This is an optimization exercise on Yosys and OpenROAD, whose aim is small area, not a production implementation. RTL that was checked went through simulation tests only; none was proved equivalent to the original. Some runs may be left out. An edit can pass the tests and still lose a function that they never use. The RTL of run 6 was laid out without a check of its function. No activity file was given, so power comes from the tool's default toggle rates.

### PDN straps and rails, run 1

Scale bar: 50 um. Pins as bars on the die edge.
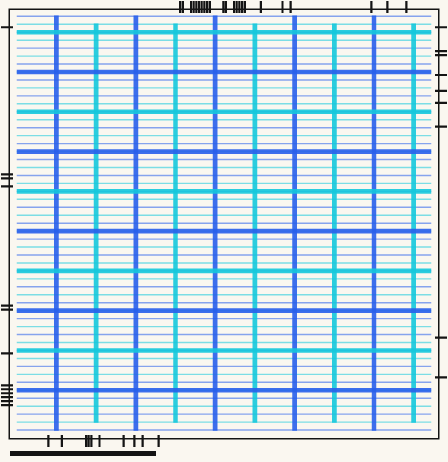
### Cells coloured by class, run 1

Scale bar: 50 um.
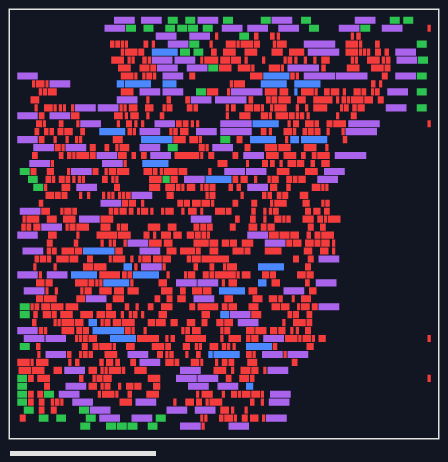
### Routed clock nets over the placement, run 1

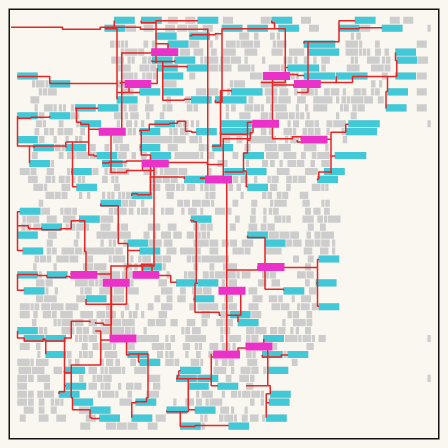
## flow/run.sh

```bash
#!/bin/bash
# synth_recipe.tcl (not shown) runs the flow's synth.tcl, then flattens the netlist and writes it again
# the make line also repeats each setting of config.mk as NAME=value (left out here)
make -C /OpenROAD-flow-scripts/flow DESIGN_CONFIG=/design/flow/config.mk WORK_HOME=/design/flow/orfs CLKGATE_MAP_FILE= SYNTH_SCRIPT=/design/flow/synth_recipe.tcl finish
```

## flow/config.mk

```make
export PLATFORM = sky130hd
export DESIGN_NAME = project
export DESIGN_NICKNAME = project
export VERILOG_FILES = /design/flow/design.v
export SDC_FILE = /design/flow/constraint.sdc
export NUM_CORES = 4
export LEC_CHECK = 0
export CAP_MARGIN = 20
export CORE_MARGIN = 2
export CORE_UTILIZATION = 40
export SLEW_MARGIN = 20
```

## flow/constraint.sdc

```tcl
create_clock -name core_clock -period 20.0 [get_ports {clk}]
set_input_delay 4.0000 -clock core_clock [delete_from_list [all_inputs] [get_ports {clk}]]
set_output_delay 4.0000 -clock core_clock [all_outputs]
set_load 0.01 [all_outputs]
```

## flow/design.v

```verilog
module project(input clk, left, right, start, rst, output reg [7:0] ROW, output [7:0] COL,
	output [7:0] seg7_3, seg7_2, seg7_1, output [4:0] state, output [4:0] next_state);
	localparam S_IDLE = 3'd0, S_INITIAL_GAME = 3'd1, S_GENERATE = 3'd2, S_MOVE = 3'd3,
		S_MOVE_2 = 3'd4, S_NEW_STAIR = 3'd5, S_RST = 3'd6;
	reg [2:0] st;
	reg [2:0] ns;
	assign state = {2'b00, st};
	assign next_state = {2'b00, ns};
	wire st_rst  = (st == S_RST);
	wire st_idle = (st == S_IDLE);
	wire st_init = (st == S_INITIAL_GAME);
	wire st_gen  = (st == S_GENERATE);
	wire st_move = (st == S_MOVE);
	wire st_new  = (st == S_NEW_STAIR);
	reg [2:0] fg;
	wire fg_act = fg[1] | fg[0];
	wire fg4 = ~fg[1] & fg[0];
	wire fg3 = ~fg[2] & fg[1];
	wire fg2 = fg[2] & fg[0];
	wire fg1 = fg[1] & ~fg[0];
	wire fgZ = fg[2] & ~fg[1];
	reg end_game, move_finish;
	always @(*) begin
		ns = st;
		case (st)
			S_RST: ns = S_IDLE;
			S_IDLE: ns = start ? S_INITIAL_GAME : S_IDLE;
			S_INITIAL_GAME: ns = S_MOVE;
			S_GENERATE: ns = fg_act ? S_GENERATE : S_MOVE;
			S_MOVE: ns = S_MOVE_2;
			S_MOVE_2: ns = end_game ? S_RST : (move_finish ? S_NEW_STAIR : S_MOVE);
			S_NEW_STAIR: ns = S_GENERATE;
			default: ns = st;
		endcase
	end
	always @(posedge clk)
		st <= rst ? S_RST : ns;
	reg [7:0] pc;
	wire pclk = pc[7] & pc[4] & pc[2] & pc[1] & pc[0];
	always @(posedge clk)
		if (st_rst) pc <= 8'd0;
		else if (st_move) pc <= pclk ? 8'd1 : pc + 8'd1;
	reg [9:0] sc;
	wire sclk = sc[9] & sc[8] & sc[7] & sc[6] & sc[5] & sc[3] & sc[0];
	always @(posedge clk)
		if (st_rst) sc <= 10'd0;
		else if (st_move) sc <= sclk ? 10'd1 : sc + 10'd1;
	reg [7:0] dclk;
	reg disp;
	wire dwrap = dclk[7] & dclk[4] & dclk[2] & dclk[1] & dclk[0];
	always @(posedge clk)
		if (rst) begin
			dclk <= 8'd0;
			disp <= 1'b0;
		end else if (dwrap) begin
			dclk <= 8'd0;
			disp <= ~disp;
		end else
			dclk <= dclk + 8'd1;
	reg [4:0] rnd;
	always @(posedge clk)
		if (st_rst) rnd <= 5'd1;
		else rnd <= rnd + 5'd1;
	reg [3:0] sc_h, sc_t, sc_u;
	reg clr_p;
	always @(posedge clk)
		clr_p <= rst | st_init;
	wire s_wrap = sc_h[3] & sc_h[1] & sc_t[1] & ~sc_t[2] & ~sc_t[0] & sc_u[1] & sc_u[0] & ~sc_u[2];
	always @(posedge clk)
		if (fgZ) begin
			if (s_wrap) begin
				sc_h <= 4'd0; sc_t <= 4'd0; sc_u <= 4'd0;
			end else if (sc_u[3] & sc_u[0]) begin
				sc_u <= 4'd0;
				if (sc_t[3] & sc_t[0]) begin
					sc_t <= 4'd0;
					sc_h <= sc_h + 4'd1;
				end else
					sc_t <= sc_t + 4'd1;
			end else
				sc_u <= sc_u + 4'd1;
		end else if (clr_p) begin
			sc_h <= 4'd0; sc_t <= 4'd0; sc_u <= 4'd0;
		end
	function [7:0] seg;
		input [3:0] d;
		case (d)
			4'd0: seg = 8'b11000000;
			4'd1: seg = 8'b11111001;
			4'd2: seg = 8'b10100100;
			4'd3: seg = 8'b10110000;
			4'd4: seg = 8'b10011001;
			4'd5: seg = 8'b10010010;
			4'd6: seg = 8'b10000010;
			4'd7: seg = 8'b11111000;
			4'd8: seg = 8'b10000000;
			4'd9: seg = 8'b10010000;
			default: seg = 8'b00000000;
		endcase
	endfunction
	assign seg7_3 = seg(sc_h);
	assign seg7_2 = seg(sc_t);
	assign seg7_1 = seg(sc_u);
	reg [4:0] limit;
	always @(*) begin
		if (sc_h != 4'd0) limit = 5'd10;
		else case (sc_t)
			4'd0: limit = 5'd31;
			4'd1: limit = 5'd28;
			4'd2: limit = 5'd25;
			4'd3: limit = 5'd20;
			4'd4: limit = 5'd15;
			4'd5: limit = 5'd13;
			4'd6: limit = (sc_u == 4'd0) ? 5'd13 : 5'd10;
			default: limit = 5'd10;
		endcase
	end
	wire solid_new = (rnd <= limit);
	reg [2:0] pos0, pos1, pos2, pos3;
	reg typ0, typ1, typ2, typ3;
	reg [1:0] dir0, dir1, dir2, dir3;
	reg [2:0] npos0, npos1, npos2, npos3;
	reg ntyp0, ntyp1, ntyp2, ntyp3;
	reg [1:0] ndir0, ndir1, ndir2, ndir3;
	task automatic slide;
		input [2:0] p;
		input [1:0] d;
		output [2:0] np;
		output [1:0] nd;
		begin
			np = p;
			nd = d;
			if (d == 2'd1) begin
				if (p == 3'd5) begin np = 3'd4; nd = 2'd2; end
				else np = p + 3'd1;
			end else if (d == 2'd2) begin
				if (p == 3'd0) begin np = 3'd1; nd = 2'd1; end
				else np = p - 3'd1;
			end
		end
	endtask
	always @(*) begin
		npos0 = pos0; npos1 = pos1; npos2 = pos2; npos3 = pos3;
		ntyp0 = typ0; ntyp1 = typ1; ntyp2 = typ2; ntyp3 = typ3;
		ndir0 = dir0; ndir1 = dir1; ndir2 = dir2; ndir3 = dir3;
		if (st_init) begin
			npos0 = 3'd1; ntyp0 = 1'b0; ndir0 = 2'd0;
			npos1 = 3'd5; ntyp1 = 1'b0; ndir1 = 2'd1;
			npos2 = 3'd2; ntyp2 = 1'b0; ndir2 = 2'd0;
			npos3 = 3'd5; ntyp3 = 1'b0; ndir3 = 2'd0;
		end else if (st_gen) begin
			if (fg4) begin
				ndir1 = 2'd3;
			end else if (fg2) begin
				npos0 = pos1; ntyp0 = typ1; ndir0 = dir1;
				npos1 = pos2; ntyp1 = typ2; ndir1 = dir2;
				npos2 = pos3; ntyp2 = typ3; ndir2 = dir3;
				ndir3 = 2'd3;
			end else if (fg1) begin
				ntyp3 = ~solid_new;
				case (rnd[2:0])
					3'd6: begin npos3 = solid_new ? 3'd0 : 3'd1; ndir3 = 2'd1; end
					3'd7: begin npos3 = solid_new ? 3'd2 : 3'd3; ndir3 = 2'd2; end
					default: begin npos3 = rnd[2:0]; ndir3 = 2'd0; end
				endcase
			end
		end else if (st_move & sclk) begin
			slide(pos0, dir0, npos0, ndir0);
			slide(pos1, dir1, npos1, ndir1);
			slide(pos2, dir2, npos2, ndir2);
			slide(pos3, dir3, npos3, ndir3);
		end
	end
	always @(posedge clk) begin
		pos0 <= npos0; pos1 <= npos1; pos2 <= npos2; pos3 <= npos3;
		typ0 <= ntyp0; typ1 <= ntyp1; typ2 <= ntyp2; typ3 <= ntyp3;
		dir0 <= ndir0; dir1 <= ndir1; dir2 <= ndir2; dir3 <= ndir3;
	end
	function covers;
		input [2:0] p;
		input [2:0] x;
		reg [3:0] d;
		begin
			d = {1'b0, x} - {1'b0, p};
			covers = (d[3:2] == 2'b00) & (d[1:0] != 2'b11);
		end
	endfunction
	reg [2:0] px, py;
	reg [1:0] jp;  
	reg [2:0] bpos;
	reg bvalid;
	always @(*) begin
		case (py[2:1])
			2'd1: begin bpos = npos0; bvalid = (ndir0 != 2'd3); end
			2'd2: begin bpos = npos1; bvalid = 1'b1; end
			2'd3: begin bpos = npos2; bvalid = 1'b1; end
			default: begin bpos = npos0; bvalid = 1'b0; end
		endcase
	end
	wire below = ~py[0] & bvalid & covers(bpos, px);
	wire above = covers(pos1, px);
	always @(posedge clk) begin
		if (st_rst) begin
			move_finish <= 1'b0;
			jp <= 2'd0;
			px <= 3'd2;
			py <= 3'd2;
		end else if (st_move) begin
			if (pclk) begin
				if (right) begin
					if (px != 3'd0) px <= px - 3'd1;
				end else if (left) begin
					if (px != 3'd7) px <= px + 3'd1;
				end
				if (jp != 2'd3) begin
					jp <= jp + 2'd1;
					py <= py + 3'd1;
				end else if (!below) begin
					py <= py - 3'd1;
				end else begin
					jp <= 2'd0;
					if (py == 3'd4) begin
						move_finish <= 1'b1;
						py <= 3'd2;
					end
				end
			end
		end else if (st_gen)
			move_finish <= 1'b0;
	end
	always @(posedge clk)
		if (st_rst) end_game <= 1'b0;
		else if (py == 3'd0) end_game <= 1'b1;
	always @(posedge clk)
		if (st_rst) fg <= 3'b000;
		else if (st_new) fg <= above ? (typ1 ? 3'b001 : 3'b011) : 3'b000;
		else if (st_gen & (fg_act | fg[2])) fg <= {fg[1], fg[0], ~fg[2]};
	reg [2:0] dc;
	reg colv;
	reg [2:0] coli;
	wire [2:0] r = rst ? 3'd0 : dc;
	wire show = ~(st_idle | st_rst);
	wire half = st_gen & fg3;
	reg [2:0] spos;
	reg styp;
	reg [1:0] sdir;
	always @(*)
		case (r[2:1])
			2'd0: begin spos = npos0; styp = ntyp0; sdir = ndir0; end
			2'd1: begin spos = npos1; styp = ntyp1; sdir = ndir1; end
			2'd2: begin spos = npos2; styp = ntyp2; sdir = ndir2; end
			default: begin spos = npos3; styp = ntyp3; sdir = ndir3; end
		endcase
	wire has = (r[0] ^ half) & (sdir != 2'd3);
	wire lit = ~styp | disp;
	reg [7:0] rowv;
	integer i;
	always @(*)
		for (i = 0; i < 8; i = i + 1)
			rowv[7 - i] = (has & lit & covers(spos, i)) | (px == i && py == r);
	always @(posedge clk) begin
		if (show) begin
			ROW <= rowv;
			dc <= r + 3'd1;
			coli <= r;
			colv <= 1'b1;
		end else begin
			ROW <= 8'd0;
			dc <= r;
			coli <= coli - 3'd1;
			colv <= colv & (coli != 3'd0);
		end
	end
	assign COL = colv ? (8'h80 >> coli) : 8'h00;
endmodule
```

==> results.txt, run 1 <==
setup skew after layout=slightly above 0.01 ns; Layout Cells excl Fill=between 1,000 and 1,500; worst-path cell chain=clkdlybuf4s50_1 > nor2_1 > o22ai_1 > nor2_1 > a31oi_1 > clkdlybuf4s50_1; cell area power density=around 140 mW/mm^2; Top Family by Delay on Critical Path=buffers and inverters; clock slew at reported path FFs=about 0.06 ns; overall power=~1.3 mW; Routed Antenna Nets=0; Max-Cap Viols=0; via count of the first global-routing pass=roughly 6,400; endpoints failing hold=0; vias after detailed routing=about 6,800; drt total wl=19,800 um; clock network power=0.336 mW; share of the cycle needed by the critical path after routing=47.4%; power dissipated by switching net loads=0.503 mW; utilization after layout=approximately 46%; drt initial violations=slightly above 500; Chip Width=about 150 um; cell with the largest stage delay on the worst path=clkdlybuf4s50_1; count of state elements after synthesis=124; post-synth top area cell=dfxtp_1; portion of synthesized cell area occupied by the leading cell type=between 20% and 30%; final-stage net count=1,037; outcome=complete, no violations; starting utilization of the core area=between 40% and 50%; placed wire-length estimate=~15,000 um; largest cells by area after synthesis=dfxtp_1 (28%), ha_1 (11%), edfxtp_1 (4.4%); final max-slew violation count=0; Max Fanout on Critical Path=2; wire length of the first global-routing pass=32,900 um
-- 'PDN straps and rails' (at the start) --
VSS: drawn in blue. VDD: drawn in cyan.
The core has 52 rows. 10 straps on met5. 10 straps on met4. 53 met1 rails follow the rows.

-- 'Cells coloured by class' (at the start) --
remaining buffers and delay cells: drawn in green, cells 51, share of their area 5.7%. sequential cells: drawn in purple, cells 124, share of their area 29%. clock drivers and dummy loads: drawn in blue, cells 32, share of their area 7.2%. remaining logic cells: drawn in red, cells 763, share of their area 58%.

-- 'Routed clock nets over the placement' (at the start) --
clock wires: drawn in red, length 1,840 um. flip-flops: drawn in cyan, count 124. clock-net drivers: drawn in magenta, count 17.
There are 18 routed clock nets. Position of the flops: spread over the die.

run 1: kinds of logic (layout without fill, tap and decap cells):
kind of cell             Yosys count  count (layout)  share of synthesized area (%)
AND/OR/NAND/NOR                  356             356                           23.9
AO/OA/AOI/OAI                    213             213                           19.5
flip-flops                       124             124                           32.1
buffers and inverters            118             148                           6.83
adder cells (fa/ha/maj)           75              75                           11.8
XOR/XNOR                          32              32                           3.46
multiplexers                      18              18                           2.41
other                              1               4                         0.0463
run 1: path summary, 6_finish.rpt:
| path | to | cells past startpoint | slack [ns] | startpoint |
|---|---|---|---|---|
| max | next_state[0] | 6 | 10.52 | start |
| min | rnd[0] | 1 | 0.44 | rnd[0] |
| max reg2reg | py[1] | 14 | 15.27 | st[1] |
| min reg2reg | rnd[0] | 1 | 0.44 | rnd[0] |
run 1: final cells by class:
| type | count | area (um^2) |
|---|---|---|
| fill | 2036 | 10700 |
| timing repair buffer | 51 | 508 |
| clock buffer | 21 | 493 |
| inverter | 65 | 244 |
| sequential | 124 | 2600 |
| tap | 270 | 338 |
| clock inverter | 11 | 154 |
| multi-input combinational | 698 | 4960 |
run 1: synth_stat cells, types with 10 or more instances:
| cell | instances |
|---|---|
| nand3_1 | 27 |
| and3_1 | 14 |
| nand4_1 | 15 |
| nor2_1 | 84 |
| o21ai_0 | 33 |
| xor2_1 | 18 |
| a21oi_1 | 45 |
| nand2_1 | 84 |
| ha_1 | 73 |
| clkbuf_1 | 25 |
| dfxtp_1 | 112 |
| nor2b_1 | 18 |
| inv_1 | 63 |
| buf_2 | 10 |
| and2_1 | 19 |
| xnor2_1 | 14 |
| edfxtp_1 | 12 |
| nand2b_1 | 22 |
run 1: state kept, by name, summed over array words and instances (netlist names), 4 cells and up:
| name | count |
|---|---|
| ROW | 8 |
| dclk | 8 |
| pc | 8 |
| rnd | 5 |
| sc | 10 |
| sc_h | 4 |
| sc_t | 4 |
| sc_u | 4 |
| seg7_1 | 8 |
| seg7_2 | 8 |
| seg7_3 | 8 |
run 1: metal layers:
| layer | GRT usage (%) | part of all wire, % | up-vias |
|---|---|---|---|
| met5 | 0 | 0 | - |
| met4 | 6.17 | 1.8 | 0 |
| met3 | 3.97 | 4.5 | 34 |
| met2 | 29.8 | 46 | 156 |
| met1 | 26.2 | 48 | 3191 |
| li1 | - | - | 3387 |
### Final layout, run 1

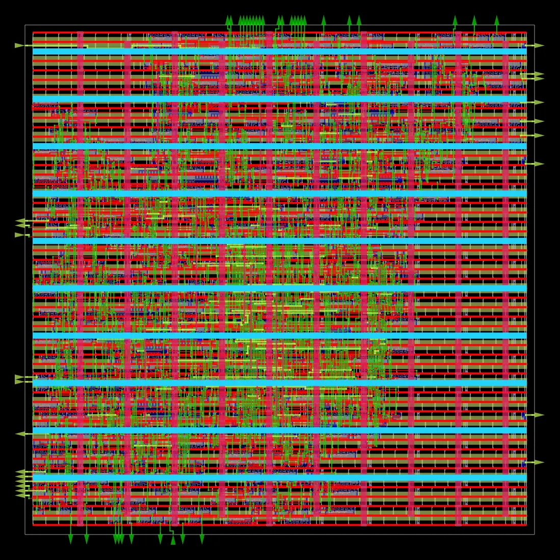

==> run 2: a larger rewrite; changed files in full <==
==> flow/design.v <==
module project(input clk, left, right, start, rst, output reg [7:0] ROW, output [7:0] COL,
	output [7:0] seg7_3, seg7_2, seg7_1, output [4:0] state, output [4:0] next_state);
	localparam S_IDLE = 3'd0, S_INITIAL_GAME = 3'd1, S_GENERATE = 3'd2, S_MOVE = 3'd3,
		S_MOVE_2 = 3'd4, S_NEW_STAIR = 3'd5, S_RST = 3'd6;
	reg [2:0] st;
	reg [2:0] ns;
	assign state = {2'b00, st};
	assign next_state = {2'b00, ns};
	function [9:0] inc;
		input [9:0] a;
		integer k;
		reg c;
		begin
			c = 1'b1;
			for (k = 0; k < 10; k = k + 1) begin
				inc[k] = a[k] ^ c;
				c = c & a[k];
			end
		end
	endfunction
	function [9:0] dec;
		input [9:0] a;
		integer k;
		reg b;
		begin
			b = 1'b1;
			for (k = 0; k < 10; k = k + 1) begin
				dec[k] = a[k] ^ b;
				b = b & ~a[k];
			end
		end
	endfunction
	function le;
		input [4:0] a;
		input [4:0] b;
		integer k;
		reg res;
		begin
			res = 1'b1;
			for (k = 0; k < 5; k = k + 1)
				res = (~a[k] & b[k]) | (~(a[k] ^ b[k]) & res);
			le = res;
		end
	endfunction
	wire st_rst  = (st == S_RST);
	wire st_idle = (st == S_IDLE);
	wire st_init = (st == S_INITIAL_GAME);
	wire st_gen  = (st == S_GENERATE);
	wire st_move = (st == S_MOVE);
	wire st_new  = (st == S_NEW_STAIR);
	reg [2:0] fg;
	wire fg_act = fg[1] | fg[0];
	wire fg4 = ~fg[1] & fg[0];
	wire fg3 = ~fg[2] & fg[1];
	wire fg2 = fg[2] & fg[0];
	wire fg1 = fg[1] & ~fg[0];
	wire fgZ = fg[2] & ~fg[1];
	reg end_game, move_finish;
	always @(*) begin
		ns = st;
		case (st)
			S_RST: ns = S_IDLE;
			S_IDLE: ns = start ? S_INITIAL_GAME : S_IDLE;
			S_INITIAL_GAME: ns = S_MOVE;
			S_GENERATE: ns = fg_act ? S_GENERATE : S_MOVE;
			S_MOVE: ns = S_MOVE_2;
			S_MOVE_2: ns = end_game ? S_RST : (move_finish ? S_NEW_STAIR : S_MOVE);
			S_NEW_STAIR: ns = S_GENERATE;
			default: ns = st;
		endcase
	end
	always @(posedge clk)
		st <= rst ? S_RST : ns;
	reg [7:0] pc;
	wire pclk = pc[7] & pc[4] & pc[2] & pc[1] & pc[0];
	always @(posedge clk)
		if (st_rst) pc <= 8'd0;
		else if (st_move) pc <= pclk ? 8'd1 : inc({2'b0, pc});
	reg [9:0] sc;
	wire sclk = sc[9] & sc[8] & sc[7] & sc[6] & sc[5] & sc[3] & sc[0];
	always @(posedge clk)
		if (st_rst) sc <= 10'd0;
		else if (st_move) sc <= sclk ? 10'd1 : inc(sc);
	reg [7:0] dclk;
	reg disp;
	wire dwrap = dclk[7] & dclk[4] & dclk[2] & dclk[1] & dclk[0];
	always @(posedge clk)
		if (rst) begin
			dclk <= 8'd0;
			disp <= 1'b0;
		end else if (dwrap) begin
			dclk <= 8'd0;
			disp <= ~disp;
		end else
			dclk <= inc({2'b0, dclk});
	reg [4:0] rnd;
	always @(posedge clk)
		if (st_rst) rnd <= 5'd1;
		else rnd <= inc({5'b0, rnd});
	reg [3:0] sc_h, sc_t, sc_u;
	reg clr_p;
	always @(posedge clk)
		clr_p <= rst | st_init;
	wire s_wrap = sc_h[3] & sc_h[1] & sc_t[1] & ~sc_t[2] & ~sc_t[0] & sc_u[1] & sc_u[0] & ~sc_u[2];
	always @(posedge clk)
		if (fgZ) begin
			if (s_wrap) begin
				sc_h <= 4'd0; sc_t <= 4'd0; sc_u <= 4'd0;
			end else if (sc_u[3] & sc_u[0]) begin
				sc_u <= 4'd0;
				if (sc_t[3] & sc_t[0]) begin
					sc_t <= 4'd0;
					sc_h <= inc({6'b0, sc_h});
				end else
					sc_t <= inc({6'b0, sc_t});
			end else
				sc_u <= inc({6'b0, sc_u});
		end else if (clr_p) begin
			sc_h <= 4'd0; sc_t <= 4'd0; sc_u <= 4'd0;
		end
	function [6:0] seg;
		input [3:0] d;
		reg a;
		begin
			a = ~d[3] & ~d[1] & (d[2] ^ d[0]);
			seg[6] = (~d[3] & ~d[2] & ~d[1]) | (d[2] & d[1] & d[0]);
			seg[5] = ~d[3] & ((~d[2] & (d[1] | d[0])) | (d[1] & d[0]));
			seg[4] = d[0] | (d[2] & ~d[1]);
			seg[3] = a | (d[2] & d[1] & d[0]);
			seg[2] = ~d[3] & ~d[2] & d[1] & ~d[0];
			seg[1] = d[2] & (d[1] ^ d[0]);
			seg[0] = a;
		end
	endfunction
	assign seg7_3 = {~(sc_h[3] & sc_h[1]), seg(sc_h)};
	assign seg7_2 = {1'b1, seg(sc_t)};
	assign seg7_1 = {1'b1, seg(sc_u)};
	reg solid_new;
	always @(*) begin
		if (sc_h != 4'd0) solid_new = le(rnd, 5'd10);
		else if (sc_t == 4'd0) solid_new = 1'b1;
		else if (sc_t == 4'd1) solid_new = le(rnd, 5'd28);
		else if (sc_t == 4'd2) solid_new = le(rnd, 5'd25);
		else if (sc_t == 4'd3) solid_new = le(rnd, 5'd20);
		else if (sc_t == 4'd4) solid_new = le(rnd, 5'd15);
		else if (sc_t == 4'd5 || (sc_t == 4'd6 && sc_u == 4'd0)) solid_new = le(rnd, 5'd13);
		else solid_new = le(rnd, 5'd10);
	end
	reg [2:0] pos0, pos1, pos2, pos3;
	reg typ0, typ1, typ2, typ3;
	reg [1:0] dir0, dir1, dir2, dir3;
	reg [2:0] npos0, npos1, npos2, npos3;
	reg ntyp0, ntyp1, ntyp2, ntyp3;
	reg [1:0] ndir0, ndir1, ndir2, ndir3;
	task automatic slide;
		input [2:0] p;
		input [1:0] d;
		output [2:0] np;
		output [1:0] nd;
		begin
			np = p;
			nd = d;
			if (d == 2'd1) begin
				if (p == 3'd5) begin np = 3'd4; nd = 2'd2; end
				else np = inc({7'b0, p});
			end else if (d == 2'd2) begin
				if (p == 3'd0) begin np = 3'd1; nd = 2'd1; end
				else np = dec({7'b0, p});
			end
		end
	endtask
	always @(*) begin
		npos0 = pos0; npos1 = pos1; npos2 = pos2; npos3 = pos3;
		ntyp0 = typ0; ntyp1 = typ1; ntyp2 = typ2; ntyp3 = typ3;
		ndir0 = dir0; ndir1 = dir1; ndir2 = dir2; ndir3 = dir3;
		if (st_init) begin
			npos0 = 3'd1; ntyp0 = 1'b0; ndir0 = 2'd0;
			npos1 = 3'd5; ntyp1 = 1'b0; ndir1 = 2'd1;
			npos2 = 3'd2; ntyp2 = 1'b0; ndir2 = 2'd0;
			npos3 = 3'd5; ntyp3 = 1'b0; ndir3 = 2'd0;
		end else if (st_gen) begin
			if (fg4) begin
				ndir1 = 2'd3;
			end else if (fg2) begin
				npos0 = pos1; ntyp0 = typ1; ndir0 = dir1;
				npos1 = pos2; ntyp1 = typ2; ndir1 = dir2;
				npos2 = pos3; ntyp2 = typ3; ndir2 = dir3;
				ndir3 = 2'd3;
			end else if (fg1) begin
				ntyp3 = ~solid_new;
				case (rnd[2:0])
					3'd6: begin npos3 = solid_new ? 3'd0 : 3'd1; ndir3 = 2'd1; end
					3'd7: begin npos3 = solid_new ? 3'd2 : 3'd3; ndir3 = 2'd2; end
					default: begin npos3 = rnd[2:0]; ndir3 = 2'd0; end
				endcase
			end
		end else if (st_move & sclk) begin
			slide(pos0, dir0, npos0, ndir0);
			slide(pos1, dir1, npos1, ndir1);
			slide(pos2, dir2, npos2, ndir2);
			slide(pos3, dir3, npos3, ndir3);
		end
	end
	always @(posedge clk) begin
		pos0 <= npos0; pos1 <= npos1; pos2 <= npos2; pos3 <= npos3;
		typ0 <= ntyp0; typ1 <= ntyp1; typ2 <= ntyp2; typ3 <= ntyp3;
		dir0 <= ndir0; dir1 <= ndir1; dir2 <= ndir2; dir3 <= ndir3;
	end
	function covers;
		input [2:0] p;
		input [2:0] x;
		reg [3:0] d;
		begin
			d = {1'b0, x} - {1'b0, p};
			covers = (d[3:2] == 2'b00) & (d[1:0] != 2'b11);
		end
	endfunction
	function span;
		input [2:0] p;
		input [2:0] x;
		case (x)
			3'd0: span = ~p[2] & ~p[1] & ~p[0];
			3'd1: span = ~p[2] & ~p[1];
			3'd2: span = ~p[2] & ~(p[1] & p[0]);
			3'd3: span = ~p[2] & (p[1] | p[0]);
			3'd4: span = (~p[2] & p[1]) | (p[2] & ~p[1] & ~p[0]);
			3'd5: span = (~p[2] & p[1] & p[0]) | (p[2] & ~p[1]);
			3'd6: span = p[2];
			default: span = p[2] & p[0];
		endcase
	endfunction
	reg [2:0] px, py;
	reg [1:0] jp;  
	reg [2:0] bpos;
	reg bvalid;
	always @(*) begin
		case (py[2:1])
			2'd1: begin bpos = npos0; bvalid = (ndir0 != 2'd3); end
			2'd2: begin bpos = npos1; bvalid = 1'b1; end
			2'd3: begin bpos = npos2; bvalid = 1'b1; end
			default: begin bpos = npos0; bvalid = 1'b0; end
		endcase
	end
	wire below = ~py[0] & bvalid & covers(bpos, px);
	wire above = covers(pos1, px);
	always @(posedge clk) begin
		if (st_rst) begin
			move_finish <= 1'b0;
			jp <= 2'd0;
			px <= 3'd2;
			py <= 3'd2;
		end else if (st_move) begin
			if (pclk) begin
				if (right) begin
					if (px != 3'd0) px <= dec({7'b0, px});
				end else if (left) begin
					if (px != 3'd7) px <= inc({7'b0, px});
				end
				if (jp != 2'd3) begin
					jp <= inc({8'b0, jp});
					py <= inc({7'b0, py});
				end else if (!below) begin
					py <= dec({7'b0, py});
				end else begin
					jp <= 2'd0;
					if (py == 3'd4) begin
						move_finish <= 1'b1;
						py <= 3'd2;
					end
				end
			end
		end else if (st_gen)
			move_finish <= 1'b0;
	end
	always @(posedge clk)
		if (st_rst) end_game <= 1'b0;
		else if (py == 3'd0) end_game <= 1'b1;
	always @(posedge clk)
		if (st_rst) fg <= 3'b000;
		else if (st_new) fg <= above ? (typ1 ? 3'b001 : 3'b011) : 3'b000;
		else if (st_gen & (fg_act | fg[2])) fg <= {fg[1], fg[0], ~fg[2]};
	reg [2:0] dc;
	reg colv;
	reg [2:0] coli;
	wire [2:0] r = rst ? 3'd0 : dc;
	wire show = ~(st_idle | st_rst);
	wire half = st_gen & fg3;
	reg [2:0] spos;
	reg styp;
	reg [1:0] sdir;
	always @(*)
		case (r[2:1])
			2'd0: begin spos = npos0; styp = ntyp0; sdir = ndir0; end
			2'd1: begin spos = npos1; styp = ntyp1; sdir = ndir1; end
			2'd2: begin spos = npos2; styp = ntyp2; sdir = ndir2; end
			default: begin spos = npos3; styp = ntyp3; sdir = ndir3; end
		endcase
	wire has = (r[0] ^ half) & (sdir != 2'd3);
	wire lit = ~styp | disp;
	reg [7:0] rowv;
	integer i;
	always @(*)
		for (i = 0; i < 8; i = i + 1)
			rowv[7 - i] = (has & lit & span(spos, i)) | (px == i && py == r);
	always @(posedge clk) begin
		if (show) begin
			ROW <= rowv;
			dc <= inc({7'b0, r});
			coli <= r;
			colv <= 1'b1;
		end else begin
			ROW <= 8'd0;
			dc <= r;
			coli <= dec({7'b0, coli});
			colv <= colv & (coli != 3'd0);
		end
	end
	genvar gi;
	generate
		for (gi = 0; gi < 8; gi = gi + 1) begin : g_col
			assign COL[7 - gi] = colv & (coli == gi);
		end
	endgenerate
endmodule
==> flow/config.mk <==
export PLATFORM = sky130hd
export DESIGN_NAME = project
export DESIGN_NICKNAME = project
export VERILOG_FILES = /design/flow/design.v
export SDC_FILE = /design/flow/constraint.sdc
export NUM_CORES = 4
export LEC_CHECK = 0
export ABC_AREA = 1
export CAP_MARGIN = 20
export CORE_MARGIN = 2
export CORE_UTILIZATION = 40
export CTS_BUF_LIST = sky130_fd_sc_hd__clkbuf_8
export CTS_CLUSTER_DIAMETER = 500
export CTS_CLUSTER_SIZE = 100
export SLEW_MARGIN = 20
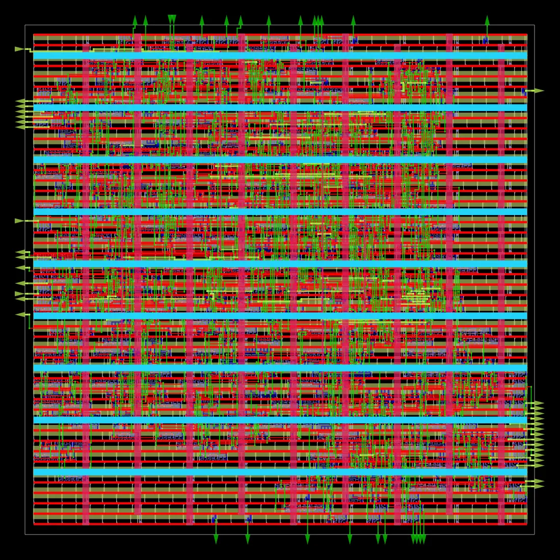
*Final layout, run 2*
Layout Cells excl Fill: 1,212
number of top-level design ports: 55
overall die area: 0.0177 mm^2

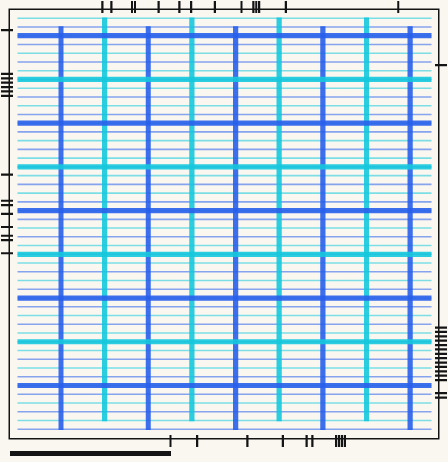
*PDN straps and rails, run 2*
Scale bar: 50 um. Pins as bars on the die edge.
VDD: drawn in cyan. VSS: drawn in blue.
The core has 47 rows. 48 met1 rails follow the rows. 55 signal pins sit on the boundary. 9 straps on met4. 9 straps on met5.

==> results.txt, run 2 <==
Routed Antenna Nets=0 (unchanged); starting utilization of the core area=40.5% (was 40.4%); largest cells by area after synthesis=dfxtp_1 (26%), nand2_1 (11%), ha_1 (10%) (was dfxtp_1 (28%), ha_1 (11%), edfxtp_1 (4.4%)); Post-Synth XOR/XNOR Area=1.97% (was 3.46%); register name with the most flops=sc (unchanged); adder-cell share of the synthesized area=10.9% (was 11.8%); hold path startpoint=rnd[0] (unchanged); flip-flop count of the largest register after layout=10 (unchanged); number of inserted filler cells in the final layout=1,753 (was 2,036); cell area power density=124 mW/mm^2 (was 136 mW/mm^2); vias after detailed routing=6,026 (was 6,768); clock slew at reported path FFs=0.11 ns (was 0.06 ns); worst-path cell chain=clkdlybuf4s50_1 > nand2_1 > o211ai_1 > clkdlybuf4s50_1 (was clkdlybuf4s50_1 > nor2_1 > o22ai_1 > nor2_1 > a31oi_1 > clkdlybuf4s50_1); via count of the first global-routing pass=5,325 (was 6,442); endpoints failing hold=0 (unchanged); simple logic cell fraction of the synthesized area=28.2% (was 23.9%); drt total wl=15,400 um (was 19,800 um); final max-slew violation count=0 (unchanged); cell with the largest stage delay on the worst path=clkdlybuf4s50_1 (unchanged); post-synth top area cell=dfxtp_1 (unchanged); outcome=complete, no violations (unchanged); wire length of the first global-routing pass=26,000 um (was 32,900 um); drt initial violations=400 (was 518); setup skew after layout=0.0177 ns (was 0.0103 ns); critical path launch point=start (unchanged); share of synthesized area spent on multiplexers=0% (was 2.41%); share of the cycle needed by the critical path after routing=45.9% (was 47.4%); Max-Cap Viols=0 (unchanged); library cell with the highest instance count after synthesis=nand2_1 (was dfxtp_1); portion of synthesized cell area occupied by the leading cell type=26.4% (was 27.7%); count of state elements after synthesis=100 (was 124); Synth Area in Compound Gates=16.2% (was 19.5%)
==> run 2: cells by family after synthesis <==
kind of cell               count (synthesis)
AOI/OAI and AO/OA                        186
buffers and inverters                    178
DFF                                      100
adders and majority gates                 57
other                                      2
xor gates and xnor gates                  15
and+or+nand+nor                          411
==> run 2: area by class of cell <==
cell class | count | area, um^2 | share of cell area, %
clock buffers | 9 | 124 | 1.65
clock inverters | 7 | 73.8 | 0.984
inverters | 152 | 581 | 7.74
multi-input cells | 675 | 3840 | 51.2
flip-flops and latches | 100 | 2120 | 28.3
well taps | 220 | 275 | 3.67
repair buffers | 49 | 488 | 6.51
==> run 2: path summary, 6_finish.rpt <==
path,endpoint,slack (ns),cells after the start
max,next_state[0],10.83,4
min,rnd[0],0.46,1
max reg2reg,py[2],15.93,20
min reg2reg,rnd[0],0.46,1
==> run 2: power breakdown <==
group / internal [mW] / switching, mW
sequential: 0.260 / 0.0624
combinational: 0.182 / 0.291
clock: 0.0586 / 0.0775
total: 0.501 / 0.431
==> run 2: metrics by stage <==
step	cells	area (um^2)	power, mW	hold WS [ns]	utilization [%]
floorplan	953	6680	0.649	0.396	-
global placement	1196	7300	0.799	0.421	44.4
detailed placement	1196	7300	0.799	0.426	44.4
CTS	1212	7500	0.938	0.454	45.6
global route	1212	7500	1.02	0.463	45.6
finish	1212	7500	0.932	0.458	45.6
==> run 2: layer usage <==
metal	part of all wire (%)	up-vias	GRT usage [%]
li1	-	3172	-
met1	52	2732	25.9
met2	43	109	27.4
met3	3.7	13	2.28
met4	1.4	0	5.32
met5	0	-	0
### Cells coloured by class, run 2

Scale bar: 50 um.
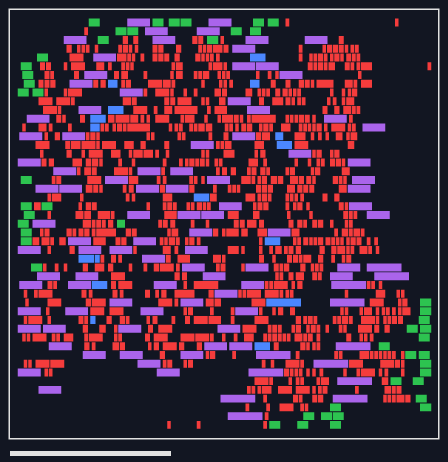

==> run 2 -> run 3 <==
--- a/flow/config.mk
+++ b/flow/config.mk
@@ -9,7 +9,4 @@
 export CAP_MARGIN = 20
 export CORE_MARGIN = 2
 export CORE_UTILIZATION = 40
-export CTS_BUF_LIST = sky130_fd_sc_hd__clkbuf_8
-export CTS_CLUSTER_DIAMETER = 500
-export CTS_CLUSTER_SIZE = 100
 export SLEW_MARGIN = 20
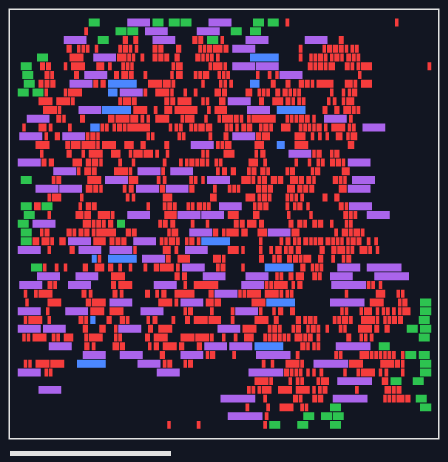
*Cells coloured by class, run 3*
Scale bar: 50 um.
clock drivers and dummy loads: drawn in blue, cells 16, share of their area 4.0%. sequential cells: drawn in purple, cells 100, share of their area 29%. remaining logic cells: drawn in red, cells 827, share of their area 60%. remaining buffers and delay cells: drawn in green, cells 49, share of their area 6.7%.

==> results.txt, run 3 <==
outcome=complete, no violations (unchanged); share of the cycle needed by the critical path after routing=45.9% (unchanged); clock slew at reported path FFs=0.07 ns (was 0.11 ns); register name with the most flops=sc (unchanged); count of state elements after synthesis=100 (unchanged); setup skew after layout=0.0113 ns (was 0.0177 ns); area taken by flip-flops and latches=0.00212 mm^2 (unchanged); drt initial violations=377 (was 400); overall die area=0.0177 mm^2 (unchanged); Post-Synth XOR/XNOR Area=1.97% (unchanged); placed wire-length estimate=11,800 um (unchanged); Max Fanout on Critical Path=2 (unchanged); Routed Antenna Nets=0 (unchanged); vias after detailed routing=6,016 (was 6,026); commonest cells in the netlist=nand2_1 (190), inv_1 (139), nor2_1 (94) (unchanged); simple logic cell fraction of the synthesized area=28.2% (unchanged); post-synth top area cell=dfxtp_1 (unchanged); cell with the largest stage delay on the worst path=clkdlybuf4s50_1 (unchanged); library cell with the highest instance count after synthesis=nand2_1 (unchanged); via count of the first global-routing pass=5,354 (was 5,325); starting utilization of the core area=40.5% (unchanged); footprint of the multi-input gates=0.00384 mm^2 (unchanged); adder-cell share of the synthesized area=10.9% (unchanged); utilization after layout=46.1% (was 45.6%); number of inserted filler cells in the final layout=1,743 (was 1,753); dominant combinational cell family by area after synthesis=simple AND/OR/NAND/NOR gates (unchanged); endpoints failing hold=0 (unchanged); wire length of the first global-routing pass=26,200 um (was 26,000 um)
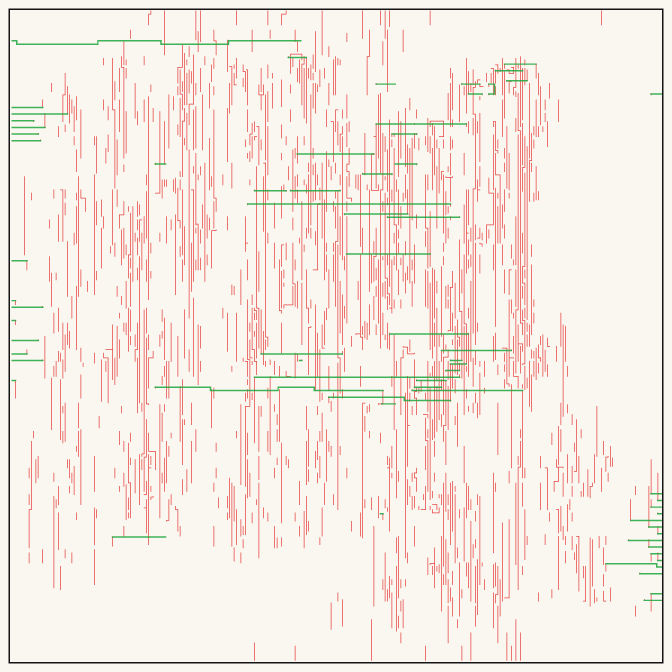
*Wiring by layer, run 3*
Two of the layers only.
M2: drawn in red, wire length 6,730 um. M3: drawn in green, wire length 586 um.

-- run 3: cell counts after synthesis --
Identical to the previous run, type by type.
-- run 3: kinds of logic (layout without fill, tap and decap cells) --
group | Yosys count | after routing
flip-flops | 100 | 100
AO/OA/AOI/OAI | 186 | 186
other | 2 | 6
XOR/XNOR | 15 | 15
adder cells (fa/ha/maj) | 57 | 57
AND/OR/NAND/NOR | 411 | 411
buffers and inverters | 178 | 217
-- run 3: metal layers --
metal | GRT usage (%) | wire, um
met5 | 0 | 0
met4 | 6.44 | 229
met3 | 2.17 | 585
met2 | 27.5 | 6730
met1 | 26.0 | 8050
-- run 3: metrics by stage --
stage / cells / area (um^2) / power (mW)
after CTS: 1212 / 7600 / 0.978
after global routing: 1212 / 7600 / 1.06
final: 1212 / 7600 / 0.973
after global placement: 1196 / 7300 / 0.799
after detailed placement: 1196 / 7300 / 0.799
after floorplan: 953 / 6680 / 0.649
-- run 3: worst paths after layout --
check             cells after the start  startpoint             to  slack (ns)
setup reg to reg                     20       st[1]          py[2]       15.92
hold reg to reg                       1     dclk[0]        dclk[0]        0.45
setup / recovery                      4       start  next_state[0]       10.83
hold / removal                        1     dclk[0]        dclk[0]        0.45
-- run 3: where the power goes --
part           internal, mW  leakage [nW]  switching [mW]  total (mW)
Sequential            0.260         0.847          0.0631       0.323
Combinational         0.182          2.54           0.292       0.474
Clock                0.0927         0.144          0.0832       0.176
Total                 0.535          3.53           0.438       0.973
-- run 3: worst max-delay path: cells and delay by family --
kind,cells,cell delay [ns]
AOI/OAI and AO/OA,1,0.11
buffers and inverters,2,1.02
and+or+nand+nor,1,0.05
-- run 3: final cells by class --
cell class	instances	share of cell area [%]
Clock buffer	10	3.29
Clock inverter	6	0.576
Timing Repair Buffer	49	6.42
Sequential cell	100	27.9
Inverter	152	7.64
Multi-Input combinational cell	675	50.5
Tap cell	220	3.62
### The clock tree on the layout, run 3

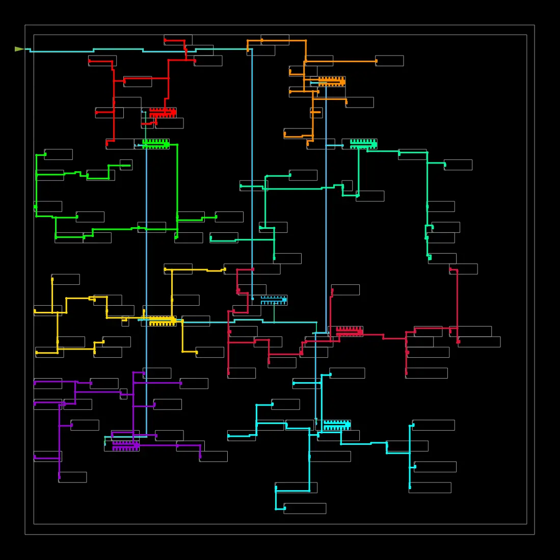

==> run 4: a larger rewrite; changed files in full <==
==> flow/design.v <==
module project(input clk, left, right, start, rst, output reg [7:0] ROW, output [7:0] COL,
	output [7:0] seg7_3, seg7_2, seg7_1, output [4:0] state, output [4:0] next_state);
	localparam S_IDLE = 3'd0, S_INITIAL_GAME = 3'd1, S_GENERATE = 3'd2, S_MOVE = 3'd3,
		S_MOVE_2 = 3'd4, S_NEW_STAIR = 3'd5, S_RST = 3'd6;
	function [9:0] inc;
		input [9:0] a;
		integer k;
		reg c;
		begin
			c = 1'b1;
			for (k = 0; k < 10; k = k + 1) begin
				inc[k] = a[k] ^ c;
				c = c & a[k];
			end
		end
	endfunction
	function [9:0] dec;
		input [9:0] a;
		integer k;
		reg b;
		begin
			b = 1'b1;
			for (k = 0; k < 10; k = k + 1) begin
				dec[k] = a[k] ^ b;
				b = b & ~a[k];
			end
		end
	endfunction
	function le;
		input [4:0] a;
		input [4:0] b;
		integer k;
		reg res;
		begin
			res = 1'b1;
			for (k = 0; k < 5; k = k + 1)
				res = (~a[k] & b[k]) | (~(a[k] ^ b[k]) & res);
			le = res;
		end
	endfunction
	reg [2:0] st;
	reg [2:0] ns;
	assign state = {2'b00, st};
	assign next_state = {2'b00, ns};
	wire st_rst  = (st == S_RST);
	wire st_idle = (st == S_IDLE);
	wire st_gen  = (st == S_GENERATE);
	wire st_move = (st == S_MOVE);
	wire st_move2 = (st == S_MOVE_2);
	wire st_new  = (st == S_NEW_STAIR);
	reg [2:0] fg;
	wire fg_act = fg[1] | fg[0];
	wire fg3 = ~fg[2] & fg[1];
	wire fg2 = fg[2] & fg[0];
	wire fgZ = fg[2] & ~fg[1];
	reg end_game, move_finish;
	always @(*) begin
		ns = st;
		case (st)
			S_RST: ns = S_IDLE;
			S_IDLE: ns = start ? S_INITIAL_GAME : S_IDLE;
			S_INITIAL_GAME: ns = S_MOVE;
			S_GENERATE: ns = fg_act ? S_GENERATE : S_MOVE;
			S_MOVE: ns = S_MOVE_2;
			S_MOVE_2: ns = end_game ? S_RST : (move_finish ? S_NEW_STAIR : S_MOVE);
			S_NEW_STAIR: ns = S_GENERATE;
			default: ns = st;
		endcase
	end
	always @(posedge clk)
		st <= rst ? S_RST : ns;
	function [7:0] lf8;
		input [7:0] q;
		lf8 = {q[6:0], q[7] ^ q[2]};
	endfunction
	function [9:0] lf10;
		input [9:0] q;
		lf10 = {q[8:0], q[9] ^ q[2]};
	endfunction
	reg [7:0] pc;
	wire pclk = ~(pc[7] | pc[6] | pc[4] | pc[2] | pc[1]);
	always @(posedge clk)
		if (st_rst) pc <= 8'b00100101;
		else if (st_move) pc <= pclk ? 8'b01001011 : lf8(pc);
	reg [9:0] sc;
	wire sclk = ~(sc[8] | sc[7] | sc[6] | sc[5] | sc[4] | sc[2] | sc[1] | sc[0]);
	always @(posedge clk)
		if (st_rst) sc <= 10'b0000000010;
		else if (st_move) sc <= sclk ? 10'b0000000100 : lf10(sc);
	reg [7:0] dclk;
	reg disp;
	wire dwrap = ~(dclk[7] | dclk[6] | dclk[4] | dclk[2] | dclk[1]);
	always @(posedge clk)
		if (rst) begin
			dclk <= 8'b00100101;
			disp <= 1'b0;
		end else if (dwrap) begin
			dclk <= 8'b00100101;
			disp <= ~disp;
		end else
			dclk <= lf8(dclk);
	reg [4:0] rnd;
	wire [4:0] rnd_inc = inc({5'b0, rnd});
	always @(posedge clk)
		if (st_rst) rnd <= 5'd1;
		else rnd <= rnd_inc;
	reg [3:0] sc_h, sc_t, sc_u;
	reg clr_p;
	always @(posedge clk)
		clr_p <= rst | (st == S_INITIAL_GAME);
	wire s_wrap = sc_h[3] & sc_h[1] & sc_t[1] & ~sc_t[2] & ~sc_t[0] & sc_u[1] & sc_u[0] & ~sc_u[2];
	always @(posedge clk)
		if (fgZ) begin
			if (s_wrap) begin
				sc_h <= 4'd0; sc_t <= 4'd0; sc_u <= 4'd0;
			end else if (sc_u[3] & sc_u[0]) begin
				sc_u <= 4'd0;
				if (sc_t[3] & sc_t[0]) begin
					sc_t <= 4'd0;
					sc_h <= inc({6'b0, sc_h});
				end else
					sc_t <= inc({6'b0, sc_t});
			end else
				sc_u <= inc({6'b0, sc_u});
		end else if (clr_p) begin
			sc_h <= 4'd0; sc_t <= 4'd0; sc_u <= 4'd0;
		end
	function [6:0] seg;
		input [3:0] d;
		reg a;
		begin
			a = ~d[3] & ~d[1] & (d[2] ^ d[0]);
			seg[6] = (~d[3] & ~d[2] & ~d[1]) | (d[2] & d[1] & d[0]);
			seg[5] = ~d[3] & ((~d[2] & (d[1] | d[0])) | (d[1] & d[0]));
			seg[4] = d[0] | (d[2] & ~d[1]);
			seg[3] = a | (d[2] & d[1] & d[0]);
			seg[2] = ~d[3] & ~d[2] & d[1] & ~d[0];
			seg[1] = d[2] & (d[1] ^ d[0]);
			seg[0] = a;
		end
	endfunction
	assign seg7_3 = {~(sc_h[3] & sc_h[1]), seg(sc_h)};
	assign seg7_2 = {1'b1, seg(sc_t)};
	assign seg7_1 = {1'b1, seg(sc_u)};
	reg [2:0] pos0, pos1, pos2, pos3;
	reg typ0, typ1, typ2, typ3;
	reg [1:0] dir0, dir1, dir2, dir3;
	function span;
		input [2:0] p;
		input [2:0] x;
		case (x)
			3'd0: span = ~p[2] & ~p[1] & ~p[0];
			3'd1: span = ~p[2] & ~p[1];
			3'd2: span = ~p[2] & ~(p[1] & p[0]);
			3'd3: span = ~p[2] & (p[1] | p[0]);
			3'd4: span = (~p[2] & p[1]) | (p[2] & ~p[1] & ~p[0]);
			3'd5: span = (~p[2] & p[1] & p[0]) | (p[2] & ~p[1]);
			3'd6: span = p[2];
			default: span = p[2] & p[0];
		endcase
	endfunction
	reg [2:0] px, py;
	reg [1:0] jp;  
	wire above = span(pos1, px);
	wire ev_init = st_idle & start;                   
	wire ev_clear = st_new & above & typ1;            
	wire ev_scroll = st_gen & fg3;                    
	wire ev_new = st_gen & fg2;                       
	wire ev_slide = sclk & ((st_move2 & ~move_finish) | (st_gen & ~fg_act));  
	wire [4:0] r5 = rnd_inc;   
	reg solid_new;
	always @(*) begin
		if (sc_h != 4'd0) solid_new = le(r5, 5'd10);
		else if (sc_t == 4'd0) solid_new = 1'b1;
		else if (sc_t == 4'd1) solid_new = le(r5, 5'd28);
		else if (sc_t == 4'd2) solid_new = le(r5, 5'd25);
		else if (sc_t == 4'd3) solid_new = le(r5, 5'd20);
		else if (sc_t == 4'd4) solid_new = le(r5, 5'd15);
		else if (sc_t == 4'd5 || (sc_t == 4'd6 && sc_u == 4'd0)) solid_new = le(r5, 5'd13);
		else solid_new = le(r5, 5'd10);
	end
	task automatic slide;
		input [2:0] p;
		input [1:0] d;
		output [2:0] np;
		output [1:0] nd;
		begin
			np = p;
			nd = d;
			if (d == 2'd1) begin
				np = inc({7'b0, p});
				if (p == 3'd4) nd = 2'd2;
			end else if (d == 2'd2) begin
				np = dec({7'b0, p});
				if (p == 3'd1) nd = 2'd1;
			end
		end
	endtask
	reg [2:0] npos0, npos1, npos2, npos3;
	reg ntyp0, ntyp1, ntyp2, ntyp3;
	reg [1:0] ndir0, ndir1, ndir2, ndir3;
	always @(*) begin
		npos0 = pos0; npos1 = pos1; npos2 = pos2; npos3 = pos3;
		ntyp0 = typ0; ntyp1 = typ1; ntyp2 = typ2; ntyp3 = typ3;
		ndir0 = dir0; ndir1 = dir1; ndir2 = dir2; ndir3 = dir3;
		if (ev_init) begin
			npos0 = 3'd1; ntyp0 = 1'b0; ndir0 = 2'd0;
			npos1 = 3'd5; ntyp1 = 1'b0; ndir1 = 2'd2;
			npos2 = 3'd2; ntyp2 = 1'b0; ndir2 = 2'd0;
			npos3 = 3'd5; ntyp3 = 1'b0; ndir3 = 2'd0;
		end else if (ev_clear) begin
			ndir1 = 2'd3;
		end else if (ev_scroll) begin
			npos0 = pos1; ntyp0 = typ1; ndir0 = dir1;
			npos1 = pos2; ntyp1 = typ2; ndir1 = dir2;
			npos2 = pos3; ntyp2 = typ3; ndir2 = dir3;
			ndir3 = 2'd3;
		end else if (ev_new) begin
			ntyp3 = ~solid_new;
			case (r5[2:0])
				3'd6: begin npos3 = solid_new ? 3'd0 : 3'd1; ndir3 = 2'd1; end
				3'd7: begin npos3 = solid_new ? 3'd2 : 3'd3; ndir3 = 2'd2; end
				default: begin npos3 = r5[2:0]; ndir3 = 2'd0; end
			endcase
		end else if (ev_slide) begin
			slide(pos0, dir0, npos0, ndir0);
			slide(pos1, dir1, npos1, ndir1);
			slide(pos2, dir2, npos2, ndir2);
			slide(pos3, dir3, npos3, ndir3);
		end
	end
	always @(posedge clk) begin
		pos0 <= npos0; pos1 <= npos1; pos2 <= npos2; pos3 <= npos3;
		typ0 <= ntyp0; typ1 <= ntyp1; typ2 <= ntyp2; typ3 <= ntyp3;
		dir0 <= ndir0; dir1 <= ndir1; dir2 <= ndir2; dir3 <= ndir3;
	end
	reg [2:0] bpos;
	reg bvalid;
	always @(*) begin
		case (py[2:1])
			2'd1: begin bpos = pos0; bvalid = (dir0 != 2'd3); end
			2'd2: begin bpos = pos1; bvalid = 1'b1; end
			2'd3: begin bpos = pos2; bvalid = 1'b1; end
			default: begin bpos = pos0; bvalid = 1'b0; end
		endcase
	end
	wire below = ~py[0] & bvalid & span(bpos, px);
	always @(posedge clk) begin
		if (st_rst) begin
			move_finish <= 1'b0;
			jp <= 2'd0;
			px <= 3'd2;
			py <= 3'd2;
		end else if (st_move) begin
			if (pclk) begin
				if (right) begin
					if (px != 3'd0) px <= dec({7'b0, px});
				end else if (left) begin
					if (px != 3'd7) px <= inc({7'b0, px});
				end
				if (jp != 2'd3) begin
					jp <= inc({8'b0, jp});
					py <= inc({7'b0, py});
				end else if (!below) begin
					py <= dec({7'b0, py});
				end else begin
					jp <= 2'd0;
					if (py == 3'd4) begin
						move_finish <= 1'b1;
						py <= 3'd2;
					end
				end
			end
		end else if (st_gen)
			move_finish <= 1'b0;
	end
	always @(posedge clk)
		if (st_rst) end_game <= 1'b0;
		else if (py == 3'd0) end_game <= 1'b1;
	always @(posedge clk)
		if (st_rst) fg <= 3'b000;
		else if (st_new) fg <= above ? (typ1 ? 3'b001 : 3'b011) : 3'b000;
		else if (st_gen & (fg_act | fg[2])) fg <= {fg[1], fg[0], ~fg[2]};
	reg [2:0] dc;
	reg colv;
	reg [2:0] coli;
	wire [2:0] r = rst ? 3'd0 : dc;
	wire show = ~(st_idle | st_rst);
	wire half = st_gen & fg3;
	reg [2:0] spos;
	reg styp;
	reg [1:0] sdir;
	always @(*)
		case (r[2:1])
			2'd0: begin spos = pos0; styp = typ0; sdir = dir0; end
			2'd1: begin spos = pos1; styp = typ1; sdir = dir1; end
			2'd2: begin spos = pos2; styp = typ2; sdir = dir2; end
			default: begin spos = pos3; styp = typ3; sdir = dir3; end
		endcase
	wire has = (r[0] ^ half) & (sdir != 2'd3);
	wire lit = ~styp | disp;
	reg [7:0] rowv;
	integer i;
	always @(*)
		for (i = 0; i < 8; i = i + 1)
			rowv[7 - i] = (has & lit & span(spos, i)) | (px == i && py == r);
	always @(posedge clk) begin
		if (show) begin
			ROW <= rowv;
			dc <= inc({7'b0, r});
			coli <= r;
			colv <= 1'b1;
		end else begin
			ROW <= 8'd0;
			dc <= r;
			coli <= dec({7'b0, coli});
			colv <= colv & (coli != 3'd0);
		end
	end
	genvar gi;
	generate
		for (gi = 0; gi < 8; gi = gi + 1) begin : g_col
			assign COL[7 - gi] = colv & (coli == gi);
		end
	endgenerate
endmodule
==> flow/config.mk <==
export PLATFORM = sky130hd
export DESIGN_NAME = project
export DESIGN_NICKNAME = project
export VERILOG_FILES = /design/flow/design.v
export SDC_FILE = /design/flow/constraint.sdc
export NUM_CORES = 4
export LEC_CHECK = 0
export ABC_AREA = 1
export CAP_MARGIN = 20
export CORE_MARGIN = 2
export CORE_UTILIZATION = 40
export CTS_BUF_LIST = sky130_fd_sc_hd__clkbuf_8
export CTS_CLUSTER_DIAMETER = 500
export CTS_CLUSTER_SIZE = 100
export SLEW_MARGIN = 20
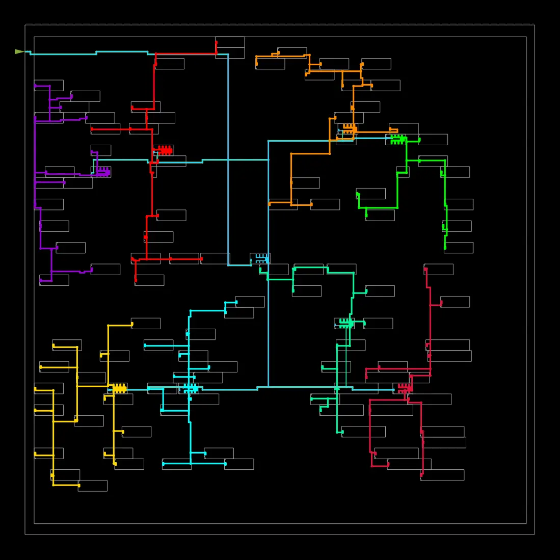
*The clock tree on the layout, run 4*
# clock sinks: 100
clock buffer count from CTS: 9
H-tree level count: 3
total number of sequential cells: 100

==> results.txt, run 4 <==
outcome=complete, no violations (unchanged); count of state elements after synthesis=100 (unchanged); number of inserted filler cells in the final layout=1,576 (was 1,743); starting utilization of the core area=40.7% (was 40.5%); Chip Width=128 um (was 133 um); critical path launch point=start (unchanged); overall power=0.884 mW (was 0.973 mW); post-placement cell count=1,110 (was 1,196); wire length of the first global-routing pass=24,000 um (was 26,200 um); Worst Reg-to-Reg Cells=8 (was 20); via count of the first global-routing pass=5,025 (was 5,354); register name with the most flops=sc (unchanged); clock slew at reported path FFs=0.09 ns (was 0.07 ns); library cell with the highest instance count after synthesis=nand2_1 (unchanged); number of top-level design ports=55 (unchanged); final-stage net count=974 (was 1,049); endpoints failing hold=0 (unchanged); setup slack of the worst register-to-register path=17.76 ns (was 15.92 ns); capture point of the critical path=next_state[0] (unchanged); share of the cycle needed by the critical path after routing=49.5% (was 45.9%); final max-slew violation count=0 (unchanged); cell area power density=126 mW/mm^2 (was 128 mW/mm^2); Layout Cells excl Fill=1,126 (was 1,212); final cell area excluding filler cells=0.00701 mm^2 (was 0.00760 mm^2); met3 track demand over resource in global routing=4.38% (was 2.17%); most heavily used metal layer in global routing=met2 (unchanged); placed cell areas=0.00679 mm^2 (was 0.00730 mm^2); commonest cells in the netlist=nand2_1 (190), inv_1 (139), dfxtp_1 (88) (was nand2_1 (190), inv_1 (139), nor2_1 (94)); Max Fanout on Critical Path=15 (was 2); Max-Cap Viols=0 (unchanged); setup skew after layout=0.0115 ns (was 0.0113 ns); largest cells by area after synthesis=dfxtp_1 (29%), nand2_1 (12%), inv_1 (8.5%) (was dfxtp_1 (26%), nand2_1 (11%), ha_1 (10%)); vias after detailed routing=5,553 (was 6,016); flip-flop count of the largest register after layout=10 (unchanged); placed wire-length estimate=10,900 um (was 11,800 um)
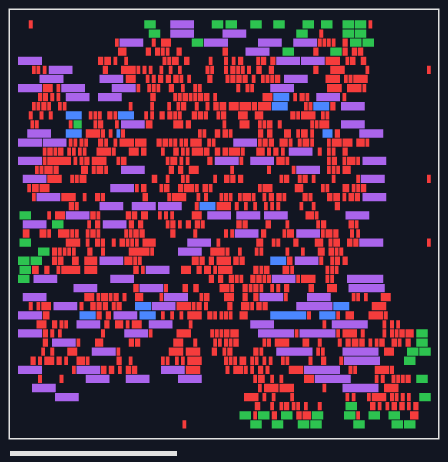
*Cells coloured by class, run 4*
Scale bar: 50 um.
clock drivers and dummy loads: drawn in blue, cells 16, share of their area 3.3%. remaining buffers and delay cells: drawn in green, cells 49, share of their area 7.2%. remaining logic cells: drawn in red, cells 773, share of their area 58%. sequential cells: drawn in purple, cells 100, share of their area 31%.

[run 4: cell families after synthesis]
family                   Yosys count  share of synthesized area, %
other                              2                         0.122
buffers and inverters            175                          11.3
AND/OR/NAND/NOR                  372                          26.9
flip-flops                       100                          34.5
adder cells (fa/ha/maj)           36                          7.31
AO/OA/AOI/OAI                    182                          16.9
XOR/XNOR                          21                          2.99
[run 4: worst min-delay path by stage]
| stage | startpoint | to | slack [ns] | cells past startpoint |
|---|---|---|---|---|
| 4_1_cts | dclk[5] | dclk[6] | 0.42 | 2 |
| 2_1_floorplan | dclk[0] | dclk[1] | 0.39 | 2 |
| 3_3_place_gp | dclk[3] | dclk[4] | 0.40 | 2 |
| 6_report | dclk[3] | dclk[4] | 0.42 | 2 |
| 5_1_grt | dclk[5] | dclk[6] | 0.42 | 2 |
| 3_5_place_dp | dclk[0] | dclk[1] | 0.40 | 2 |
[run 4: stage by stage]
stage / util [%] / hold slack (ns)
2_1_floorplan: - / 0.394
3_3_place_gp: 44.8 / 0.399
3_5_place_dp: 44.8 / 0.403
4_1_cts: 46.3 / 0.418
5_1_grt: 46.3 / 0.422
6_report: 46.3 / 0.418
[run 4: report_power, final]
group          internal (mW)  switching [mW]
sequential             0.256          0.0536
combinational          0.170           0.263
clock                 0.0716          0.0696
[run 4: area by class of cell]
cell class | count | area, um^2 | area share (%)
Clock buffer | 13 | 179 | 2.55
Clock inverter | 3 | 42.5 | 0.606
Inverter | 156 | 591 | 8.42
Multi-Input combinational cell | 617 | 3360 | 47.9
Sequential cell | 100 | 2120 | 30.3
Tap cell | 188 | 235 | 3.35
Timing Repair Buffer | 49 | 488 | 6.96
[run 4: layer usage]
layer	share of wire, %	wire length (um)	up-vias
met5	0	0	-
met3	4.2	588	10
met2	44	6170	92
li1	-	-	2957
met1	51	7210	2494
met4	1.3	182	0
[run 4: worst max-delay path: stages]
cell             delay, ns
clkdlybuf4s50_1       0.47
nand3_1               0.45
o21ai_0               0.22
o21ai_0               0.11
o21ai_0               0.10
clkdlybuf4s50_1       0.57
### Wiring by layer, run 4

Two of the layers only.
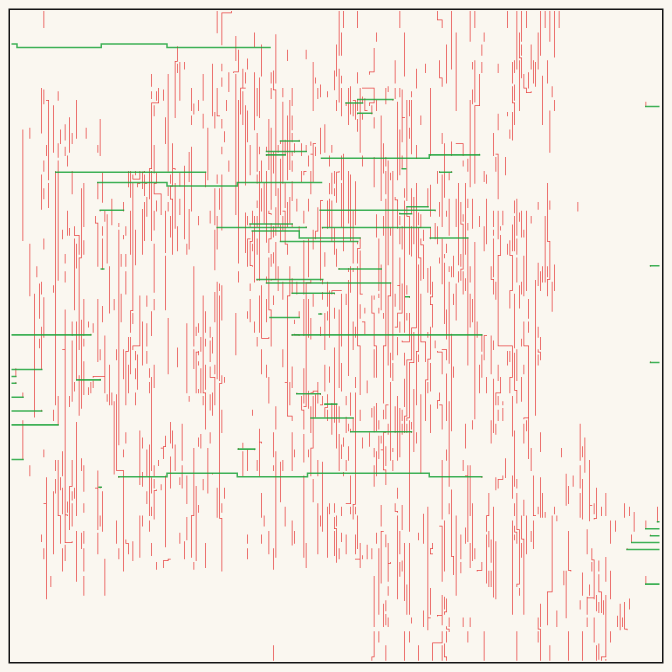

==> run 4 -> run 5 <==
--- a/flow/design.v
+++ b/flow/design.v
@@ -184,15 +184,17 @@
 		input [1:0] d;
 		output [2:0] np;
 		output [1:0] nd;
+		reg u;
 		begin
-			np = p;
-			nd = d;
-			if (d == 2'd1) begin
-				np = inc({7'b0, p});
-				if (p == 3'd4) nd = 2'd2;
-			end else if (d == 2'd2) begin
-				np = dec({7'b0, p});
-				if (p == 3'd1) nd = 2'd1;
+			u = d[0];
+			np[0] = ~p[0];
+			np[1] = p[1] ^ ~(u ^ p[0]);
+			np[2] = p[2] ^ (u ? (p[1] & p[0]) : (~p[1] & ~p[0]));
+			nd[1] = 1'b1;
+			nd[0] = u ? ~p[2] : (~p[2] & ~p[1] & p[0]);
+			if (~d[1]) begin
+				np = p;
+				nd = d;
 			end
 		end
 	endtask
@@ -205,21 +207,21 @@
 		ndir0 = dir0; ndir1 = dir1; ndir2 = dir2; ndir3 = dir3;
 		if (ev_init) begin
 			npos0 = 3'd1; ntyp0 = 1'b0; ndir0 = 2'd0;
-			npos1 = 3'd5; ntyp1 = 1'b0; ndir1 = 2'd2;
+			npos1 = 3'd5; ntyp1 = 1'b0; ndir1 = 2'b10;
 			npos2 = 3'd2; ntyp2 = 1'b0; ndir2 = 2'd0;
 			npos3 = 3'd5; ntyp3 = 1'b0; ndir3 = 2'd0;
 		end else if (ev_clear) begin
-			ndir1 = 2'd3;
+			ndir1 = 2'b01;
 		end else if (ev_scroll) begin
 			npos0 = pos1; ntyp0 = typ1; ndir0 = dir1;
 			npos1 = pos2; ntyp1 = typ2; ndir1 = dir2;
 			npos2 = pos3; ntyp2 = typ3; ndir2 = dir3;
-			ndir3 = 2'd3;
+			ndir3 = 2'b01;
 		end else if (ev_new) begin
 			ntyp3 = ~solid_new;
 			case (r5[2:0])
-				3'd6: begin npos3 = solid_new ? 3'd0 : 3'd1; ndir3 = 2'd1; end
-				3'd7: begin npos3 = solid_new ? 3'd2 : 3'd3; ndir3 = 2'd2; end
+				3'd6: begin npos3 = solid_new ? 3'd0 : 3'd1; ndir3 = 2'b11; end
+				3'd7: begin npos3 = solid_new ? 3'd2 : 3'd3; ndir3 = 2'b10; end
 				default: begin npos3 = r5[2:0]; ndir3 = 2'd0; end
 			endcase
 		end else if (ev_slide) begin
@@ -238,7 +240,7 @@
 	reg bvalid;
 	always @(*) begin
 		case (py[2:1])
-			2'd1: begin bpos = pos0; bvalid = (dir0 != 2'd3); end
+			2'd1: begin bpos = pos0; bvalid = (dir0 != 2'b01); end
 			2'd2: begin bpos = pos1; bvalid = 1'b1; end
 			2'd3: begin bpos = pos2; bvalid = 1'b1; end
 			default: begin bpos = pos0; bvalid = 1'b0; end
@@ -297,7 +299,7 @@
 			2'd2: begin spos = pos2; styp = typ2; sdir = dir2; end
 			default: begin spos = pos3; styp = typ3; sdir = dir3; end
 		endcase
-	wire has = (r[0] ^ half) & (sdir != 2'd3);
+	wire has = (r[0] ^ half) & (sdir != 2'b01);
 	wire lit = ~styp | disp;
 	reg [7:0] rowv;
 	integer i;
==> flow/flow/run.sh (new file) <==
#!/bin/bash
# Own layout flow: the standard ORFS flow (standard.sh), with
#  - no adder-cell extraction in synthesis (ADDER_MAP_FILE empty), area-oriented ABC;
#  - the smallest buffer (buf_1) on every input and output port;
#  - clock tree built from small clock buffers, without dummy load cells.
# Registers, their names and cell types are those of the standard synthesis.
set -euo pipefail
cd "$(dirname "$0")/.."
bash standard.sh \
  ADDER_MAP_FILE= \
  ABC_AREA=1 \
  ABC_LOAD_IN_FF=0 \
  "BUFFER_PORTS_ARGS=-buffer_cell sky130_fd_sc_hd__buf_1" \
  "CTS_ARGS=-sink_clustering_enable -repair_clock_nets -dont_use_dummy_load -buf_list sky130_fd_sc_hd__clkbuf_8 -sink_clustering_size 20 -sink_clustering_max_diameter 60" \
  finish > flow_make.log 2>&1
==> flow/standard.sh (new file) <==
#!/bin/bash
# synth_recipe.tcl (not shown) runs the flow's synth.tcl, then flattens the netlist and writes it again
# the make line also repeats each setting of config.mk as NAME=value (left out here)
make -C /OpenROAD-flow-scripts/flow DESIGN_CONFIG=/design/flow/config.mk WORK_HOME=/design/flow/orfs CLKGATE_MAP_FILE= SYNTH_SCRIPT=/design/flow/synth_recipe.tcl "${@:-finish}"
--- a/flow/config.mk
+++ b/flow/config.mk
@@ -9,7 +9,4 @@
 export CAP_MARGIN = 20
 export CORE_MARGIN = 2
 export CORE_UTILIZATION = 40
-export CTS_BUF_LIST = sky130_fd_sc_hd__clkbuf_8
-export CTS_CLUSTER_DIAMETER = 500
-export CTS_CLUSTER_SIZE = 100
 export SLEW_MARGIN = 20
removed: flow/run.sh
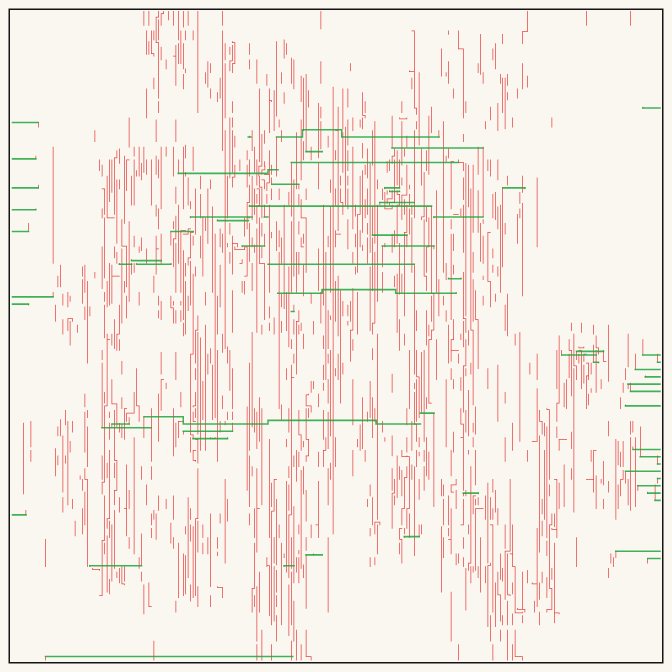
*Wiring by layer, run 5*
Two of the layers only.
M3: drawn in green, wire length 553 um. M2: drawn in red, wire length 5,810 um.

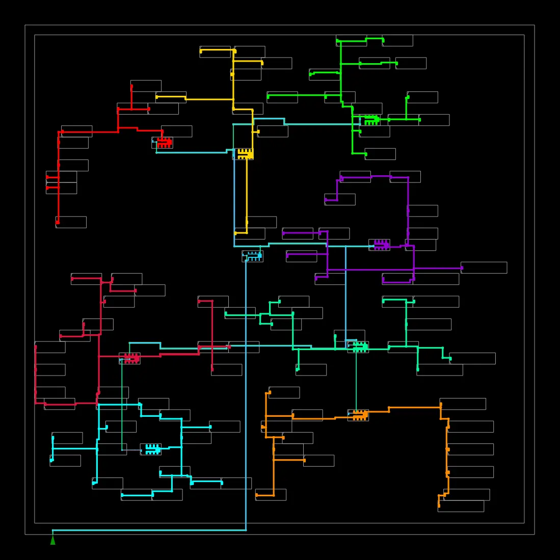
*The clock tree on the layout, run 5*
root buf cell: clkbuf_8

==> results.txt, run 5 <==
outcome=complete, no violations (unchanged); setup skew after layout=0.0277 ns (was 0.0115 ns); drt total wl=13,100 um (was 14,200 um); largest cells by area after synthesis=dfxtp_1 (32%), nand2_1 (14%), inv_1 (8.1%) (was dfxtp_1 (29%), nand2_1 (12%), inv_1 (8.5%)); number of top-level design ports=55 (unchanged); cell internal power dissipation=0.443 mW (was 0.498 mW); register name with the most flops=sc (unchanged); combinational fraction of design power=46.5% (was 49.0%); worst-path cell chain=buf_1 > nand3_1 > and3_1 > o221ai_1 > buf_1 (was clkdlybuf4s50_1 > nand3_1 > o21ai_0 > o21ai_0 > o21ai_0 > clkdlybuf4s50_1); clock slew at reported path FFs=0.08 ns (was 0.09 ns); flip-flop count of the largest register after layout=10 (unchanged); drt initial violations=285 (was 380); cell area power density=140 mW/mm^2 (was 126 mW/mm^2); Chip Width=122 um (was 128 um); commonest cells in the netlist=nand2_1 (201), inv_1 (120), nor2_1 (114) (was nand2_1 (190), inv_1 (139), dfxtp_1 (88)); number of inserted filler cells in the final layout=1,506 (was 1,576); clock share of power=12.4% (was 16.0%); share of the cycle needed by the critical path after routing=46.9% (was 49.5%); starting utilization of the core area=40.6% (was 40.7%); via count of the first global-routing pass=4,484 (was 5,025); final max-slew violation count=0 (unchanged); post-synth top area cell=dfxtp_1 (unchanged); cell with the largest stage delay on the worst path=nand3_1 (was clkdlybuf4s50_1); overall die area=0.0149 mm^2 (was 0.0164 mm^2); Max-Cap Viols=0 (unchanged)
run 5: cell count changes after synthesis, sizes merged, moves of 5 or more:
cell / change
inv: -28
o31ai: -8
o21ai: -13
ha: -36
nor2: +32
nand3: +5
nand2: +7
run 5: routing by layer:
metal / global-route usage (%) / share of wire, %
met2: 28.2 / 44
met3: 3.93 / 4.2
met5: 0 / 0
met4: 6.25 / 1.6
met1: 24.3 / 50
run 5: final cells by class:
cell class / instances / area, um^2 / share of cell area [%]
multi-input combinational: 598 / 2840 / 47.5
sequential: 100 / 2120 / 35.5
inverter: 129 / 484 / 8.09
tap: 180 / 225 / 3.76
timing repair buffer: 49 / 188 / 3.14
clock buffer: 9 / 124 / 2.07
run 5: worst paths after layout:
kind            from       endpoint  slack, ns  cells after the start
min          dclk[5]        dclk[6]       0.41                      2
min reg2reg  dclk[5]        dclk[6]       0.41                      2
max            start  next_state[0]      10.62                      5
max reg2reg    st[2]          dc[2]      17.74                     10
run 5: power by group through the flow:
stage / Sequential, mW / Combinational, mW / Clock (mW)
global placement: 0.348 / 0.388 / 0
global route: 0.355 / 0.447 / 0.115
CTS: 0.343 / 0.391 / 0.108
detailed placement: 0.347 / 0.389 / 0
floorplan: 0.318 / 0.314 / 0
finish: 0.344 / 0.389 / 0.104
run 5: cell families (layout without fill, tap and decap cells):
logic type	count (synthesis)	after routing	synth area share, %
other	2	6	0.135
AND/OR/NAND/NOR	414	414	31.3
AO/OA/AOI/OAI	162	162	16.6
flip-flops	100	100	38.1
XOR/XNOR	16	16	2.65
buffers and inverters	155	187	11.2
run 5: tightest hold or removal path, cell delays in order, from the launching register on:
cell	delay (ns)
dfxtp_1	0.30
inv_1	0.04
nor2_1	0.03
run 5: stage by stage:
step	total power, mW	util, %	setup WS [ns]	area (um^2)	hold slack [ns]
3_5_place_dp	0.736	42.7	10.60	5860	0.398
5_1_grt	0.917	43.6	10.48	5990	0.444
4_1_cts	0.842	43.6	10.60	5990	0.411
3_3_place_gp	0.736	42.7	10.65	5860	0.397
2_1_floorplan	0.632	-	11.60	5590	0.394
6_report	0.836	43.6	10.62	5990	0.413
### Routed clock nets over the placement, run 5

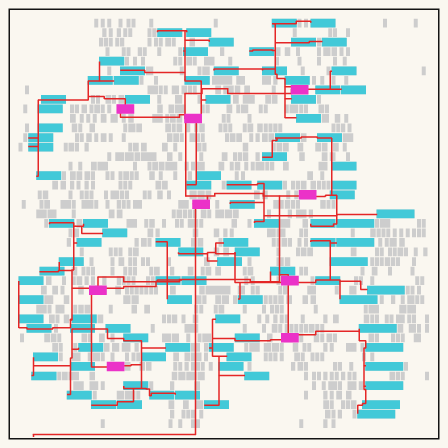

--- run 6 (changed files replaced; the others as in run 5) ---
removed: flow/flow/run.sh
removed: flow/standard.sh
==> flow/design.v <==
  module project(input clk, left, right, start, rst, output reg [7:0] ROW, COL,
	output reg [7:0] seg7_3, seg7_2, seg7_1, output reg [4:0] state, next_state);
	reg [1:0] matrix[7:0][7:0]; 
	reg [9:0] score;
	reg [3:0] BCD_1;
	reg [3:0] BCD_2;
	reg [3:0] BCD_3;
	reg [9:0] temp;
	reg [2:0] player_X;  
	reg [2:0] player_Y;
	reg player_clk;
	reg [3:0] jump_count;
	reg jump;
	reg [7:0] player_clk_count;
	reg move_finish;
	reg [2:0] rand_num_3; 
	reg [4:0] rand_num_5;
	reg end_game;
	reg [7:0] ROW_REG;
	reg [2:0] generate_fg;  
	reg [4:0] disappear_probility; 
	reg [2:0] display_count;
	reg display;
	reg [7:0] display_clk;
	reg shift_clk;
	reg [10:0] shift_clk_count;
	reg [1:0] shift_flag[7:0];
	parameter S_IDLE = 0, S_INITIAL_GAME = 1, 
	S_GENERATE = 2, S_MOVE = 3, S_MOVE_2 = 4,
	S_NEW_STAIR = 5, S_RST = 6;
	parameter BLANK = 8'b00000000, ZERO = 8'b11000000, ONE = 8'b11111001, TWO = 8'b10100100, THREE = 8'b10110000,
	FOUR = 8'b10011001, FIVE = 8'b10010010, SIX = 8'b10000010, SEVEN = 8'b11111000, EIGHT = 8'b10000000,
	NINE = 8'b10010000;
	parameter PLAYER_MOVE_STOP = 150;
	parameter SHIFT_TIME_SPACE = 1000;
	integer i, j, k, x;
	wire [1:0] above_cell = (player_Y == 3'd7) ? 2'b00 : matrix[player_X][player_Y + 3'd1];
	wire [1:0] below_cell = (player_Y == 3'd0) ? 2'b00 : matrix[player_X][player_Y - 3'd1];
	always@(posedge clk) begin
		case(state)
		S_RST: begin
			disappear_probility <= 31;
		end
		default: begin
			if(score < 10) begin
				disappear_probility <= 31;
			end
			else if(score == 10) begin
				disappear_probility <= 28;
			end
			else if(score == 20) begin
				disappear_probility <= 25;
			end
			else if(score == 30) begin
				disappear_probility <= 20;
			end
			else if(score == 40) begin
				disappear_probility <= 15;
			end
			else if(score == 50) begin
				disappear_probility <= 13;
			end
			else if(score > 60)begin
				disappear_probility <= 10;
			end
		end
		endcase
	end
	always@(posedge clk) begin  
		case(state) 
			S_RST: begin
				player_clk <= 0;
				player_clk_count <= 0;
				shift_clk <= 0;
				shift_clk_count <= 0;
			end
			S_MOVE: begin
				if(player_clk_count < PLAYER_MOVE_STOP) begin
					player_clk_count <= player_clk_count + 1;
					player_clk <= 0;
				end
				else begin
					player_clk <= 1;
					player_clk_count <= 0;
				end
				if(shift_clk_count < SHIFT_TIME_SPACE)begin
					shift_clk_count <= shift_clk_count + 1;
					shift_clk <= 0;
				end
				else begin
					shift_clk <= 1;
					shift_clk_count <= 0;
				end
			end
		endcase
		if(rst) begin
			display <= 0;
			display_clk <= 0;
		end
		else if(display_clk > 150) begin
			display <= ~display;
			display_clk <= 0;
		end
		else begin
			display_clk <= display_clk + 1;
		end
	end
	always@(posedge clk) begin  
		if(rst) begin
			state <= S_RST;
		end
		else begin
			state <= next_state;
		end
	end
	always@(*) begin
		next_state = state;
		case(state)
			S_RST: begin
				next_state = S_IDLE;
			end
			S_IDLE: begin
				if(start == 1) begin
					next_state = S_INITIAL_GAME;
				end
				else begin
					next_state = S_IDLE;
				end
			end
			S_INITIAL_GAME: begin  
				next_state = S_MOVE;
			end
			S_GENERATE: begin 
				if(generate_fg != 0) begin
					next_state = S_GENERATE;
				end
				else begin
					next_state = S_MOVE;
				end
			end
			S_MOVE: begin
				next_state = S_MOVE_2;
			end
			S_MOVE_2: begin  
				if(end_game == 1) begin
					next_state = S_RST;
				end
				else if(move_finish == 1) begin
					next_state = S_NEW_STAIR;
				end
				else begin
					next_state = S_MOVE;
				end
			end
			S_NEW_STAIR: begin	  
				next_state = S_GENERATE;
			end
		endcase
	end
	always@(posedge clk) begin
		case(state)
		S_RST:begin
			end_game <= 0;
		end
		default: begin
				if(player_Y == 0) begin
					end_game <= 1;
				end
			end
		endcase
	end
	always@(posedge clk) begin  
		case(state)
			S_RST: begin
				generate_fg <= 0;
			end
			S_NEW_STAIR:begin
				if(above_cell == 2) begin 
					generate_fg <= 4;
				end
				else if(above_cell == 1) begin
					generate_fg <= 3;
				end
			end
			S_GENERATE:
				if(generate_fg > 0) begin
					generate_fg <= generate_fg - 1;
				end
		endcase
	end
	always @(posedge clk) begin
    case(state)
		S_RST: begin
			move_finish <= 0;
			jump <= 1;
			jump_count <= 0;
			player_X <= 2;
			player_Y <= 2;
		end
        S_MOVE: begin
			if(player_clk == 1) begin
				if (jump_count < 2) begin
					jump_count <= jump_count + 1;
					jump <= 1;
				end
				else begin
					jump <= 0;
				end
				if (right == 1) begin
					if (player_X > 0) begin
						player_X <= player_X - 1;  
					end
					else begin
						player_X <= player_X; 
					end
				end
				else if (left == 1) begin
					if (player_X < 7) begin
						player_X <= player_X + 1;  
					end
					else begin
						player_X <= player_X;
					end
				end
				if (jump == 0) begin
					if (below_cell == 0) begin
						player_Y <= player_Y - 1;  
					end
					else begin
						player_Y <= player_Y;  
						jump <= 1;  
						jump_count <= 0;
						if(player_Y == 4) begin
							move_finish <= 1;
							player_Y <= player_Y - 2;
						end
					end
				end
				else if (jump == 1) begin
					player_Y <= player_Y + 1;  
				end
			end
        end
		S_GENERATE:begin
			move_finish <= 0;
		end
    endcase
	end
	always@(negedge clk) begin  
		if(rst) begin
			score <= 0;
		end
		case(state)
			S_RST: begin
				for (i = 0; i < 8; i = i + 1) begin
					for (j = 0; j < 8; j = j + 1) begin
						matrix[i][j] <= 2'b00; 
					end
					shift_flag[i] <= 2'b00;
				end
			end
			S_INITIAL_GAME: begin  
				score <= 0;
				matrix[3][1] <= 2'b01;
				matrix[2][1] <= 2'b01;
				matrix[1][1] <= 2'b01;
				matrix[7][3] <= 2'b01;
				matrix[6][3] <= 2'b01;
				matrix[5][3] <= 2'b01;
				matrix[4][5] <= 2'b01;
				matrix[3][5] <= 2'b01;
				matrix[2][5] <= 2'b01;
				matrix[5][7] <= 2'b01;
				matrix[6][7] <= 2'b01;
				matrix[7][7] <= 2'b01;
				shift_flag[3] <= 2'b01;
			end
			S_GENERATE: begin
				if(generate_fg == 4) begin  
					for(i = 0; i < 8; i = i + 1) begin
						matrix[i][3] <= 2'b00;
					end
					shift_flag[3] <= 0;
				end
				else if((generate_fg == 3) || (generate_fg == 2)) begin  
					for (i = 0; i < 8; i = i + 1) begin
						matrix[i][0] <= matrix[i][1];  
						matrix[i][1] <= matrix[i][2];  
						matrix[i][2] <= matrix[i][3];  
						matrix[i][3] <= matrix[i][4];  
						matrix[i][4] <= matrix[i][5];  
						matrix[i][5] <= matrix[i][6];  
						matrix[i][6] <= matrix[i][7];  
						matrix[i][7] <= 2'b00;
					end
				end
				else if(generate_fg == 1) begin
					score <= score + 1;
					case(rand_num_3)  
						0:begin
							if(rand_num_5 <= disappear_probility) begin
								matrix[2][7] <= 1;
								matrix[1][7] <= 1;
								matrix[0][7] <= 1;
								shift_flag[7] <= 2'b00;
								shift_flag[6] <= 2'b00;
								shift_flag[5] <= shift_flag[7];
								shift_flag[4] <= shift_flag[6];
								shift_flag[3] <= shift_flag[5];
								shift_flag[2] <= shift_flag[4];
								shift_flag[1] <= shift_flag[3];
								shift_flag[0] <= shift_flag[2];
							end
							else begin
								matrix[2][7] <= 2;
								matrix[1][7] <= 2;
								matrix[0][7] <= 2;
								shift_flag[7] <= 2'b00;
								shift_flag[6] <= 2'b00;
								shift_flag[5] <= shift_flag[7];
								shift_flag[4] <= shift_flag[6];
								shift_flag[3] <= shift_flag[5];
								shift_flag[2] <= shift_flag[4];
								shift_flag[1] <= shift_flag[3];
								shift_flag[0] <= shift_flag[2];
							end
						end
						1:begin
							if(rand_num_5 <= disappear_probility) begin
								matrix[3][7] <= 1;
								matrix[2][7] <= 1;
								matrix[1][7] <= 1;
								shift_flag[7] <= 2'b00;
								shift_flag[6] <= 2'b00;
								shift_flag[5] <= shift_flag[7];
								shift_flag[4] <= shift_flag[6];
								shift_flag[3] <= shift_flag[5];
								shift_flag[2] <= shift_flag[4];
								shift_flag[1] <= shift_flag[3];
								shift_flag[0] <= shift_flag[2];
							end
							else begin
								matrix[3][7] <= 2;
								matrix[2][7] <= 2;
								matrix[1][7] <= 2;
								shift_flag[7] <= 2'b00;
								shift_flag[6] <= 2'b00;
								shift_flag[5] <= shift_flag[7];
								shift_flag[4] <= shift_flag[6];
								shift_flag[3] <= shift_flag[5];
								shift_flag[2] <= shift_flag[4];
								shift_flag[1] <= shift_flag[3];
								shift_flag[0] <= shift_flag[2];
							end
						end
						2:begin
							if(rand_num_5 <= disappear_probility) begin
								matrix[4][7] <= 1;
								matrix[3][7] <= 1;
								matrix[2][7] <= 1;
								shift_flag[7] <= 2'b00;
								shift_flag[6] <= 2'b00;
								shift_flag[5] <= shift_flag[7];
								shift_flag[4] <= shift_flag[6];
								shift_flag[3] <= shift_flag[5];
								shift_flag[2] <= shift_flag[4];
								shift_flag[1] <= shift_flag[3];
								shift_flag[0] <= shift_flag[2];
							end
							else begin
								matrix[4][7] <= 2;
								matrix[3][7] <= 2;
								matrix[2][7] <= 2;
								shift_flag[7] <= 2'b00;
								shift_flag[6] <= 2'b00;
								shift_flag[5] <= shift_flag[7];
								shift_flag[4] <= shift_flag[6];
								shift_flag[3] <= shift_flag[5];
								shift_flag[2] <= shift_flag[4];
								shift_flag[1] <= shift_flag[3];
								shift_flag[0] <= shift_flag[2];
							end
						end
						3:begin
							if(rand_num_5 <= disappear_probility) begin
								matrix[5][7] <= 1;
								matrix[4][7] <= 1;
								matrix[3][7] <= 1;
								shift_flag[7] <= 2'b00;
								shift_flag[6] <= 2'b00;
								shift_flag[5] <= shift_flag[7];
								shift_flag[4] <= shift_flag[6];
								shift_flag[3] <= shift_flag[5];
								shift_flag[2] <= shift_flag[4];
								shift_flag[1] <= shift_flag[3];
								shift_flag[0] <= shift_flag[2];
							end
							else begin
								matrix[5][7] <= 2;
								matrix[4][7] <= 2;
								matrix[3][7] <= 2;
								shift_flag[7] <= 2'b00;
								shift_flag[6] <= 2'b00;
								shift_flag[5] <= shift_flag[7];
								shift_flag[4] <= shift_flag[6];
								shift_flag[3] <= shift_flag[5];
								shift_flag[2] <= shift_flag[4];
								shift_flag[1] <= shift_flag[3];
								shift_flag[0] <= shift_flag[2];
							end
						end
						4:begin
							if(rand_num_5 <= disappear_probility) begin
								matrix[6][7] <= 1;
								matrix[5][7] <= 1;
								matrix[4][7] <= 1;
								shift_flag[7] <= 2'b00;
								shift_flag[6] <= 2'b00;
								shift_flag[5] <= shift_flag[7];
								shift_flag[4] <= shift_flag[6];
								shift_flag[3] <= shift_flag[5];
								shift_flag[2] <= shift_flag[4];
								shift_flag[1] <= shift_flag[3];
								shift_flag[0] <= shift_flag[2];
							end
							else begin
								matrix[6][7] <= 2;
								matrix[5][7] <= 2;
								matrix[4][7] <= 2;
								shift_flag[7] <= 2'b00;
								shift_flag[6] <= 2'b00;
								shift_flag[5] <= shift_flag[7];
								shift_flag[4] <= shift_flag[6];
								shift_flag[3] <= shift_flag[5];
								shift_flag[2] <= shift_flag[4];
								shift_flag[1] <= shift_flag[3];
								shift_flag[0] <= shift_flag[2];
							end
						end
						5:begin
							if(rand_num_5 <= disappear_probility) begin
								matrix[5][7] <= 1;
								matrix[6][7] <= 1;
								matrix[7][7] <= 1;
								shift_flag[7] <= 2'b00;
								shift_flag[6] <= 2'b00;
								shift_flag[5] <= shift_flag[7];
								shift_flag[4] <= shift_flag[6];
								shift_flag[3] <= shift_flag[5];
								shift_flag[2] <= shift_flag[4];
								shift_flag[1] <= shift_flag[3];
								shift_flag[0] <= shift_flag[2];
							end
							else begin
								matrix[5][7] <= 2;
								matrix[6][7] <= 2;
								matrix[7][7] <= 2;
								shift_flag[7] <= 2'b00;
								shift_flag[6] <= 2'b00;
								shift_flag[5] <= shift_flag[7];
								shift_flag[4] <= shift_flag[6];
								shift_flag[3] <= shift_flag[5];
								shift_flag[2] <= shift_flag[4];
								shift_flag[1] <= shift_flag[3];
								shift_flag[0] <= shift_flag[2];
							end
						end
						6:begin
							if(rand_num_5 <= disappear_probility) begin
								matrix[2][7] <= 1;
								matrix[1][7] <= 1;
								matrix[0][7] <= 1;
								shift_flag[7] <= 2'b01;
								shift_flag[6] <= 2'b00;
								shift_flag[5] <= shift_flag[7];
								shift_flag[4] <= shift_flag[6];
								shift_flag[3] <= shift_flag[5];
								shift_flag[2] <= shift_flag[4];
								shift_flag[1] <= shift_flag[3];
								shift_flag[0] <= shift_flag[2];
							end
							else begin
								matrix[3][7] <= 2;
								matrix[2][7] <= 2;
								matrix[1][7] <= 2;
								shift_flag[7] <= 2'b01;
								shift_flag[6] <= 2'b00;
								shift_flag[5] <= shift_flag[7];
								shift_flag[4] <= shift_flag[6];
								shift_flag[3] <= shift_flag[5];
								shift_flag[2] <= shift_flag[4];
								shift_flag[1] <= shift_flag[3];
								shift_flag[0] <= shift_flag[2];
							end
						end
						7:begin
							if(rand_num_5 <= disappear_probility) begin
								matrix[4][7] <= 1;
								matrix[3][7] <= 1;
								matrix[2][7] <= 1;
								shift_flag[7] <= 2'b10;
								shift_flag[6] <= 2'b00;
								shift_flag[5] <= shift_flag[7];
								shift_flag[4] <= shift_flag[6];
								shift_flag[3] <= shift_flag[5];
								shift_flag[2] <= shift_flag[4];
								shift_flag[1] <= shift_flag[3];
								shift_flag[0] <= shift_flag[2];
							end
							else begin
								matrix[5][7] <= 2;
								matrix[4][7] <= 2;
								matrix[3][7] <= 2;
								shift_flag[7] <= 2'b10;
								shift_flag[6] <= 2'b00;
								shift_flag[5] <= shift_flag[7];
								shift_flag[4] <= shift_flag[6];
								shift_flag[3] <= shift_flag[5];
								shift_flag[2] <= shift_flag[4];
								shift_flag[1] <= shift_flag[3];
								shift_flag[0] <= shift_flag[2];
							end
						end
					endcase
				end
			end
			S_MOVE: begin
				if(shift_clk == 1) begin
					for(x = 0; x < 8; x = x + 1) begin
						if(shift_flag[x] == 1 && matrix[7][x] == 0) begin
							matrix[7][x] <= matrix[6][x];
							matrix[6][x] <= matrix[5][x];
							matrix[5][x] <= matrix[4][x];
							matrix[4][x] <= matrix[3][x];
							matrix[3][x] <= matrix[2][x];
							matrix[2][x] <= matrix[1][x];
							matrix[1][x] <= matrix[0][x];
							matrix[0][x] <= 0;
						end
						else if(shift_flag[x] == 2 && matrix[0][x] == 0) begin
							matrix[0][x] <= matrix[1][x];
							matrix[1][x] <= matrix[2][x];
							matrix[2][x] <= matrix[3][x];
							matrix[3][x] <= matrix[4][x];
							matrix[4][x] <= matrix[5][x];
							matrix[5][x] <= matrix[6][x];
							matrix[6][x] <= matrix[7][x];
							matrix[7][x] <= 0;
						end
						else if(shift_flag[x] == 1 && matrix[7][x] != 0) begin
							shift_flag[x] <= 2;
							matrix[0][x] <= matrix[1][x];
							matrix[1][x] <= matrix[2][x];
							matrix[2][x] <= matrix[3][x];
							matrix[3][x] <= matrix[4][x];
							matrix[4][x] <= matrix[5][x];
							matrix[5][x] <= matrix[6][x];
							matrix[6][x] <= matrix[7][x];
							matrix[7][x] <= 0;
						end
						else if(shift_flag[x] == 2 && matrix[0][x] != 0) begin
							shift_flag[x] <= 1;
							matrix[7][x] <= matrix[6][x];
							matrix[6][x] <= matrix[5][x];
							matrix[5][x] <= matrix[4][x];
							matrix[4][x] <= matrix[3][x];
							matrix[3][x] <= matrix[2][x];
							matrix[2][x] <= matrix[1][x];
							matrix[1][x] <= matrix[0][x];
							matrix[0][x] <= 0;
						end
					end
				end
			end
		endcase
	end
	reg [3:0] bcd_3_c, bcd_2_c, bcd_1_c;
	always@(posedge clk) begin
		temp = score;
		bcd_3_c = 0;
		bcd_2_c = 0;
		bcd_1_c = 0;
		for(k = 0; k < 9; k = k + 1)
		begin
			{bcd_3_c, bcd_2_c, bcd_1_c, temp} = {bcd_3_c, bcd_2_c, bcd_1_c, temp} * 2;
			if(bcd_2_c >= 5)
			begin
				bcd_2_c = bcd_2_c + 3;
			end
			if(bcd_1_c >= 5)
			begin
				bcd_1_c = bcd_1_c + 3;
			end
		end
		{bcd_3_c, bcd_2_c, bcd_1_c} = {bcd_3_c, bcd_2_c, bcd_1_c} * 2 + temp[9];
		BCD_3 <= bcd_3_c;
		BCD_2 <= bcd_2_c;
		BCD_1 <= bcd_1_c;
	end
	always@(posedge clk) begin
		case(BCD_3)
			0: seg7_3 <= ZERO;
			1: seg7_3 <= ONE;
			2: seg7_3 <= TWO;
			3: seg7_3 <= THREE;
			4: seg7_3 <= FOUR;
			5: seg7_3 <= FIVE;
			6: seg7_3 <= SIX;
			7: seg7_3 <= SEVEN;
			8: seg7_3 <= EIGHT;
			9: seg7_3 <= NINE;
			default: seg7_3 <= BLANK;
		endcase
	end
	always@(posedge clk) begin
		case(BCD_2)
			0: seg7_2 <= ZERO;
			1: seg7_2 <= ONE;
			2: seg7_2 <= TWO;
			3: seg7_2 <= THREE;
			4: seg7_2 <= FOUR;
			5: seg7_2 <= FIVE;
			6: seg7_2 <= SIX;
			7: seg7_2 <= SEVEN;
			8: seg7_2 <= EIGHT;
			9: seg7_2 <= NINE;
			default: seg7_2 <= BLANK;
		endcase
	end
	always@(posedge clk) begin
		case(BCD_1)
			0: seg7_1 <= ZERO;
			1: seg7_1 <= ONE;
			2: seg7_1 <= TWO;
			3: seg7_1 <= THREE;
			4: seg7_1 <= FOUR;
			5: seg7_1 <= FIVE;
			6: seg7_1 <= SIX;
			7: seg7_1 <= SEVEN;
			8: seg7_1 <= EIGHT;
			9: seg7_1 <= NINE;
			default: seg7_1 <= BLANK;
		endcase
	end
	always@(posedge clk) begin  
		if(rst) begin
			display_count = 0;
		end
		case(state)
			S_IDLE, S_RST:begin
				ROW <= 0;
				COL <= (COL << 1);
			end
			default: begin
				case(display_count)
					0:begin
						ROW_REG = 0;
						for(i = 0; i < 8; i = i + 1) begin
							if(matrix[i][0] == 1 || (player_X == i && player_Y == 0)) begin
								ROW_REG = (ROW_REG << 1) + 1;
							end
							else if(matrix[i][0] == 2 || (player_X == i && player_Y == 0)) begin
								ROW_REG = (ROW_REG << 1) + display;
							end
							else begin
								ROW_REG = (ROW_REG << 1);
							end
						end
						ROW <= ROW_REG;
						display_count = display_count + 1;
						COL <= 8'b10000000;
					end
					1:begin
						ROW_REG = 0;
						for(i = 0; i < 8; i = i + 1) begin
							if(matrix[i][1] == 1|| (player_X == i && player_Y == 1)) begin
								ROW_REG = (ROW_REG << 1) + 1;
							end
							else if(matrix[i][1] == 2 || (player_X == i && player_Y == 1)) begin
								ROW_REG = (ROW_REG << 1) + display;
							end
							else begin
								ROW_REG = (ROW_REG << 1);
							end
						end
						ROW <= ROW_REG;
						display_count = display_count + 1;
						COL <= 8'b01000000;
					end
					2:begin
						ROW_REG = 0;
						for(i = 0; i < 8; i = i + 1) begin
							if(matrix[i][2] == 1 || (player_X == i && player_Y == 2)) begin
								ROW_REG = (ROW_REG << 1) + 1;
							end
							else if(matrix[i][2] == 2 || (player_X == i && player_Y == 2)) begin
								ROW_REG = (ROW_REG << 1) + display;
							end
							else begin
								ROW_REG = (ROW_REG << 1);
							end
						end
						ROW <= ROW_REG;
						display_count = display_count + 1;
						COL <= 8'b00100000;
					end
					3:begin
						ROW_REG = 0;
						for(i = 0; i < 8; i = i + 1) begin
							if(matrix[i][3] == 1 || (player_X == i && player_Y == 3)) begin
								ROW_REG = (ROW_REG << 1) + 1;
							end
							else if(matrix[i][3] == 2 || (player_X == i && player_Y == 3)) begin
								ROW_REG = (ROW_REG << 1) + display;
							end
							else begin
								ROW_REG = (ROW_REG << 1);
							end
						end
						ROW <= ROW_REG;
						display_count = display_count + 1;
						COL <= 8'b00010000;
					end
					4:begin
						ROW_REG = 0;
						for(i = 0; i < 8; i = i + 1) begin
							if(matrix[i][4] == 1 || (player_X == i && player_Y == 4)) begin
								ROW_REG = (ROW_REG << 1) + 1;
							end
							else if(matrix[i][4] == 2 || (player_X == i && player_Y == 4)) begin
								ROW_REG = (ROW_REG << 1) + display;
							end
							else begin
								ROW_REG = (ROW_REG << 1);
							end
						end
						ROW <= ROW_REG;
						display_count = display_count + 1;
						COL <= 8'b00001000;
					end
					5:begin
						ROW_REG = 0;
						for(i = 0; i < 8; i = i + 1) begin
							if(matrix[i][5] == 1 || (player_X == i && player_Y == 5)) begin
								ROW_REG = (ROW_REG << 1) + 1;
							end
							else if(matrix[i][5] == 2 || (player_X == i && player_Y == 5)) begin
								ROW_REG = (ROW_REG << 1) + display;
							end
							else begin
								ROW_REG = (ROW_REG << 1);
							end
						end
						ROW <= ROW_REG;
						display_count = display_count + 1;
						COL <= 8'b00000100;
					end
					6:begin
						ROW_REG = 0;
						for(i = 0; i < 8; i = i + 1) begin
							if(matrix[i][6] == 1 || (player_X == i && player_Y == 6)) begin
								ROW_REG = (ROW_REG << 1) + 1;
							end
							else if(matrix[i][6] == 2 || (player_X == i && player_Y == 6)) begin
								ROW_REG = (ROW_REG << 1) + display;
							end
							else begin
								ROW_REG = (ROW_REG << 1);
							end
						end
						ROW <= ROW_REG;
						display_count = display_count + 1;
						COL <= 8'b00000010;
					end
					7:begin
						ROW_REG = 0;
						for(i = 0; i < 8; i = i + 1) begin
							if(matrix[i][7] == 1 || (player_X == i && player_Y == 7)) begin
								ROW_REG = (ROW_REG << 1) + 1;
							end
							else if(matrix[i][7] == 2 || (player_X == i && player_Y == 7)) begin
								ROW_REG = (ROW_REG << 1) + display;
							end
							else begin
								ROW_REG = (ROW_REG << 1);
							end
						end
						ROW <= ROW_REG;
						COL <= 8'b00000001;
						display_count = 0;
					end
					default: begin
						display_count = 0;
					end
				endcase
			end
		endcase
	end
	always@(posedge clk) begin
		case(state) 
			S_RST: begin
				rand_num_5 <= 1;
				rand_num_3 <= 1;
			end
			default: begin
				if(rand_num_5 == 31) begin
					rand_num_5 <= 0;
				end
				else begin
					rand_num_5 <= rand_num_5 + 1;
				end
				if(rand_num_3 == 7) begin
					rand_num_3 <= 0;
				end
				else begin
					rand_num_3 <= rand_num_3 + 1;
				end
			end
		endcase
	end
endmodule 
==> flow/run.sh <==
#!/bin/bash
# synth_recipe.tcl (not shown) runs the flow's synth.tcl, then flattens the netlist and writes it again
# the make line also repeats each setting of config.mk as NAME=value (left out here)
make -C /OpenROAD-flow-scripts/flow DESIGN_CONFIG=/design/flow/config.mk WORK_HOME=/design/flow/orfs CLKGATE_MAP_FILE= SYNTH_SCRIPT=/design/flow/synth_recipe.tcl finish
==> flow/config.mk <==
export PLATFORM = sky130hd
export DESIGN_NAME = project
export DESIGN_NICKNAME = project
export VERILOG_FILES = /design/flow/design.v
export SDC_FILE = /design/flow/constraint.sdc
export NUM_CORES = 4
export LEC_CHECK = 0
export CAP_MARGIN = 20
export CORE_MARGIN = 2
export CORE_UTILIZATION = 40
export SLEW_MARGIN = 20
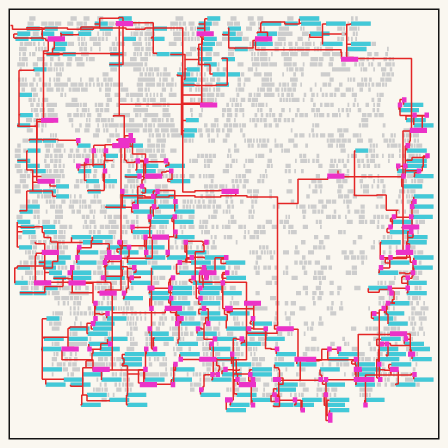
*Routed clock nets over the placement, run 6*
clock wires: drawn in red, length 5,030 um. flip-flops: drawn in cyan, count 273. clock-net drivers: drawn in magenta, count 188.
Position of the flops: spread over the die.

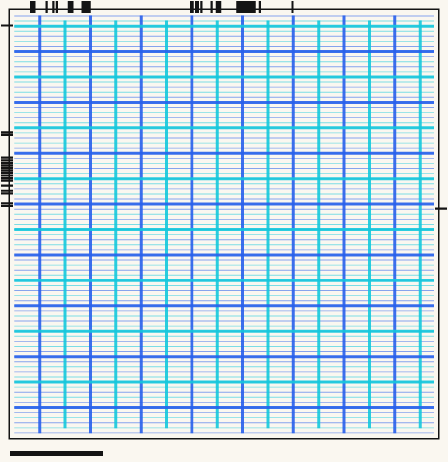
*PDN straps and rails, run 6*
Scale bar: 50 um. Pins as bars on the die edge.
VDD: drawn in cyan. VSS: drawn in blue.
83 met1 rails follow the rows. The core has 82 rows. 16 straps on met5. 16 straps on met4.

==> results.txt, run 6 <==
cell area power density=191 mW/mm^2 (was 140 mW/mm^2); footprint of the multi-input gates=0.0120 mm^2 (was 0.00284 mm^2); starting utilization of the core area=40.4% (was 40.6%); count of state elements after synthesis=273 (was 100); Max Fanout on Critical Path=9 (was 21); outcome=complete, no violations (unchanged); drt total wl=85,000 um (was 13,100 um); Max-Cap Viols=0 (unchanged); number of inserted filler cells in the final layout=5,024 (was 1,506); Layout Cells excl Fill=3,183 (was 1,065); clock buffer count from CTS=34 (was 9); Routed Antenna Nets=0 (unchanged); setup skew after layout=0.0669 ns (was 0.0277 ns); endpoints failing hold=0 (unchanged); portion of synthesized cell area occupied by the leading cell type=26.7% (was 31.6%); drt initial violations=2,748 (was 285); final max-slew violation count=0 (unchanged); flip-flop count of the largest register after layout=128 (was 10); area taken by flip-flops and latches=0.00727 mm^2 (was 0.00212 mm^2); post-synth top area cell=edfxtp_1 (was dfxtp_1); Crit path largest cell delay=0.55 ns (was 0.57 ns); final-stage net count=2,590 (was 892); clock slew at reported path FFs=0.06 ns (was 0.08 ns); overall die area=0.0524 mm^2 (was 0.0149 mm^2); via count of the first global-routing pass=19,600 (was 4,484); placed wire-length estimate=58,600 um (was 9810 um); post-placement cell count=2,966 (was 1,056); commonest cells in the netlist=nand2_1 (270), o21ai_0 (249), edfxtp_1 (180) (was nand2_1 (201), inv_1 (120), nor2_1 (114)); cell with the largest stage delay on the worst path=o21ai_0 (was nand3_1); Worst path most repeated cell=ha_1 (was buf_1); number of port buffers=54 (was 48); vias after detailed routing=20,400 (was 5,237); root buf cell=clkbuf_16 (was clkbuf_8); number of top-level design ports=55 (unchanged); library cell with the highest instance count after synthesis=nand2_1 (unchanged); Chip Width=229 um (was 122 um); register name with the most flops=matrix (was sc)
-- run 6: changes by cell type after synthesis, sizes merged, moves of 43 or more --
cell and change:
ha +101, nand3 +43, clkbuf +124, o21ai +181, mux2i +137, a21oi +93
edfxtp +168, nor2 +51, nand2 +65
-- run 6: path summary, 6_finish.rpt --
kind            start  cells past startpoint       end  slack [ns]
max          score[7]                     36  BCD_2[3]        2.26
max reg2reg  score[7]                     36  BCD_2[3]        2.26
min            COL[3]                      2    COL[4]        0.45
min reg2reg    COL[3]                      2    COL[4]        0.45
-- run 6: metal layers --
layer	GRT usage (%)	share of wire, %	up-vias	wire length [um]
met3	7.55	10	279	8470
met1	41.0	40	9833	34400
met5	0	0.027	-	23
met4	17.8	5.9	4	4990
met2	48.4	44	1223	37200
li1	-	-	9025	-
-- run 6: logic make-up after synthesis --
family | Yosys count | synth area share, %
xor gates and xnor gates | 50 | 2.31
adders and majority gates | 104 | 6.45
AOI/OAI and AO/OA | 744 | 24.6
other | 1 | 0.0185
muxes | 146 | 7.31
and+or+nand+nor | 778 | 18.1
DFF | 273 | 35.9
buffers and inverters | 277 | 5.33
-- run 6: through the flow --
stage	setup WS [ns]	total power [mW]	utilization, %	instance area (um^2)	hold slack [ns]
2_1_floorplan	3.73	2.57	-	20200	0.417
3_3_place_gp	2.97	3.52	42.6	21300	0.431
3_5_place_dp	2.52	3.53	42.6	21300	0.437
4_1_cts	2.49	4.31	46.1	23100	0.452
5_1_grt	1.61	4.58	46.1	23100	0.467
6_report	2.26	4.41	46.1	23100	0.449
-- run 6: area by class of cell --
cell class	count	share of cell area, %
clock inverter	180	3.94
multi-input combinational	1823	51.8
sequential	273	31.5
antenna	3	0.0325
timing repair buffer	93	3.61
tap	672	3.64
inverter	104	1.70
clock buffer	35	3.79
-- run 6: critical path, delay by kind of cell (launching register included) --
| kind | cells | cell delay, ns |
|---|---|---|
| simple gates | 8 | 1.60 |
| compound gates | 9 | 2.04 |
| buf+inv | 8 | 0.69 |
| xor+xnor | 1 | 0.28 |
| flops | 1 | 0.51 |
| fa+ha+maj | 8 | 1.97 |
| mux | 2 | 0.48 |
-- run 6: power breakdown --
group          switching [mW]  internal (mW)  total, mW
combinational            1.33          0.691       2.02
sequential              0.613          0.968       1.58
clock                   0.351          0.454      0.805

## separate check: timing with driven ports
How much do the figures lean on ideal ports? The routed layouts below were timed once more, with nothing changed but the port constraints.
Step 1 (the two cells are an assumption about what drives the block):
set clk [get_ports {clk}]
set_driving_cell -lib_cell sky130_fd_sc_hd__clkbuf_16 $clk
set_driving_cell -lib_cell sky130_fd_sc_hd__buf_2 [delete_from_list [all_inputs] $clk]
Step 2 times the ports against the registers' clock, not the clock port: input delays grow and output delays shrink by t, the midpoint of the rising clock arrivals with the driver on.
a / b / c = no drivers / after step 1 / after step 2; a / b = the first two.
| run | t, ns | slack for setup (ns) | latest minus earliest clock arrival (ns) |
|---|---|---|---|
| run 1 | 0.465 | 10.515 / 10.491 / 10.491 | 0.011 / 0.011 |
| run 2 | 0.418 | 10.825 / 10.803 / 10.803 | 0.018 / 0.018 |
| run 3 | 0.400 | 10.825 / 10.803 / 10.803 | 0.012 / 0.011 |
| run 4 | 0.410 | 10.096 / 10.075 / 10.075 | 0.012 / 0.012 |
| run 5 | 0.408 | 10.623 / 10.601 / 10.601 | 0.028 / 0.028 |
After both steps setup and hold are still met in every run listed. For run 1, which loses most, drivers alone change the setup slack by -0.024 ns; drivers and shift together by -0.024 ns.
